Background: an optimization exercise with open tools, aiming at small area and a short achievable clock period. Do not read the settings as production practice.
The RTL was checked by simulation tests, not by an equivalence proof against the original design.
Some runs may be left out. An edit can pass the tests and still lose a function that they never use.

**Run 1: clock network drawn from the DEF**

Scale: 3 px per um.
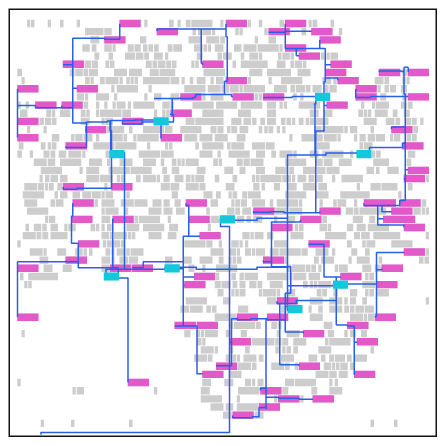
**Run 1: full-chip view from the flow's report step**

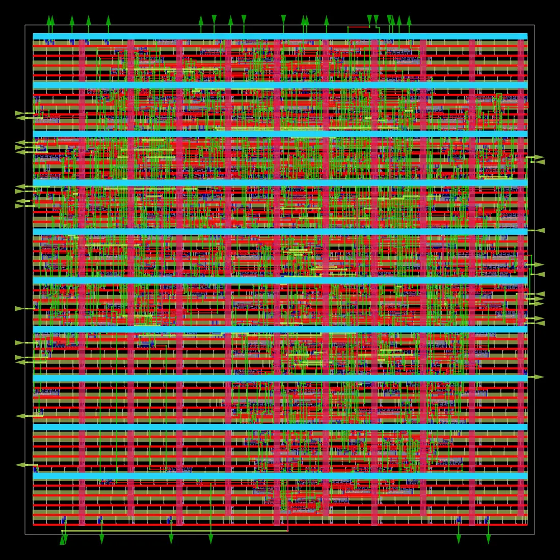
**Run 1: cell sizes after repair**

Scale: 4 px per um.
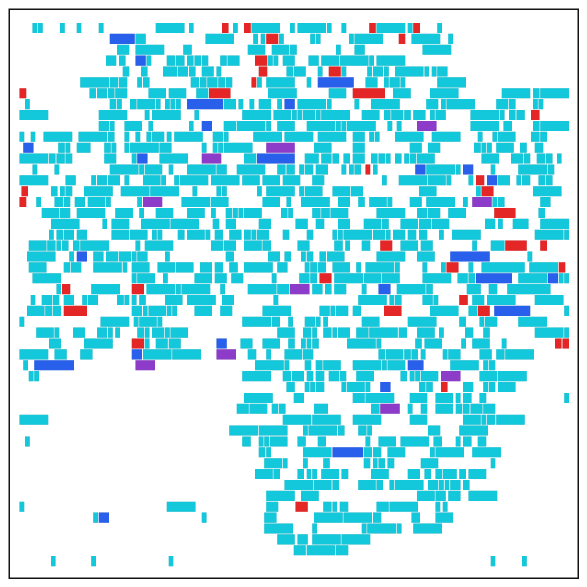
`design/flow/design.v`:
```
module dsp_trader (
    input  wire        clk,
    input  wire        rst,
    input  wire [15:0] price_in,
    input  wire        price_valid,
    output wire [31:0] trade_word,
    output reg         trade_valid
);
    reg [31:0] ema_short;
    reg [31:0] ema_long;
    reg [7:0]  cnt;
    reg        p_ge;    
    reg        p_le;    
    reg [15:0] last_price;
    wire n1 = ~ema_short[3];
    wire n2 = ~ema_short[4];
    wire n3 = ~ema_short[5];
    wire n4 = ~ema_short[6];
    wire n5 = ~ema_short[7];
    wire n6 = ~ema_short[8];
    wire n7 = ~ema_short[9];
    wire n8 = ~ema_short[10];
    wire n9 = ~ema_short[11];
    wire n10 = ~ema_short[12];
    wire n11 = ~ema_short[13];
    wire n12 = ~ema_short[14];
    wire n13 = ~ema_short[15];
    wire n14 = ~ema_short[16];
    wire n15 = ~ema_short[17];
    wire n16 = ~ema_short[18];
    wire n17 = ~ema_short[19];
    wire n18 = ~ema_short[20];
    wire n19 = ~ema_short[21];
    wire n20 = ~ema_short[22];
    wire n21 = ~ema_short[23];
    wire n22 = ~ema_short[24];
    wire n23 = ~ema_short[25];
    wire n24 = ~ema_short[26];
    wire n25 = ~ema_short[27];
    wire n26 = ~ema_short[28];
    wire n27 = ~ema_short[29];
    wire n28 = ~ema_short[30];
    wire n29 = ~ema_short[31];
    wire n30 = ~|ema_short[2:0];
    wire n31 = ema_short[13] ^ price_in[0];
    wire n32 = n31 ^ n14;
    wire n33 = ema_short[13] & price_in[0];
    wire n34 = ema_short[13] ^ price_in[0];
    wire n35 = n14 & n34;
    wire n36 = n33 | n35;
    wire n37 = ema_short[14] ^ price_in[1];
    wire n38 = n37 ^ n15;
    wire n39 = ema_short[14] & price_in[1];
    wire n40 = ema_short[14] ^ price_in[1];
    wire n41 = n15 & n40;
    wire n42 = n39 | n41;
    wire n43 = ema_short[15] ^ price_in[2];
    wire n44 = n43 ^ n16;
    wire n45 = ema_short[15] & price_in[2];
    wire n46 = ema_short[15] ^ price_in[2];
    wire n47 = n16 & n46;
    wire n48 = n45 | n47;
    wire n49 = ema_short[16] ^ price_in[3];
    wire n50 = n49 ^ n17;
    wire n51 = ema_short[16] & price_in[3];
    wire n52 = ema_short[16] ^ price_in[3];
    wire n53 = n17 & n52;
    wire n54 = n51 | n53;
    wire n55 = ema_short[17] ^ price_in[4];
    wire n56 = n55 ^ n18;
    wire n57 = ema_short[17] & price_in[4];
    wire n58 = ema_short[17] ^ price_in[4];
    wire n59 = n18 & n58;
    wire n60 = n57 | n59;
    wire n61 = ema_short[18] ^ price_in[5];
    wire n62 = n61 ^ n19;
    wire n63 = ema_short[18] & price_in[5];
    wire n64 = ema_short[18] ^ price_in[5];
    wire n65 = n19 & n64;
    wire n66 = n63 | n65;
    wire n67 = ema_short[19] ^ price_in[6];
    wire n68 = n67 ^ n20;
    wire n69 = ema_short[19] & price_in[6];
    wire n70 = ema_short[19] ^ price_in[6];
    wire n71 = n20 & n70;
    wire n72 = n69 | n71;
    wire n73 = ema_short[20] ^ price_in[7];
    wire n74 = n73 ^ n21;
    wire n75 = ema_short[20] & price_in[7];
    wire n76 = ema_short[20] ^ price_in[7];
    wire n77 = n21 & n76;
    wire n78 = n75 | n77;
    wire n79 = ema_short[21] ^ price_in[8];
    wire n80 = n79 ^ n22;
    wire n81 = ema_short[21] & price_in[8];
    wire n82 = ema_short[21] ^ price_in[8];
    wire n83 = n22 & n82;
    wire n84 = n81 | n83;
    wire n85 = ema_short[22] ^ price_in[9];
    wire n86 = n85 ^ n23;
    wire n87 = ema_short[22] & price_in[9];
    wire n88 = ema_short[22] ^ price_in[9];
    wire n89 = n23 & n88;
    wire n90 = n87 | n89;
    wire n91 = ema_short[23] ^ price_in[10];
    wire n92 = n91 ^ n24;
    wire n93 = ema_short[23] & price_in[10];
    wire n94 = ema_short[23] ^ price_in[10];
    wire n95 = n24 & n94;
    wire n96 = n93 | n95;
    wire n97 = ema_short[24] ^ price_in[11];
    wire n98 = n97 ^ n25;
    wire n99 = ema_short[24] & price_in[11];
    wire n100 = ema_short[24] ^ price_in[11];
    wire n101 = n25 & n100;
    wire n102 = n99 | n101;
    wire n103 = ema_short[25] ^ price_in[12];
    wire n104 = n103 ^ n26;
    wire n105 = ema_short[25] & price_in[12];
    wire n106 = ema_short[25] ^ price_in[12];
    wire n107 = n26 & n106;
    wire n108 = n105 | n107;
    wire n109 = ema_short[26] ^ price_in[13];
    wire n110 = n109 ^ n27;
    wire n111 = ema_short[26] & price_in[13];
    wire n112 = ema_short[26] ^ price_in[13];
    wire n113 = n27 & n112;
    wire n114 = n111 | n113;
    wire n115 = ema_short[27] ^ price_in[14];
    wire n116 = n115 ^ n28;
    wire n117 = ema_short[27] & price_in[14];
    wire n118 = ema_short[27] ^ price_in[14];
    wire n119 = n28 & n118;
    wire n120 = n117 | n119;
    wire n121 = ema_short[28] ^ price_in[15];
    wire n122 = n121 ^ n29;
    wire n123 = ema_short[28] & price_in[15];
    wire n124 = ema_short[28] ^ price_in[15];
    wire n125 = n29 & n124;
    wire n126 = n123 | n125;
    wire n127 = ~ema_short[29];
    wire n128 = n127 ^ n126;
    wire n129 = ema_short[29] | n126;
    wire n130 = ~ema_short[30];
    wire n131 = n130 ^ n129;
    wire n132 = ema_short[30] | n129;
    wire n133 = ~ema_short[31];
    wire n134 = n133 ^ n132;
    wire n135 = ema_short[31] | n132;
    wire n136 = ema_short[0] & n1;
    wire n137 = ema_short[1] & n2;
    wire n138 = ema_short[2] & n3;
    wire n139 = ema_short[3] & n4;
    wire n140 = ema_short[4] & n5;
    wire n141 = ema_short[5] & n6;
    wire n142 = ema_short[6] & n7;
    wire n143 = ema_short[7] & n8;
    wire n144 = ema_short[8] & n9;
    wire n145 = ema_short[9] & n10;
    wire n146 = ema_short[10] & n11;
    wire n147 = ema_short[11] & n12;
    wire n148 = ema_short[12] & n13;
    wire n149 = n36 & n38;
    wire n150 = n42 & n44;
    wire n151 = n48 & n50;
    wire n152 = n54 & n56;
    wire n153 = n60 & n62;
    wire n154 = n66 & n68;
    wire n155 = n72 & n74;
    wire n156 = n78 & n80;
    wire n157 = n84 & n86;
    wire n158 = n90 & n92;
    wire n159 = n96 & n98;
    wire n160 = n102 & n104;
    wire n161 = n108 & n110;
    wire n162 = n114 & n116;
    wire n163 = n120 & n122;
    wire n164 = ema_short[0] ^ n1;
    wire n165 = ema_short[1] ^ n2;
    wire n166 = ema_short[2] ^ n3;
    wire n167 = ema_short[3] ^ n4;
    wire n168 = ema_short[4] ^ n5;
    wire n169 = ema_short[5] ^ n6;
    wire n170 = ema_short[6] ^ n7;
    wire n171 = ema_short[7] ^ n8;
    wire n172 = ema_short[8] ^ n9;
    wire n173 = ema_short[9] ^ n10;
    wire n174 = ema_short[10] ^ n11;
    wire n175 = ema_short[11] ^ n12;
    wire n176 = ema_short[12] ^ n13;
    wire n177 = n36 ^ n38;
    wire n178 = n42 ^ n44;
    wire n179 = n48 ^ n50;
    wire n180 = n54 ^ n56;
    wire n181 = n60 ^ n62;
    wire n182 = n66 ^ n68;
    wire n183 = n72 ^ n74;
    wire n184 = n78 ^ n80;
    wire n185 = n84 ^ n86;
    wire n186 = n90 ^ n92;
    wire n187 = n96 ^ n98;
    wire n188 = n102 ^ n104;
    wire n189 = n108 ^ n110;
    wire n190 = n114 ^ n116;
    wire n191 = n120 ^ n122;
    wire n192 = n164 & n30;
    wire n193 = n136 | n192;
    wire n194 = n165 & n193;
    wire n195 = n137 | n194;
    wire n196 = n165 & n164;
    wire n197 = n167 & n138;
    wire n198 = n139 | n197;
    wire n199 = n167 & n166;
    wire n200 = n169 & n140;
    wire n201 = n141 | n200;
    wire n202 = n169 & n168;
    wire n203 = n171 & n142;
    wire n204 = n143 | n203;
    wire n205 = n171 & n170;
    wire n206 = n173 & n144;
    wire n207 = n145 | n206;
    wire n208 = n173 & n172;
    wire n209 = n175 & n146;
    wire n210 = n147 | n209;
    wire n211 = n175 & n174;
    wire n212 = n32 & n148;
    wire n213 = n32 & n176;
    wire n214 = n178 & n149;
    wire n215 = n150 | n214;
    wire n216 = n178 & n177;
    wire n217 = n180 & n151;
    wire n218 = n152 | n217;
    wire n219 = n180 & n179;
    wire n220 = n182 & n153;
    wire n221 = n154 | n220;
    wire n222 = n182 & n181;
    wire n223 = n184 & n155;
    wire n224 = n156 | n223;
    wire n225 = n184 & n183;
    wire n226 = n186 & n157;
    wire n227 = n158 | n226;
    wire n228 = n186 & n185;
    wire n229 = n188 & n159;
    wire n230 = n160 | n229;
    wire n231 = n188 & n187;
    wire n232 = n190 & n161;
    wire n233 = n162 | n232;
    wire n234 = n190 & n189;
    wire n235 = n128 & n163;
    wire n236 = n128 & n191;
    wire n237 = n134 & n131;
    wire n238 = n166 & n195;
    wire n239 = n138 | n238;
    wire n240 = n166 & n196;
    wire n241 = n199 & n195;
    wire n242 = n198 | n241;
    wire n243 = n199 & n196;
    wire n244 = n170 & n201;
    wire n245 = n142 | n244;
    wire n246 = n170 & n202;
    wire n247 = n205 & n201;
    wire n248 = n204 | n247;
    wire n249 = n205 & n202;
    wire n250 = n174 & n207;
    wire n251 = n146 | n250;
    wire n252 = n174 & n208;
    wire n253 = n211 & n207;
    wire n254 = n210 | n253;
    wire n255 = n211 & n208;
    wire n256 = n177 & n212;
    wire n257 = n149 | n256;
    wire n258 = n177 & n213;
    wire n259 = n216 & n212;
    wire n260 = n215 | n259;
    wire n261 = n216 & n213;
    wire n262 = n181 & n218;
    wire n263 = n153 | n262;
    wire n264 = n181 & n219;
    wire n265 = n222 & n218;
    wire n266 = n221 | n265;
    wire n267 = n222 & n219;
    wire n268 = n185 & n224;
    wire n269 = n157 | n268;
    wire n270 = n185 & n225;
    wire n271 = n228 & n224;
    wire n272 = n227 | n271;
    wire n273 = n228 & n225;
    wire n274 = n189 & n230;
    wire n275 = n161 | n274;
    wire n276 = n189 & n231;
    wire n277 = n234 & n230;
    wire n278 = n233 | n277;
    wire n279 = n234 & n231;
    wire n280 = n131 & n235;
    wire n281 = n131 & n236;
    wire n282 = n237 & n235;
    wire n283 = n237 & n236;
    wire n284 = n168 & n242;
    wire n285 = n140 | n284;
    wire n286 = n168 & n243;
    wire n287 = n202 & n242;
    wire n288 = n201 | n287;
    wire n289 = n202 & n243;
    wire n290 = n246 & n242;
    wire n291 = n245 | n290;
    wire n292 = n246 & n243;
    wire n293 = n249 & n242;
    wire n294 = n248 | n293;
    wire n295 = n249 & n243;
    wire n296 = n176 & n254;
    wire n297 = n148 | n296;
    wire n298 = n176 & n255;
    wire n299 = n213 & n254;
    wire n300 = n212 | n299;
    wire n301 = n213 & n255;
    wire n302 = n258 & n254;
    wire n303 = n257 | n302;
    wire n304 = n258 & n255;
    wire n305 = n261 & n254;
    wire n306 = n260 | n305;
    wire n307 = n261 & n255;
    wire n308 = n183 & n266;
    wire n309 = n155 | n308;
    wire n310 = n183 & n267;
    wire n311 = n225 & n266;
    wire n312 = n224 | n311;
    wire n313 = n225 & n267;
    wire n314 = n270 & n266;
    wire n315 = n269 | n314;
    wire n316 = n270 & n267;
    wire n317 = n273 & n266;
    wire n318 = n272 | n317;
    wire n319 = n273 & n267;
    wire n320 = n191 & n278;
    wire n321 = n163 | n320;
    wire n322 = n191 & n279;
    wire n323 = n236 & n278;
    wire n324 = n235 | n323;
    wire n325 = n236 & n279;
    wire n326 = n281 & n278;
    wire n327 = n280 | n326;
    wire n328 = n281 & n279;
    wire n329 = n283 & n278;
    wire n330 = n282 | n329;
    wire n331 = n283 & n279;
    wire n332 = n172 & n294;
    wire n333 = n144 | n332;
    wire n334 = n172 & n295;
    wire n335 = n208 & n294;
    wire n336 = n207 | n335;
    wire n337 = n208 & n295;
    wire n338 = n252 & n294;
    wire n339 = n251 | n338;
    wire n340 = n252 & n295;
    wire n341 = n255 & n294;
    wire n342 = n254 | n341;
    wire n343 = n255 & n295;
    wire n344 = n298 & n294;
    wire n345 = n297 | n344;
    wire n346 = n298 & n295;
    wire n347 = n301 & n294;
    wire n348 = n300 | n347;
    wire n349 = n301 & n295;
    wire n350 = n304 & n294;
    wire n351 = n303 | n350;
    wire n352 = n304 & n295;
    wire n353 = n307 & n294;
    wire n354 = n306 | n353;
    wire n355 = n307 & n295;
    wire n356 = n187 & n318;
    wire n357 = n159 | n356;
    wire n358 = n187 & n319;
    wire n359 = n231 & n318;
    wire n360 = n230 | n359;
    wire n361 = n231 & n319;
    wire n362 = n276 & n318;
    wire n363 = n275 | n362;
    wire n364 = n276 & n319;
    wire n365 = n279 & n318;
    wire n366 = n278 | n365;
    wire n367 = n279 & n319;
    wire n368 = n322 & n318;
    wire n369 = n321 | n368;
    wire n370 = n322 & n319;
    wire n371 = n325 & n318;
    wire n372 = n324 | n371;
    wire n373 = n325 & n319;
    wire n374 = n328 & n318;
    wire n375 = n327 | n374;
    wire n376 = n328 & n319;
    wire n377 = n331 & n318;
    wire n378 = n330 | n377;
    wire n379 = n331 & n319;
    wire n380 = n179 & n354;
    wire n381 = n151 | n380;
    wire n382 = n179 & n355;
    wire n383 = n219 & n354;
    wire n384 = n218 | n383;
    wire n385 = n219 & n355;
    wire n386 = n264 & n354;
    wire n387 = n263 | n386;
    wire n388 = n264 & n355;
    wire n389 = n267 & n354;
    wire n390 = n266 | n389;
    wire n391 = n267 & n355;
    wire n392 = n310 & n354;
    wire n393 = n309 | n392;
    wire n394 = n310 & n355;
    wire n395 = n313 & n354;
    wire n396 = n312 | n395;
    wire n397 = n313 & n355;
    wire n398 = n316 & n354;
    wire n399 = n315 | n398;
    wire n400 = n316 & n355;
    wire n401 = n319 & n354;
    wire n402 = n318 | n401;
    wire n403 = n319 & n355;
    wire n404 = n358 & n354;
    wire n405 = n357 | n404;
    wire n406 = n358 & n355;
    wire n407 = n361 & n354;
    wire n408 = n360 | n407;
    wire n409 = n361 & n355;
    wire n410 = n364 & n354;
    wire n411 = n363 | n410;
    wire n412 = n364 & n355;
    wire n413 = n367 & n354;
    wire n414 = n366 | n413;
    wire n415 = n367 & n355;
    wire n416 = n370 & n354;
    wire n417 = n369 | n416;
    wire n418 = n370 & n355;
    wire n419 = n373 & n354;
    wire n420 = n372 | n419;
    wire n421 = n373 & n355;
    wire n422 = n376 & n354;
    wire n423 = n375 | n422;
    wire n424 = n376 & n355;
    wire n425 = n379 & n354;
    wire n426 = n378 | n425;
    wire n427 = n379 & n355;
    wire n428 = n164 ^ n30;
    wire n429 = n165 ^ n193;
    wire n430 = n166 ^ n195;
    wire n431 = n167 ^ n239;
    wire n432 = n168 ^ n242;
    wire n433 = n169 ^ n285;
    wire n434 = n170 ^ n288;
    wire n435 = n171 ^ n291;
    wire n436 = n172 ^ n294;
    wire n437 = n173 ^ n333;
    wire n438 = n174 ^ n336;
    wire n439 = n175 ^ n339;
    wire n440 = n176 ^ n342;
    wire n441 = n32 ^ n345;
    wire n442 = n177 ^ n348;
    wire n443 = n178 ^ n351;
    wire n444 = n179 ^ n354;
    wire n445 = n180 ^ n381;
    wire n446 = n181 ^ n384;
    wire n447 = n182 ^ n387;
    wire n448 = n183 ^ n390;
    wire n449 = n184 ^ n393;
    wire n450 = n185 ^ n396;
    wire n451 = n186 ^ n399;
    wire n452 = n187 ^ n402;
    wire n453 = n188 ^ n405;
    wire n454 = n189 ^ n408;
    wire n455 = n190 ^ n411;
    wire n456 = n191 ^ n414;
    wire n457 = n128 ^ n417;
    wire n458 = n131 ^ n420;
    wire n459 = n134 ^ n423;
    wire n460 = ~ema_long[6];
    wire n461 = ~ema_long[7];
    wire n462 = ~ema_long[8];
    wire n463 = ~ema_long[9];
    wire n464 = ~ema_long[10];
    wire n465 = ~ema_long[11];
    wire n466 = ~ema_long[12];
    wire n467 = ~ema_long[13];
    wire n468 = ~ema_long[14];
    wire n469 = ~ema_long[15];
    wire n470 = ~ema_long[16];
    wire n471 = ~ema_long[17];
    wire n472 = ~ema_long[18];
    wire n473 = ~ema_long[19];
    wire n474 = ~ema_long[20];
    wire n475 = ~ema_long[21];
    wire n476 = ~ema_long[22];
    wire n477 = ~ema_long[23];
    wire n478 = ~ema_long[24];
    wire n479 = ~ema_long[25];
    wire n480 = ~ema_long[26];
    wire n481 = ~ema_long[27];
    wire n482 = ~ema_long[28];
    wire n483 = ~ema_long[29];
    wire n484 = ~ema_long[30];
    wire n485 = ~ema_long[31];
    wire n486 = ~|ema_long[5:0];
    wire n487 = ema_long[10] ^ price_in[0];
    wire n488 = n487 ^ n470;
    wire n489 = ema_long[10] & price_in[0];
    wire n490 = ema_long[10] ^ price_in[0];
    wire n491 = n470 & n490;
    wire n492 = n489 | n491;
    wire n493 = ema_long[11] ^ price_in[1];
    wire n494 = n493 ^ n471;
    wire n495 = ema_long[11] & price_in[1];
    wire n496 = ema_long[11] ^ price_in[1];
    wire n497 = n471 & n496;
    wire n498 = n495 | n497;
    wire n499 = ema_long[12] ^ price_in[2];
    wire n500 = n499 ^ n472;
    wire n501 = ema_long[12] & price_in[2];
    wire n502 = ema_long[12] ^ price_in[2];
    wire n503 = n472 & n502;
    wire n504 = n501 | n503;
    wire n505 = ema_long[13] ^ price_in[3];
    wire n506 = n505 ^ n473;
    wire n507 = ema_long[13] & price_in[3];
    wire n508 = ema_long[13] ^ price_in[3];
    wire n509 = n473 & n508;
    wire n510 = n507 | n509;
    wire n511 = ema_long[14] ^ price_in[4];
    wire n512 = n511 ^ n474;
    wire n513 = ema_long[14] & price_in[4];
    wire n514 = ema_long[14] ^ price_in[4];
    wire n515 = n474 & n514;
    wire n516 = n513 | n515;
    wire n517 = ema_long[15] ^ price_in[5];
    wire n518 = n517 ^ n475;
    wire n519 = ema_long[15] & price_in[5];
    wire n520 = ema_long[15] ^ price_in[5];
    wire n521 = n475 & n520;
    wire n522 = n519 | n521;
    wire n523 = ema_long[16] ^ price_in[6];
    wire n524 = n523 ^ n476;
    wire n525 = ema_long[16] & price_in[6];
    wire n526 = ema_long[16] ^ price_in[6];
    wire n527 = n476 & n526;
    wire n528 = n525 | n527;
    wire n529 = ema_long[17] ^ price_in[7];
    wire n530 = n529 ^ n477;
    wire n531 = ema_long[17] & price_in[7];
    wire n532 = ema_long[17] ^ price_in[7];
    wire n533 = n477 & n532;
    wire n534 = n531 | n533;
    wire n535 = ema_long[18] ^ price_in[8];
    wire n536 = n535 ^ n478;
    wire n537 = ema_long[18] & price_in[8];
    wire n538 = ema_long[18] ^ price_in[8];
    wire n539 = n478 & n538;
    wire n540 = n537 | n539;
    wire n541 = ema_long[19] ^ price_in[9];
    wire n542 = n541 ^ n479;
    wire n543 = ema_long[19] & price_in[9];
    wire n544 = ema_long[19] ^ price_in[9];
    wire n545 = n479 & n544;
    wire n546 = n543 | n545;
    wire n547 = ema_long[20] ^ price_in[10];
    wire n548 = n547 ^ n480;
    wire n549 = ema_long[20] & price_in[10];
    wire n550 = ema_long[20] ^ price_in[10];
    wire n551 = n480 & n550;
    wire n552 = n549 | n551;
    wire n553 = ema_long[21] ^ price_in[11];
    wire n554 = n553 ^ n481;
    wire n555 = ema_long[21] & price_in[11];
    wire n556 = ema_long[21] ^ price_in[11];
    wire n557 = n481 & n556;
    wire n558 = n555 | n557;
    wire n559 = ema_long[22] ^ price_in[12];
    wire n560 = n559 ^ n482;
    wire n561 = ema_long[22] & price_in[12];
    wire n562 = ema_long[22] ^ price_in[12];
    wire n563 = n482 & n562;
    wire n564 = n561 | n563;
    wire n565 = ema_long[23] ^ price_in[13];
    wire n566 = n565 ^ n483;
    wire n567 = ema_long[23] & price_in[13];
    wire n568 = ema_long[23] ^ price_in[13];
    wire n569 = n483 & n568;
    wire n570 = n567 | n569;
    wire n571 = ema_long[24] ^ price_in[14];
    wire n572 = n571 ^ n484;
    wire n573 = ema_long[24] & price_in[14];
    wire n574 = ema_long[24] ^ price_in[14];
    wire n575 = n484 & n574;
    wire n576 = n573 | n575;
    wire n577 = ema_long[25] ^ price_in[15];
    wire n578 = n577 ^ n485;
    wire n579 = ema_long[25] & price_in[15];
    wire n580 = ema_long[25] ^ price_in[15];
    wire n581 = n485 & n580;
    wire n582 = n579 | n581;
    wire n583 = ~ema_long[26];
    wire n584 = n583 ^ n582;
    wire n585 = ema_long[26] | n582;
    wire n586 = ~ema_long[27];
    wire n587 = n586 ^ n585;
    wire n588 = ema_long[27] | n585;
    wire n589 = ~ema_long[28];
    wire n590 = n589 ^ n588;
    wire n591 = ema_long[28] | n588;
    wire n592 = ~ema_long[29];
    wire n593 = n592 ^ n591;
    wire n594 = ema_long[29] | n591;
    wire n595 = ~ema_long[30];
    wire n596 = n595 ^ n594;
    wire n597 = ema_long[30] | n594;
    wire n598 = ~ema_long[31];
    wire n599 = n598 ^ n597;
    wire n600 = ema_long[31] | n597;
    wire n601 = ema_long[0] & n460;
    wire n602 = ema_long[1] & n461;
    wire n603 = ema_long[2] & n462;
    wire n604 = ema_long[3] & n463;
    wire n605 = ema_long[4] & n464;
    wire n606 = ema_long[5] & n465;
    wire n607 = ema_long[6] & n466;
    wire n608 = ema_long[7] & n467;
    wire n609 = ema_long[8] & n468;
    wire n610 = ema_long[9] & n469;
    wire n611 = n492 & n494;
    wire n612 = n498 & n500;
    wire n613 = n504 & n506;
    wire n614 = n510 & n512;
    wire n615 = n516 & n518;
    wire n616 = n522 & n524;
    wire n617 = n528 & n530;
    wire n618 = n534 & n536;
    wire n619 = n540 & n542;
    wire n620 = n546 & n548;
    wire n621 = n552 & n554;
    wire n622 = n558 & n560;
    wire n623 = n564 & n566;
    wire n624 = n570 & n572;
    wire n625 = n576 & n578;
    wire n626 = ema_long[0] ^ n460;
    wire n627 = ema_long[1] ^ n461;
    wire n628 = ema_long[2] ^ n462;
    wire n629 = ema_long[3] ^ n463;
    wire n630 = ema_long[4] ^ n464;
    wire n631 = ema_long[5] ^ n465;
    wire n632 = ema_long[6] ^ n466;
    wire n633 = ema_long[7] ^ n467;
    wire n634 = ema_long[8] ^ n468;
    wire n635 = ema_long[9] ^ n469;
    wire n636 = n492 ^ n494;
    wire n637 = n498 ^ n500;
    wire n638 = n504 ^ n506;
    wire n639 = n510 ^ n512;
    wire n640 = n516 ^ n518;
    wire n641 = n522 ^ n524;
    wire n642 = n528 ^ n530;
    wire n643 = n534 ^ n536;
    wire n644 = n540 ^ n542;
    wire n645 = n546 ^ n548;
    wire n646 = n552 ^ n554;
    wire n647 = n558 ^ n560;
    wire n648 = n564 ^ n566;
    wire n649 = n570 ^ n572;
    wire n650 = n576 ^ n578;
    wire n651 = n626 & n486;
    wire n652 = n601 | n651;
    wire n653 = n627 & n652;
    wire n654 = n602 | n653;
    wire n655 = n627 & n626;
    wire n656 = n629 & n603;
    wire n657 = n604 | n656;
    wire n658 = n629 & n628;
    wire n659 = n631 & n605;
    wire n660 = n606 | n659;
    wire n661 = n631 & n630;
    wire n662 = n633 & n607;
    wire n663 = n608 | n662;
    wire n664 = n633 & n632;
    wire n665 = n635 & n609;
    wire n666 = n610 | n665;
    wire n667 = n635 & n634;
    wire n668 = n636 & n488;
    wire n669 = n638 & n612;
    wire n670 = n613 | n669;
    wire n671 = n638 & n637;
    wire n672 = n640 & n614;
    wire n673 = n615 | n672;
    wire n674 = n640 & n639;
    wire n675 = n642 & n616;
    wire n676 = n617 | n675;
    wire n677 = n642 & n641;
    wire n678 = n644 & n618;
    wire n679 = n619 | n678;
    wire n680 = n644 & n643;
    wire n681 = n646 & n620;
    wire n682 = n621 | n681;
    wire n683 = n646 & n645;
    wire n684 = n648 & n622;
    wire n685 = n623 | n684;
    wire n686 = n648 & n647;
    wire n687 = n650 & n624;
    wire n688 = n625 | n687;
    wire n689 = n650 & n649;
    wire n690 = n587 & n584;
    wire n691 = n593 & n590;
    wire n692 = n599 & n596;
    wire n693 = n628 & n654;
    wire n694 = n603 | n693;
    wire n695 = n628 & n655;
    wire n696 = n658 & n654;
    wire n697 = n657 | n696;
    wire n698 = n658 & n655;
    wire n699 = n632 & n660;
    wire n700 = n607 | n699;
    wire n701 = n632 & n661;
    wire n702 = n664 & n660;
    wire n703 = n663 | n702;
    wire n704 = n664 & n661;
    wire n705 = n488 & n666;
    wire n706 = n488 & n667;
    wire n707 = n668 & n666;
    wire n708 = n611 | n707;
    wire n709 = n668 & n667;
    wire n710 = n639 & n670;
    wire n711 = n614 | n710;
    wire n712 = n639 & n671;
    wire n713 = n674 & n670;
    wire n714 = n673 | n713;
    wire n715 = n674 & n671;
    wire n716 = n643 & n676;
    wire n717 = n618 | n716;
    wire n718 = n643 & n677;
    wire n719 = n680 & n676;
    wire n720 = n679 | n719;
    wire n721 = n680 & n677;
    wire n722 = n647 & n682;
    wire n723 = n622 | n722;
    wire n724 = n647 & n683;
    wire n725 = n686 & n682;
    wire n726 = n685 | n725;
    wire n727 = n686 & n683;
    wire n728 = n584 & n688;
    wire n729 = n584 & n689;
    wire n730 = n690 & n688;
    wire n731 = n690 & n689;
    wire n732 = n596 & n691;
    wire n733 = n692 & n691;
    wire n734 = n630 & n697;
    wire n735 = n605 | n734;
    wire n736 = n630 & n698;
    wire n737 = n661 & n697;
    wire n738 = n660 | n737;
    wire n739 = n661 & n698;
    wire n740 = n701 & n697;
    wire n741 = n700 | n740;
    wire n742 = n701 & n698;
    wire n743 = n704 & n697;
    wire n744 = n703 | n743;
    wire n745 = n704 & n698;
    wire n746 = n637 & n708;
    wire n747 = n612 | n746;
    wire n748 = n637 & n709;
    wire n749 = n671 & n708;
    wire n750 = n670 | n749;
    wire n751 = n671 & n709;
    wire n752 = n712 & n708;
    wire n753 = n711 | n752;
    wire n754 = n712 & n709;
    wire n755 = n715 & n708;
    wire n756 = n714 | n755;
    wire n757 = n715 & n709;
    wire n758 = n645 & n720;
    wire n759 = n620 | n758;
    wire n760 = n645 & n721;
    wire n761 = n683 & n720;
    wire n762 = n682 | n761;
    wire n763 = n683 & n721;
    wire n764 = n724 & n720;
    wire n765 = n723 | n764;
    wire n766 = n724 & n721;
    wire n767 = n727 & n720;
    wire n768 = n726 | n767;
    wire n769 = n727 & n721;
    wire n770 = n590 & n730;
    wire n771 = n590 & n731;
    wire n772 = n691 & n730;
    wire n773 = n691 & n731;
    wire n774 = n732 & n730;
    wire n775 = n732 & n731;
    wire n776 = n733 & n730;
    wire n777 = n733 & n731;
    wire n778 = n634 & n744;
    wire n779 = n609 | n778;
    wire n780 = n634 & n745;
    wire n781 = n667 & n744;
    wire n782 = n666 | n781;
    wire n783 = n667 & n745;
    wire n784 = n706 & n744;
    wire n785 = n705 | n784;
    wire n786 = n706 & n745;
    wire n787 = n709 & n744;
    wire n788 = n708 | n787;
    wire n789 = n709 & n745;
    wire n790 = n748 & n744;
    wire n791 = n747 | n790;
    wire n792 = n748 & n745;
    wire n793 = n751 & n744;
    wire n794 = n750 | n793;
    wire n795 = n751 & n745;
    wire n796 = n754 & n744;
    wire n797 = n753 | n796;
    wire n798 = n754 & n745;
    wire n799 = n757 & n744;
    wire n800 = n756 | n799;
    wire n801 = n757 & n745;
    wire n802 = n649 & n768;
    wire n803 = n624 | n802;
    wire n804 = n649 & n769;
    wire n805 = n689 & n768;
    wire n806 = n688 | n805;
    wire n807 = n689 & n769;
    wire n808 = n729 & n768;
    wire n809 = n728 | n808;
    wire n810 = n729 & n769;
    wire n811 = n731 & n768;
    wire n812 = n730 | n811;
    wire n813 = n731 & n769;
    wire n814 = n771 & n768;
    wire n815 = n770 | n814;
    wire n816 = n771 & n769;
    wire n817 = n773 & n768;
    wire n818 = n772 | n817;
    wire n819 = n773 & n769;
    wire n820 = n775 & n768;
    wire n821 = n774 | n820;
    wire n822 = n775 & n769;
    wire n823 = n777 & n768;
    wire n824 = n776 | n823;
    wire n825 = n777 & n769;
    wire n826 = n641 & n800;
    wire n827 = n616 | n826;
    wire n828 = n641 & n801;
    wire n829 = n677 & n800;
    wire n830 = n676 | n829;
    wire n831 = n677 & n801;
    wire n832 = n718 & n800;
    wire n833 = n717 | n832;
    wire n834 = n718 & n801;
    wire n835 = n721 & n800;
    wire n836 = n720 | n835;
    wire n837 = n721 & n801;
    wire n838 = n760 & n800;
    wire n839 = n759 | n838;
    wire n840 = n760 & n801;
    wire n841 = n763 & n800;
    wire n842 = n762 | n841;
    wire n843 = n763 & n801;
    wire n844 = n766 & n800;
    wire n845 = n765 | n844;
    wire n846 = n766 & n801;
    wire n847 = n769 & n800;
    wire n848 = n768 | n847;
    wire n849 = n769 & n801;
    wire n850 = n804 & n800;
    wire n851 = n803 | n850;
    wire n852 = n804 & n801;
    wire n853 = n807 & n800;
    wire n854 = n806 | n853;
    wire n855 = n807 & n801;
    wire n856 = n810 & n800;
    wire n857 = n809 | n856;
    wire n858 = n810 & n801;
    wire n859 = n813 & n800;
    wire n860 = n812 | n859;
    wire n861 = n813 & n801;
    wire n862 = n816 & n800;
    wire n863 = n815 | n862;
    wire n864 = n816 & n801;
    wire n865 = n819 & n800;
    wire n866 = n818 | n865;
    wire n867 = n819 & n801;
    wire n868 = n822 & n800;
    wire n869 = n821 | n868;
    wire n870 = n822 & n801;
    wire n871 = n825 & n800;
    wire n872 = n824 | n871;
    wire n873 = n825 & n801;
    wire n874 = n626 ^ n486;
    wire n875 = n627 ^ n652;
    wire n876 = n628 ^ n654;
    wire n877 = n629 ^ n694;
    wire n878 = n630 ^ n697;
    wire n879 = n631 ^ n735;
    wire n880 = n632 ^ n738;
    wire n881 = n633 ^ n741;
    wire n882 = n634 ^ n744;
    wire n883 = n635 ^ n779;
    wire n884 = n488 ^ n782;
    wire n885 = n636 ^ n785;
    wire n886 = n637 ^ n788;
    wire n887 = n638 ^ n791;
    wire n888 = n639 ^ n794;
    wire n889 = n640 ^ n797;
    wire n890 = n641 ^ n800;
    wire n891 = n642 ^ n827;
    wire n892 = n643 ^ n830;
    wire n893 = n644 ^ n833;
    wire n894 = n645 ^ n836;
    wire n895 = n646 ^ n839;
    wire n896 = n647 ^ n842;
    wire n897 = n648 ^ n845;
    wire n898 = n649 ^ n848;
    wire n899 = n650 ^ n851;
    wire n900 = n584 ^ n854;
    wire n901 = n587 ^ n857;
    wire n902 = n590 ^ n860;
    wire n903 = n593 ^ n863;
    wire n904 = n596 ^ n866;
    wire n905 = n599 ^ n869;
    wire [31:0] next_short = {n459, n458, n457, n456, n455, n454, n453, n452, n451, n450, n449, n448, n447, n446, n445, n444, n443, n442, n441, n440, n439, n438, n437, n436, n435, n434, n433, n432, n431, n430, n429, n428};
    wire [31:0] next_long = {n905, n904, n903, n902, n901, n900, n899, n898, n897, n896, n895, n894, n893, n892, n891, n890, n889, n888, n887, n886, n885, n884, n883, n882, n881, n880, n879, n878, n877, n876, n875, n874};
    wire n906 = ~ema_long[0];
    wire n907 = ~ema_long[1];
    wire n908 = ~ema_long[2];
    wire n909 = ~ema_long[3];
    wire n910 = ~ema_long[4];
    wire n911 = ~ema_long[5];
    wire n912 = ~ema_long[6];
    wire n913 = ~ema_long[7];
    wire n914 = ~ema_long[8];
    wire n915 = ~ema_long[9];
    wire n916 = ~ema_long[10];
    wire n917 = ~ema_long[11];
    wire n918 = ~ema_long[12];
    wire n919 = ~ema_long[13];
    wire n920 = ~ema_long[14];
    wire n921 = ~ema_long[15];
    wire n922 = ~ema_long[16];
    wire n923 = ~ema_long[17];
    wire n924 = ~ema_long[18];
    wire n925 = ~ema_long[19];
    wire n926 = ~ema_long[20];
    wire n927 = ~ema_long[21];
    wire n928 = ~ema_long[22];
    wire n929 = ~ema_long[23];
    wire n930 = ~ema_long[24];
    wire n931 = ~ema_long[25];
    wire n932 = ~ema_long[26];
    wire n933 = ~ema_long[27];
    wire n934 = ~ema_long[28];
    wire n935 = ~ema_long[29];
    wire n936 = ~ema_long[30];
    wire n937 = ~ema_long[31];
    wire n938 = ema_short[0] & n906;
    wire n939 = ema_short[1] & n907;
    wire n940 = ema_short[2] & n908;
    wire n941 = ema_short[3] & n909;
    wire n942 = ema_short[4] & n910;
    wire n943 = ema_short[5] & n911;
    wire n944 = ema_short[6] & n912;
    wire n945 = ema_short[7] & n913;
    wire n946 = ema_short[8] & n914;
    wire n947 = ema_short[9] & n915;
    wire n948 = ema_short[10] & n916;
    wire n949 = ema_short[11] & n917;
    wire n950 = ema_short[12] & n918;
    wire n951 = ema_short[13] & n919;
    wire n952 = ema_short[14] & n920;
    wire n953 = ema_short[15] & n921;
    wire n954 = ema_short[16] & n922;
    wire n955 = ema_short[17] & n923;
    wire n956 = ema_short[18] & n924;
    wire n957 = ema_short[19] & n925;
    wire n958 = ema_short[20] & n926;
    wire n959 = ema_short[21] & n927;
    wire n960 = ema_short[22] & n928;
    wire n961 = ema_short[23] & n929;
    wire n962 = ema_short[24] & n930;
    wire n963 = ema_short[25] & n931;
    wire n964 = ema_short[26] & n932;
    wire n965 = ema_short[27] & n933;
    wire n966 = ema_short[28] & n934;
    wire n967 = ema_short[29] & n935;
    wire n968 = ema_short[30] & n936;
    wire n969 = ema_short[31] & n937;
    wire n970 = ema_short[0] ^ n906;
    wire n971 = ema_short[1] ^ n907;
    wire n972 = ema_short[2] ^ n908;
    wire n973 = ema_short[3] ^ n909;
    wire n974 = ema_short[4] ^ n910;
    wire n975 = ema_short[5] ^ n911;
    wire n976 = ema_short[6] ^ n912;
    wire n977 = ema_short[7] ^ n913;
    wire n978 = ema_short[8] ^ n914;
    wire n979 = ema_short[9] ^ n915;
    wire n980 = ema_short[10] ^ n916;
    wire n981 = ema_short[11] ^ n917;
    wire n982 = ema_short[12] ^ n918;
    wire n983 = ema_short[13] ^ n919;
    wire n984 = ema_short[14] ^ n920;
    wire n985 = ema_short[15] ^ n921;
    wire n986 = ema_short[16] ^ n922;
    wire n987 = ema_short[17] ^ n923;
    wire n988 = ema_short[18] ^ n924;
    wire n989 = ema_short[19] ^ n925;
    wire n990 = ema_short[20] ^ n926;
    wire n991 = ema_short[21] ^ n927;
    wire n992 = ema_short[22] ^ n928;
    wire n993 = ema_short[23] ^ n929;
    wire n994 = ema_short[24] ^ n930;
    wire n995 = ema_short[25] ^ n931;
    wire n996 = ema_short[26] ^ n932;
    wire n997 = ema_short[27] ^ n933;
    wire n998 = ema_short[28] ^ n934;
    wire n999 = ema_short[29] ^ n935;
    wire n1000 = ema_short[30] ^ n936;
    wire n1001 = ema_short[31] ^ n937;
    wire n1002 = ema_short[0] | n906;
    wire n1003 = ema_short[1] | n907;
    wire n1004 = ema_short[2] | n908;
    wire n1005 = ema_short[3] | n909;
    wire n1006 = ema_short[4] | n910;
    wire n1007 = ema_short[5] | n911;
    wire n1008 = ema_short[6] | n912;
    wire n1009 = ema_short[7] | n913;
    wire n1010 = ema_short[8] | n914;
    wire n1011 = ema_short[9] | n915;
    wire n1012 = ema_short[10] | n916;
    wire n1013 = ema_short[11] | n917;
    wire n1014 = ema_short[12] | n918;
    wire n1015 = ema_short[13] | n919;
    wire n1016 = ema_short[14] | n920;
    wire n1017 = ema_short[15] | n921;
    wire n1018 = ema_short[16] | n922;
    wire n1019 = ema_short[17] | n923;
    wire n1020 = ema_short[18] | n924;
    wire n1021 = ema_short[19] | n925;
    wire n1022 = ema_short[20] | n926;
    wire n1023 = ema_short[21] | n927;
    wire n1024 = ema_short[22] | n928;
    wire n1025 = ema_short[23] | n929;
    wire n1026 = ema_short[24] | n930;
    wire n1027 = ema_short[25] | n931;
    wire n1028 = ema_short[26] | n932;
    wire n1029 = ema_short[27] | n933;
    wire n1030 = ema_short[28] | n934;
    wire n1031 = ema_short[29] | n935;
    wire n1032 = ema_short[30] | n936;
    wire n1033 = ema_short[31] | n937;
    wire n1034 = n971 & n938;
    wire n1035 = n939 | n1034;
    wire n1036 = n971 & n970;
    wire n1037 = n973 & n940;
    wire n1038 = n941 | n1037;
    wire n1039 = n973 & n972;
    wire n1040 = n975 & n942;
    wire n1041 = n943 | n1040;
    wire n1042 = n975 & n974;
    wire n1043 = n977 & n944;
    wire n1044 = n945 | n1043;
    wire n1045 = n977 & n976;
    wire n1046 = n979 & n946;
    wire n1047 = n947 | n1046;
    wire n1048 = n979 & n978;
    wire n1049 = n981 & n948;
    wire n1050 = n949 | n1049;
    wire n1051 = n981 & n980;
    wire n1052 = n983 & n950;
    wire n1053 = n951 | n1052;
    wire n1054 = n983 & n982;
    wire n1055 = n985 & n952;
    wire n1056 = n953 | n1055;
    wire n1057 = n985 & n984;
    wire n1058 = n1039 & n1035;
    wire n1059 = n1038 | n1058;
    wire n1060 = n1039 & n1036;
    wire n1061 = n1045 & n1041;
    wire n1062 = n1044 | n1061;
    wire n1063 = n1045 & n1042;
    wire n1064 = n1051 & n1047;
    wire n1065 = n1050 | n1064;
    wire n1066 = n1051 & n1048;
    wire n1067 = n1057 & n1053;
    wire n1068 = n1056 | n1067;
    wire n1069 = n1057 & n1054;
    wire n1070 = n1063 & n1059;
    wire n1071 = n1062 | n1070;
    wire n1072 = n1063 & n1060;
    wire n1073 = n1069 & n1065;
    wire n1074 = n1068 | n1073;
    wire n1075 = n1069 & n1066;
    wire n1076 = n1075 & n1071;
    wire n1077 = n1074 | n1076;
    wire n1078 = n1075 & n1072;
    wire n1079 = n1077 | n1078;
    wire n1080 = n987 & n954;
    wire n1081 = n955 | n1080;
    wire n1082 = n987 & n986;
    wire n1083 = n989 & n956;
    wire n1084 = n957 | n1083;
    wire n1085 = n989 & n988;
    wire n1086 = n991 & n958;
    wire n1087 = n959 | n1086;
    wire n1088 = n991 & n990;
    wire n1089 = n993 & n960;
    wire n1090 = n961 | n1089;
    wire n1091 = n993 & n992;
    wire n1092 = n995 & n962;
    wire n1093 = n963 | n1092;
    wire n1094 = n995 & n994;
    wire n1095 = n997 & n964;
    wire n1096 = n965 | n1095;
    wire n1097 = n997 & n996;
    wire n1098 = n999 & n966;
    wire n1099 = n967 | n1098;
    wire n1100 = n999 & n998;
    wire n1101 = n1001 & n968;
    wire n1102 = n969 | n1101;
    wire n1103 = n1001 & n1000;
    wire n1104 = n1085 & n1081;
    wire n1105 = n1084 | n1104;
    wire n1106 = n1085 & n1082;
    wire n1107 = n1091 & n1087;
    wire n1108 = n1090 | n1107;
    wire n1109 = n1091 & n1088;
    wire n1110 = n1097 & n1093;
    wire n1111 = n1096 | n1110;
    wire n1112 = n1097 & n1094;
    wire n1113 = n1103 & n1099;
    wire n1114 = n1102 | n1113;
    wire n1115 = n1103 & n1100;
    wire n1116 = n1109 & n1105;
    wire n1117 = n1108 | n1116;
    wire n1118 = n1109 & n1106;
    wire n1119 = n1115 & n1111;
    wire n1120 = n1114 | n1119;
    wire n1121 = n1115 & n1112;
    wire n1122 = n1121 & n1117;
    wire n1123 = n1120 | n1122;
    wire n1124 = n1121 & n1118;
    wire n1125 = n1124 & n1079;
    wire n1126 = n1123 | n1125;
    wire n1127 = ~(n986 ^ n1079);
    wire n1128 = ~(n987 ^ n1018);
    wire n1129 = ~(n988 ^ n1019);
    wire n1130 = ~(n989 ^ n1020);
    wire n1131 = ~(n990 ^ n1021);
    wire n1132 = ~(n991 ^ n1022);
    wire n1133 = ~(n992 ^ n1023);
    wire n1134 = ~(n993 ^ n1024);
    wire n1135 = ~(n994 ^ n1025);
    wire n1136 = ~(n995 ^ n1026);
    wire n1137 = ~(n996 ^ n1027);
    wire n1138 = ~(n997 ^ n1028);
    wire n1139 = ~(n998 ^ n1029);
    wire n1140 = ~(n999 ^ n1030);
    wire n1141 = ~(n1000 ^ n1031);
    wire n1142 = ~(n1001 ^ n1032);
    wire n1143 = n986 ^ n1079;
    wire n1144 = n987 ^ n954;
    wire n1145 = n988 ^ n955;
    wire n1146 = n989 ^ n956;
    wire n1147 = n990 ^ n957;
    wire n1148 = n991 ^ n958;
    wire n1149 = n992 ^ n959;
    wire n1150 = n993 ^ n960;
    wire n1151 = n994 ^ n961;
    wire n1152 = n995 ^ n962;
    wire n1153 = n996 ^ n963;
    wire n1154 = n997 ^ n964;
    wire n1155 = n998 ^ n965;
    wire n1156 = n999 ^ n966;
    wire n1157 = n1000 ^ n967;
    wire n1158 = n1001 ^ n968;
    wire dh_zero = n1127 & n1128 & n1129 & n1130 & n1131 & n1132 & n1133 & n1134 & n1135 & n1136 & n1137 & n1138 & n1139 & n1140 & n1141 & n1142;
    wire dh_ones = n1143 & n1144 & n1145 & n1146 & n1147 & n1148 & n1149 & n1150 & n1151 & n1152 & n1153 & n1154 & n1155 & n1156 & n1157 & n1158;
    wire s_geq = n1126;
    wire s_ge = s_geq & ~dh_zero;                                         
    wire s_le = ~s_geq & ~(dh_ones & (ema_short[15:0] != ema_long[15:0]));   
    wire first   = (cnt == 8'd0);
    wire trading = (cnt >= 8'd200);
    wire d_valid = (cnt == 8'd201);
    wire ld   = price_valid & first;
    wire hold = ~price_valid;
    wire upd  = price_valid & ~first;
    wire d_ge = d_valid & s_ge;
    wire d_le = d_valid & s_le;
    always @(posedge clk) begin
        ema_short <= ({32{ld}} & {price_in, 16'd0}) | ({32{hold}} & ema_short) | ({32{upd}} & next_short);
        ema_long  <= ({32{ld}} & {price_in, 16'd0}) | ({32{hold}} & ema_long)  | ({32{upd}} & next_long);
        if (price_valid && trading) begin
            p_ge <= d_ge;
            p_le <= d_le;
        end
        last_price <= price_in;
    end
    always @(posedge clk) begin
        if (rst) begin
            cnt         <= 8'd0;
            trade_valid <= 1'b0;
        end else begin
            trade_valid <= price_valid & trading & ((~p_ge & d_ge) | (~p_le & d_le));
            if (price_valid && cnt != 8'd201)
                cnt <= cnt + 8'd1;
        end
    end
    assign trade_word = {p_ge, 15'd50, last_price};
endmodule
```
`design/flow/standard.sh`:
```
#!/bin/bash
# synth_recipe.tcl (not shown) runs the flow's synth.tcl, then flattens the netlist and writes it again
# the make line also repeats each setting of config.mk as NAME=value (left out here)
make -C /OpenROAD-flow-scripts/flow DESIGN_CONFIG=/design/flow/config.mk WORK_HOME=/design/flow/orfs CLKGATE_MAP_FILE= SYNTH_SCRIPT=/design/flow/synth_recipe.tcl "${@:-finish}"
```
`design/flow/constraint.sdc`:
```
create_clock -name core_clock -period 7.5 [get_ports {clk}]
set_input_delay 1.5000 -clock core_clock [delete_from_list [all_inputs] [get_ports {clk}]]
set_output_delay 1.5000 -clock core_clock [all_outputs]
set_load 0.01 [all_outputs]
```
`design/flow/flow/run.sh`:
```
#!/bin/bash
# The standard layout with two changes:
#  - synthesis maps logic with a shorter ABC script (one &dch + &nf mapping pass and
#    gate sizing) instead of ORFS's five-round speed script; every other synthesis step,
#    and so every register, is unchanged. The ORFS scripts are copied into this work
#    folder and only abc_speed.script is replaced.
#  - the port buffers are buf_1 cells instead of the default choice (a slow delay-buffer
#    cell that resizing may not swap out).
set -euo pipefail
here=$PWD
rm -rf "$here/orfs_scripts"
cp -r "$FLOW_HOME/scripts" "$here/orfs_scripts"
cp "$here/flow/abc_speed.script" "$here/orfs_scripts/abc_speed.script"
bash standard.sh "SCRIPTS_DIR=$here/orfs_scripts" \
  'BUFFER_PORTS_ARGS=-buffer_cell sky130_fd_sc_hd__buf_1' finish > standard_flow.log 2>&1
```
`design/flow/flow/abc_speed.script`:
```
&get -n
&st
&dch
&nf
&put
buffer -c
topo
stime -c
upsize -c
dnsize -c
```
`design/flow/config.mk`:
```
export PLATFORM = sky130hd
export DESIGN_NAME = dsp_trader
export DESIGN_NICKNAME = dsp_trader
export VERILOG_FILES = /design/flow/design.v
export SDC_FILE = /design/flow/constraint.sdc
export NUM_CORES = 4
export LEC_CHECK = 0
export CAP_MARGIN = 20
export CORE_MARGIN = 2
export CORE_UTILIZATION = 40
export CTS_BUF_LIST = sky130_fd_sc_hd__clkbuf_4 sky130_fd_sc_hd__clkbuf_8
export SETUP_SLACK_MARGIN = 3.5
export SLEW_MARGIN = 20
```
==> results.txt, run 1 <==
- Root buf cell: clkbuf_8
- Input/output buffers: 36
- Achievable Freq: 258 MHz
- Yosys reg bits: 91
- Min Tclk post-route: 3.88 ns
- Min-delay src: ema_short[30]
- Reg-to-Reg End: ema_long[29]
- Final Skew: 0.0181 ns
- Hold WS: ~0.52 ns
- Synth area leaders: dfxtp_1 (23%), ha_1 (17%), fa_1 (14%), inv_1 (6.0%), xor2_1 (4.1%)
- Router iterations before antenna repair: 5
- Wire per inst: 16.9 um
- Dpl ws: approximately 2.6 ns
- Sequential fraction of the synthesis area: 0.242
- Max incr delay on CP: between 0.5 and 0.6 ns
- Vias: between 5000 and 6000
- Status: no timing/DRC/antenna violations
- Data arrival, critical path: ~4.1 ns
- Placed Area: 7940 um^2
- Hpwl dp: approximately 14000 um
- Pin slew with the least headroom to its limit: between 0.9 and 1 ns
- Post-route insts no fill: between 1000 and 1500
- Clock Sinks: slightly above 90
- Unrepaired setup endpoints after global routing: no
- Core area: 18700 um^2
- Hold Crit Endpoint: ema_short[30]
- Post-Synth XOR/XNOR Area: 0.0681
- Number of global-route vias before repair: 5891
- Final #Nets: 1051
- Cell mode on critical path: inv_1
- Max_cap viols: 0
- Worst R2R Path Depth: 14
- Share of synthesized flip-flops with an asynchronous set or reset: 0
- Library cells used by synthesis: 64
- CP startpoint kind: primary input
-- 'clock network drawn from the DEF' (at the start) --
clock-net drivers -> cyan  # count 9
flip-flops -> magenta  # count 91
clock wires -> blue  # length 1550 um
routed clock nets = 10

-- 'full-chip view from the flow's report step' (at the start) --
die area: 20100 um^2
Rows: 50

-- 'cell sizes after repair' (at the start) --
x3 and x4 -> blue  # cells 25, most used buf_4
x6 and larger -> purple  # cells 10, most used clkbuf_8
x2 -> red  # cells 37
x1 and smaller -> cyan  # cells 807, most used inv_1

## run 1: routing by layer
metal,track usage,wire (um)
met1,0.272,9070
met2,0.326,8850
met3,0.0321,641
met4,0.0505,223
met5,0,0
## run 1: synth_stat cells (all sizes together), types with 8 or more instances
library cell    n
a21o           11
a21oi          53
and3            9
buf            18
clkbuf         15
dfxtp          89
fa             52
ha            106
inv           122
nand2          63
nand3          14
nand4          14
nor2           29
nor3           14
o211ai         16
o21a            9
o21ai          39
o221ai         10
o22ai          18
o32ai           8
xnor2          20
xor2           37
## run 1: state kept, by name (all words and copies together), names as in the netlist
| name | count |
|---|---|
| last_price | 16 |
| ema_long | 32 |
| trade_valid | 1 |
| p_le | 1 |
| cnt | 8 |
| ema_short | 32 |
| p_ge | 1 |
## run 1: worst max path at each step
stage                       startpoint       endpoint  slack (ns)
final                     price_in[13]   ema_long[31]        3.62
after global routing       price_in[4]  ema_short[31]        3.51
after CTS                  price_in[2]  ema_short[30]        3.48
after detailed placement   price_in[1]  ema_short[30]        2.62
after global placement     price_in[1]  ema_short[30]        2.71
after floorplan           price_in[10]   ema_long[31]        3.51
## run 1: cell usage in the layout (no fill, tap or decap), types with 15 or more instances in the layout
| cell type | synthesis | routed |
|---|---|---|
| nor2_1 | 29 | 28 |
| xnor2_1 | 20 | 20 |
| conb_1 | 2 | 15 |
| buf_1 | 1 | 23 |
| o211ai_1 | 16 | 16 |
| dfxtp_1 | 89 | 89 |
| o21ai_0 | 39 | 37 |
| o22ai_1 | 18 | 18 |
| a21oi_1 | 52 | 48 |
| fa_1 | 52 | 51 |
| ha_1 | 106 | 101 |
| inv_1 | 121 | 120 |
| xor2_1 | 36 | 36 |
| nand2_1 | 63 | 62 |
## run 1: layout make-up
cell class | instances | area, um^2 | share of cell area
multi-input combinational | 606 | 5280 | 0.638
clock inverter | 4 | 27.5 | 0.00333
tap | 234 | 293 | 0.0354
timing repair buffer | 44 | 226 | 0.0274
clock buffer | 12 | 146 | 0.0177
sequential | 91 | 1840 | 0.223
inverter | 122 | 458 | 0.0554
## run 1: stage by stage
| step | util |
|---|---|
| 2_1_floorplan | - |
| 3_3_place_gp | 0.425 |
| 3_5_place_dp | 0.425 |
| 4_1_cts | 0.437 |
| 5_1_grt | 0.442 |
| 6_report | 0.442 |
## run 1: repair_timing
action | in CTS | in global routing
cloned | 0 | 0
setup buffers | 3 | 1
resized for setup | 9 | 22
endpoints found under the setup margin | 14 | 17
pin swaps | 1 | 5
## run 1: logic make-up (layout without fill, tap and decap cells)
family | count (synthesis) | after routing
buffers and inverters | 155 | 182
other | 2 | 15
AOI/OAI and AO/OA | 204 | 204
and+or+nand+nor | 172 | 172
adders and majority gates | 158 | 158
xor gates and xnor gates | 57 | 57
DFF | 91 | 91
## run 1: worst max-delay path: cells and delay by family
kind,cells,cell delay [ns]
AO/OA/AOI/OAI,4,0.87
XOR/XNOR,1,0.13
adder cells (fa/ha/maj),2,0.91
buffers and inverters,3,0.42
AND/OR/NAND/NOR,2,0.29
**Run 1: placement by cell class**

Scale: 4 px per um.
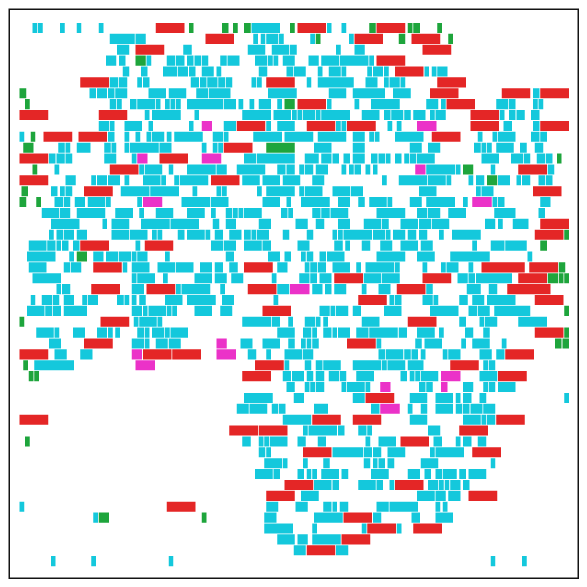

==> run 1 -> run 2 <==
==> design/flow/flow/run.sh (replaced) <==
#!/bin/bash
# The standard layout with three changes:
#  - synthesis maps logic with a shorter ABC script (one &dch + &nf mapping pass and
#    gate sizing) instead of ORFS's five-round speed script; the ORFS scripts are copied
#    into this work folder and only abc_speed.script is replaced;
#  - the half-adder cells (ha_*) are added to the don't-use list, so Yosys extracts only
#    full adders and ABC maps the rest of the adders' logic itself; every register is as
#    in the standard synthesis;
#  - the port buffers are buf_1 cells instead of the default choice (a slow delay-buffer
#    cell that resizing may not swap out).
set -euo pipefail
here=$PWD
rm -rf "$here/orfs_scripts"
cp -r "$FLOW_HOME/scripts" "$here/orfs_scripts"
cp "$here/flow/abc_speed.script" "$here/orfs_scripts/abc_speed.script"
# the platform's own don't-use list, plus the half adders
dont_use=$(sed -n '/^export DONT_USE_CELLS += /,/^#/p' "$FLOW_HOME/platforms/sky130hd/config.mk" \
  | grep -o 'sky130_fd_sc_hd__[a-z0-9_]*' | tr '\n' ' ')
dont_use="$dont_use sky130_fd_sc_hd__ha_1 sky130_fd_sc_hd__ha_2 sky130_fd_sc_hd__ha_4"
echo "DONT_USE_CELLS=$dont_use" > dont_use.log
bash standard.sh "SCRIPTS_DIR=$here/orfs_scripts" "DONT_USE_CELLS=$dont_use" \
  'BUFFER_PORTS_ARGS=-buffer_cell sky130_fd_sc_hd__buf_1' finish > standard_flow.log 2>&1
**Run 2: placement by cell class**

Scale: 4 px per um.
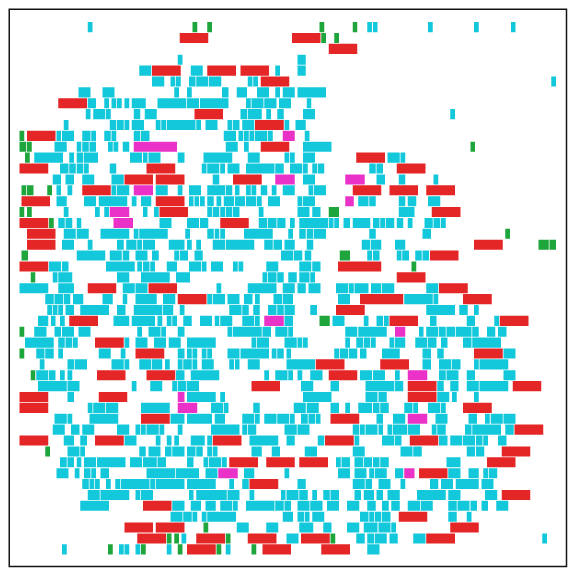
clock drivers and dummy loads -> magenta  # cells 16
registers -> red  # cells 91
remaining logic cells -> cyan  # cells 741
remaining buffers and delay cells -> green  # cells 40
core area: 17900 um^2
Seq/total area: 0.236
Rows: 49

**Run 2: clock network drawn from the DEF**

Scale: 3 px per um.
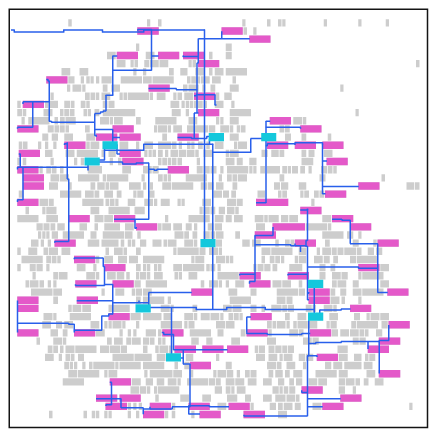
clock-net drivers -> cyan  # count 9
flip-flops -> magenta  # count 91
clock wires -> blue  # length 1440 um
flops lie = all over the die
Final Skew: 0.0160 ns

==> run 2 against run 1 <==
Compared with the run above: sequential cell count unchanged; die area shrank 4.1%; clock skew down 0.0021 ns; first-iteration DRC count increased by 45%; cell area down 5.7%; via count rose by 1.2%; cell count rose by 0.36%; core utilization shrank 0.66 points; critical endpoint is now ema_long[21].
==> results.txt, run 2 <==
- Status: no timing/DRC/antenna violations
- Clock Sinks: 91 (unchanged)
- Sequential Area: 1840 um^2 (unchanged)
- Most numerous cell in the Yosys netlist: dfxtp_1
- Library cells used by synthesis: 69 (+7.8%)
- Min-delay src: cnt[0]
- CP top delay family: compound AO/OA/AOI/OAI gates
- Hold Crit Endpoint: cnt[0]
- Sequential fraction of the synthesis area: 0.253 (+0.0107)
- Data arrival, critical path: 4.08 ns (-0.03 ns)
- Wire per inst: 16.8 um (-0.54%)
- # IOs: 52
- Clock tree buffer depth: 2
- Number of global-route vias before repair: 5734 (-2.7%)
- Pin slew with the least headroom to its limit: 0.884 ns (-0.0780 ns)
- CP startpoint kind: primary input
- Unrepaired setup endpoints after global routing: yes
- Final Util: 0.436 (-0.00658)
- Worst R2R Start: ema_short[2]
- CP bufs+invs: 1 (-2)
- Most frequent cells in the layout: dfxtp_1 (89), xnor2_1 (85), nand2_1 (84), nor2_1 (69), inv_1 (62)
- Synth area leaders: dfxtp_1 (24%), fa_1 (14%), xnor2_1 (10%), xor2_1 (4.9%), nand2_1 (4.3%)
- CP Depth: 11 (-1)
- Router iterations before antenna repair: 5 (unchanged)
- Cell accounting for the most synthesized area: dfxtp_1
- Post-Synth XOR/XNOR Area: 0.154 (+0.0858)
- Share of synthesized flip-flops with an asynchronous set or reset: 0 (unchanged)
- Commonest cells in the netlist: dfxtp_1 (89), xnor2_1 (87), nand2_1 (84)
- Area occupied by multi-input gates: 5050 um^2 (-4.3%)
- Worst R2R Path Depth: 13 (-1)
- Biggest registers after layout: ema_long (32), ema_short (32), last_price (16)
- Largest net degree at the start of global routing: 55
- Hpwl dp: 14400 um (about the same)
- Yosys reg bits: 91 (unchanged)
- Input/output buffers: 36 (unchanged)
- Min Tclk post-route: 3.85 ns (-0.0332 ns)
- Die area: 19300 um^2 (-4.1%)
- Max_cap viols: 0 (unchanged)
- Vias: 6038 (+1.2%)
- Root buf cell: clkbuf_8
- Buffers inserted by post-CTS timing repair: 0 (-3)
- GP Congestion: ~0.86
**Run 2: gate families picked out**

Scale: 3 px per um.
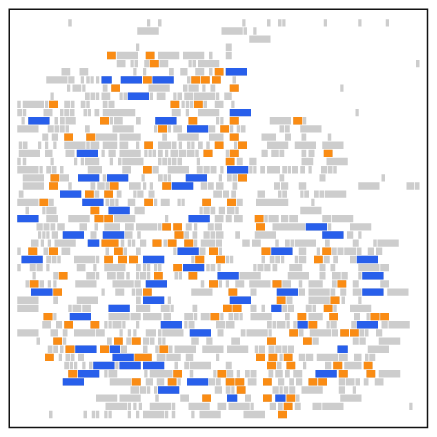
xor and xnor cells -> orange  # cells 128, most used xnor2_1, where all over the die
fa/ha/maj cells -> blue  # cells 60, most used fa_1, where all over the die
leading cell type in the layout, fill and taps excluded: dfxtp_1
post-route insts no fill: 1117
fraction of area in multi-input gates: 0.648

run 2: cell types whose count changed after synthesis, moves of 13 or more:
| cell | before | now |
|---|---|---|
| nor2_1 | 29 | 69 |
| a21oi_1 | 52 | 30 |
| nor2b_1 | 1 | 22 |
| o221ai_1 | 10 | 27 |
| xnor2_1 | 20 | 87 |
| inv_1 | 121 | 62 |
| nand2_1 | 63 | 84 |
| ha_1 | 106 | 0 |
| o211ai_1 | 16 | 3 |
run 2: final cells by class:
cell class	instances	area share
multi-input cells	676	0.648
flip-flops and latches	91	0.236
well taps	229	0.0367
inverters	65	0.0313
repair buffers	40	0.0218
clock buffers	12	0.0196
clock inverters	4	0.00642
run 2: kinds of logic after synthesis:
kind of cell / count (synthesis)
AO/OA/AOI/OAI: 198
XOR/XNOR: 128
adder cells (fa/ha/maj): 60
buffers and inverters: 108
flip-flops: 91
other: 2
AND/OR/NAND/NOR: 275
run 2: worst max-delay path by stage:
stage / from / to / slack [ns]
final: price_in[1] / ema_long[21] / 3.65
after floorplan: price_in[1] / ema_long[21] / 3.60
after CTS: price_in[4] / ema_short[28] / 3.55
after global placement: price_in[4] / ema_short[28] / 3.23
after global routing: price_in[6] / ema_short[29] / 3.44
after detailed placement: price_in[4] / ema_short[28] / 3.14
run 2: repair_timing:
| item | CTS | global route |
|---|---|---|
| hold buffers | 0 | 0 |
| endpoints found under the setup margin | 1 | 8 |
| resized for setup | 1 | 10 |
| cloned | 0 | 0 |
run 2: through the flow:
step | setup WS, ns | hold WS, ns | instances | area (um^2)
after CTS | 3.55 | 0.530 | 1117 | 7770
after global routing | 3.44 | 0.547 | 1117 | 7800
after global placement | 3.23 | 0.488 | 1101 | 7560
after detailed placement | 3.14 | 0.510 | 1101 | 7560
final | 3.65 | 0.527 | 1117 | 7800
after floorplan | 3.60 | 0.466 | 875 | 7330
run 2: layer usage:
| layer | vias up | routed length (um) | GRT usage |
|---|---|---|---|
| met5 | - | 0 | 0 |
| met4 | 0 | 365 | 0.0590 |
| met3 | 28 | 796 | 0.0342 |
| met2 | 130 | 8260 | 0.297 |
| met1 | 2882 | 9320 | 0.287 |
| li1 | 2998 | - | - |
run 2: worst register-to-register path, stage by stage, from the launching register on:
cell,delay (ns)
dfxtp_1,0.41
or3_1,0.39
fa_1,0.36
inv_1,0.07
fa_1,0.20
o221ai_1,0.11
o21ai_1,0.17
a41oi_2,0.23
o21ai_1,0.40
a31oi_4,0.24
inv_2,0.24
fa_1,0.48
a22oi_1,0.17
o21ai_0,0.09
**Run 2: full-chip view from the flow's report step**

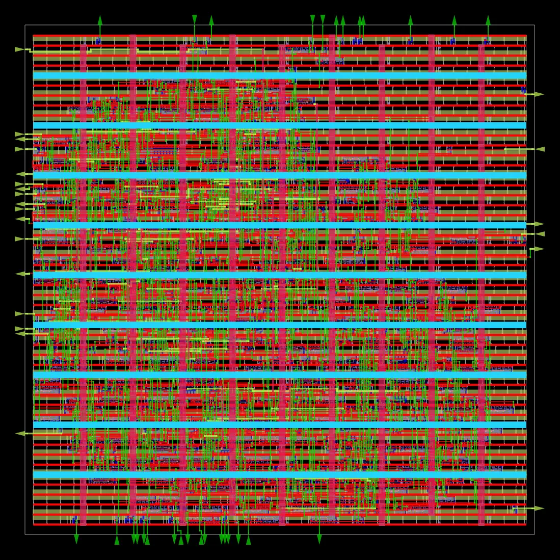

==> run 2 -> run 3 <==
--- a/design/flow/config.mk
+++ b/design/flow/config.mk
@@ -9,5 +9,5 @@
 export CORE_MARGIN = 2
 export CORE_UTILIZATION = 40
 export CTS_BUF_LIST = sky130_fd_sc_hd__clkbuf_4 sky130_fd_sc_hd__clkbuf_8
-export SETUP_SLACK_MARGIN = 3.5
+export SETUP_SLACK_MARGIN = 3.7
 export SLEW_MARGIN = 20
**Run 3: full-chip view from the flow's report step**

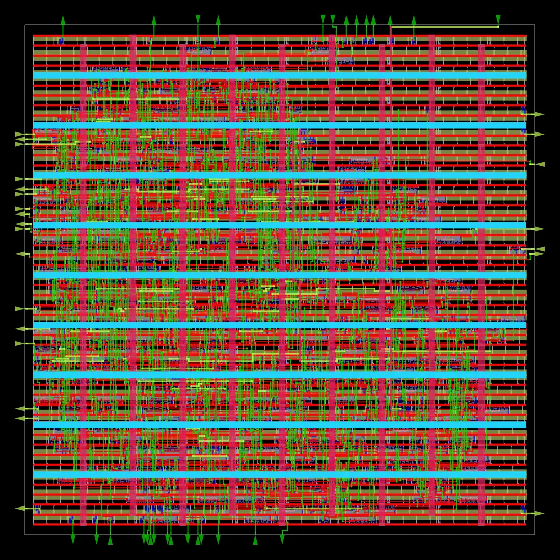
final instance area: 7870 um^2
# IOs: 52

**Run 3: a small window of the routed layout**

Window x 22 to 47, y 22 to 47 um. Cells in gray, sequential cells in the stronger gray; small squares are vias.
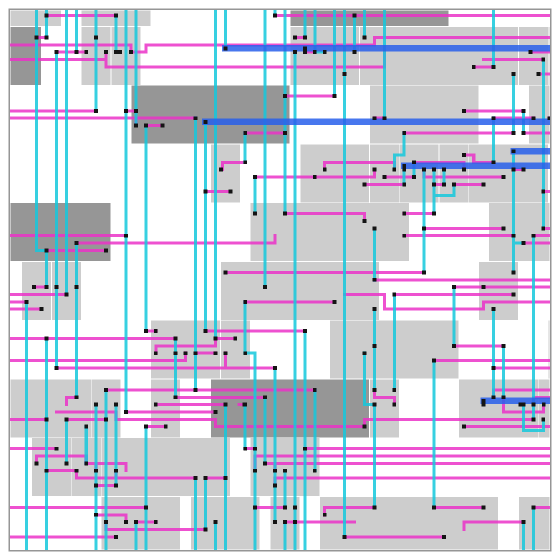
M1 -> magenta
M2 -> cyan
M3 -> blue
sequential cells in the window = 3
cells with their middle in the window = 37
most frequent = nand2_1 (9), inv_1 (4), fa_1 (4)
netlist names of flops here include = ema_short (3)

**Run 3: gate families picked out**

Scale: 3 px per um.
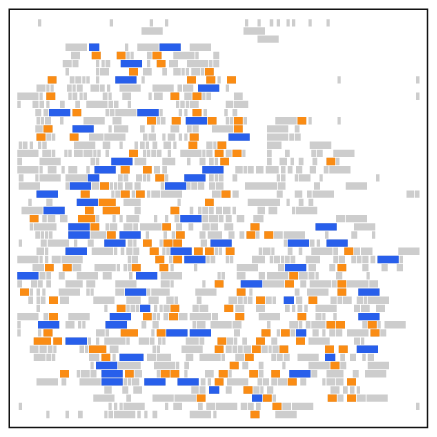
xor and xnor cells -> orange  # cells 128, most used xnor2_1, where all over the die
fa/ha/maj cells -> blue  # cells 60, most used fa_1

==> run 3 against run 2 <==
Compared with the run above: maximum frequency rose by 3.3%; clock-buffer cell count down 2; still clean on timing, DRC and antenna; die area is the same; first-iteration DRC count down 10%.
==> results.txt, run 3 <==
- Unrepaired setup endpoints after global routing: yes
- Library cells used by synthesis: 69 (unchanged)
- Most numerous cell in the Yosys netlist: dfxtp_1
- Placed Area: 7590 um^2 (+0.41%)
- Commonest cells in the netlist: dfxtp_1 (89), xnor2_1 (87), nand2_1 (84)
- CP startpoint kind: primary input
- Yosys reg bits: 91 (unchanged)
- Clock Sinks: 91 (unchanged)
- Synth area leaders: dfxtp_1 (24%), fa_1 (14%), xnor2_1 (10%), xor2_1 (4.9%), nand2_1 (4.3%)
- Status: no timing/DRC/antenna violations
- GP Congestion: 0.876 (+2.0%)
- Most frequent cells in the layout: dfxtp_1 (89), nand2_1 (83), xnor2_1 (83), nor2_1 (68), inv_1 (62)
- Sequential fraction of the synthesis area: 0.253 (unchanged)
- Leading cell type in the layout, fill and taps excluded: dfxtp_1
- Rows: 49 (unchanged)
- Biggest registers after layout: ema_long (32), ema_short (32), last_price (16)
- Input/output buffers: 36 (unchanged)
- Max_cap viols: 0 (unchanged)
- Cell accounting for the most synthesized area: dfxtp_1
- Number of global-route vias before repair: 5706 (-0.49%)
- Largest net degree at the start of global routing: 55 (unchanged)
run 3: cell counts after synthesis:
No cell type changed its count.
run 3: kinds of logic (layout without fill, tap and decap cells):
logic type	after synthesis	in the layout
AOI/OAI and AO/OA	198	198
and+or+nand+nor	275	275
other	2	15
xor gates and xnor gates	128	128
adders and majority gates	60	60
buffers and inverters	108	122
DFF	91	91
run 3: path summary, 6_finish.rpt:
kind	to	cells after the start	slack (ns)
min	cnt[0]	1	0.52
max	ema_long[29]	11	3.78
max reg2reg	ema_short[16]	13	3.90
min reg2reg	cnt[0]	1	0.52
run 3: worst max-delay path: stages:
cell	delay, ns
buf_1	0.26
fa_1	0.48
xnor2_1	0.19
nor3_1	0.24
nand2_1	0.12
o221a_2	0.30
o31ai_1	0.29
a31oi_2	0.11
buf_4	0.18
o21ai_0	0.14
o221ai_1	0.13
run 3: repair_timing:
action | 4_1_cts | 5_1_grt
setup endpoints to repair | 9 | 19
buffers inserted | 0 | 2
pin swaps | 0 | 2
resized for setup | 7 | 21
run 3: per-stage QoR:
step | hold WS [ns] | worst slack [ns] | cells | utilization
floorplan | 0.466 | 3.66 | 875 | -
global placement | 0.493 | 3.15 | 1101 | 0.424
detailed placement | 0.496 | 3.13 | 1101 | 0.424
CTS | 0.516 | 3.70 | 1116 | 0.434
global route | 0.578 | 3.69 | 1118 | 0.440
finish | 0.522 | 3.78 | 1118 | 0.440
run 3: final cells by class:
cell class | count | area (um^2)
clock buffer | 10 | 131
tap | 229 | 287
fill | 1774 | 10000
inverter | 65 | 244
multi-input combinational | 676 | 5140
sequential | 91 | 1840
clock inverter | 5 | 28.8
timing repair buffer | 42 | 194
run 3: per-layer routing:
layer / vias to the layer above / GRT usage / part of all wire
met3: 19 / 0.0297 / 0.039
met4: 0 / 0.0500 / 0.013
met2: 148 / 0.316 / 0.46
li1: 2998 / - / -
met1: 2915 / 0.282 / 0.49
met5: - / 0 / 0

==> what the ideal ports hide <==
How much do the figures lean on ideal ports? The routed layouts below were timed once more, with nothing changed but the port constraints. Step 1 sets driving cells, clkbuf_16 on the clock port and buf_2 on the other inputs (assumed; they add their load-dependent delay and slew). Step 2, shift: input delay + t, output delay - t, t = (earliest + latest rising clock arrival at the registers) / 2. This alone moves slack from input paths to output paths. Slacks: ideal ports / drivers / drivers and shift; pairs: ideal ports / drivers.
run | t (ns) | setup slack, ns | worst data-port slew with drivers (ns)
run 1 | 0.425 | 3.621 / 3.638 / 3.213 | 0.03
run 2 | 0.409 | 3.654 / 3.669 / 3.260 | 0.03
run 3 | 0.428 | 3.777 / 3.793 / 3.365 | 0.04
After both steps setup and hold are still met in every run listed. The setup slack of run 3, which loses most, moves by +0.016 ns with the drivers and by -0.412 ns with both steps.
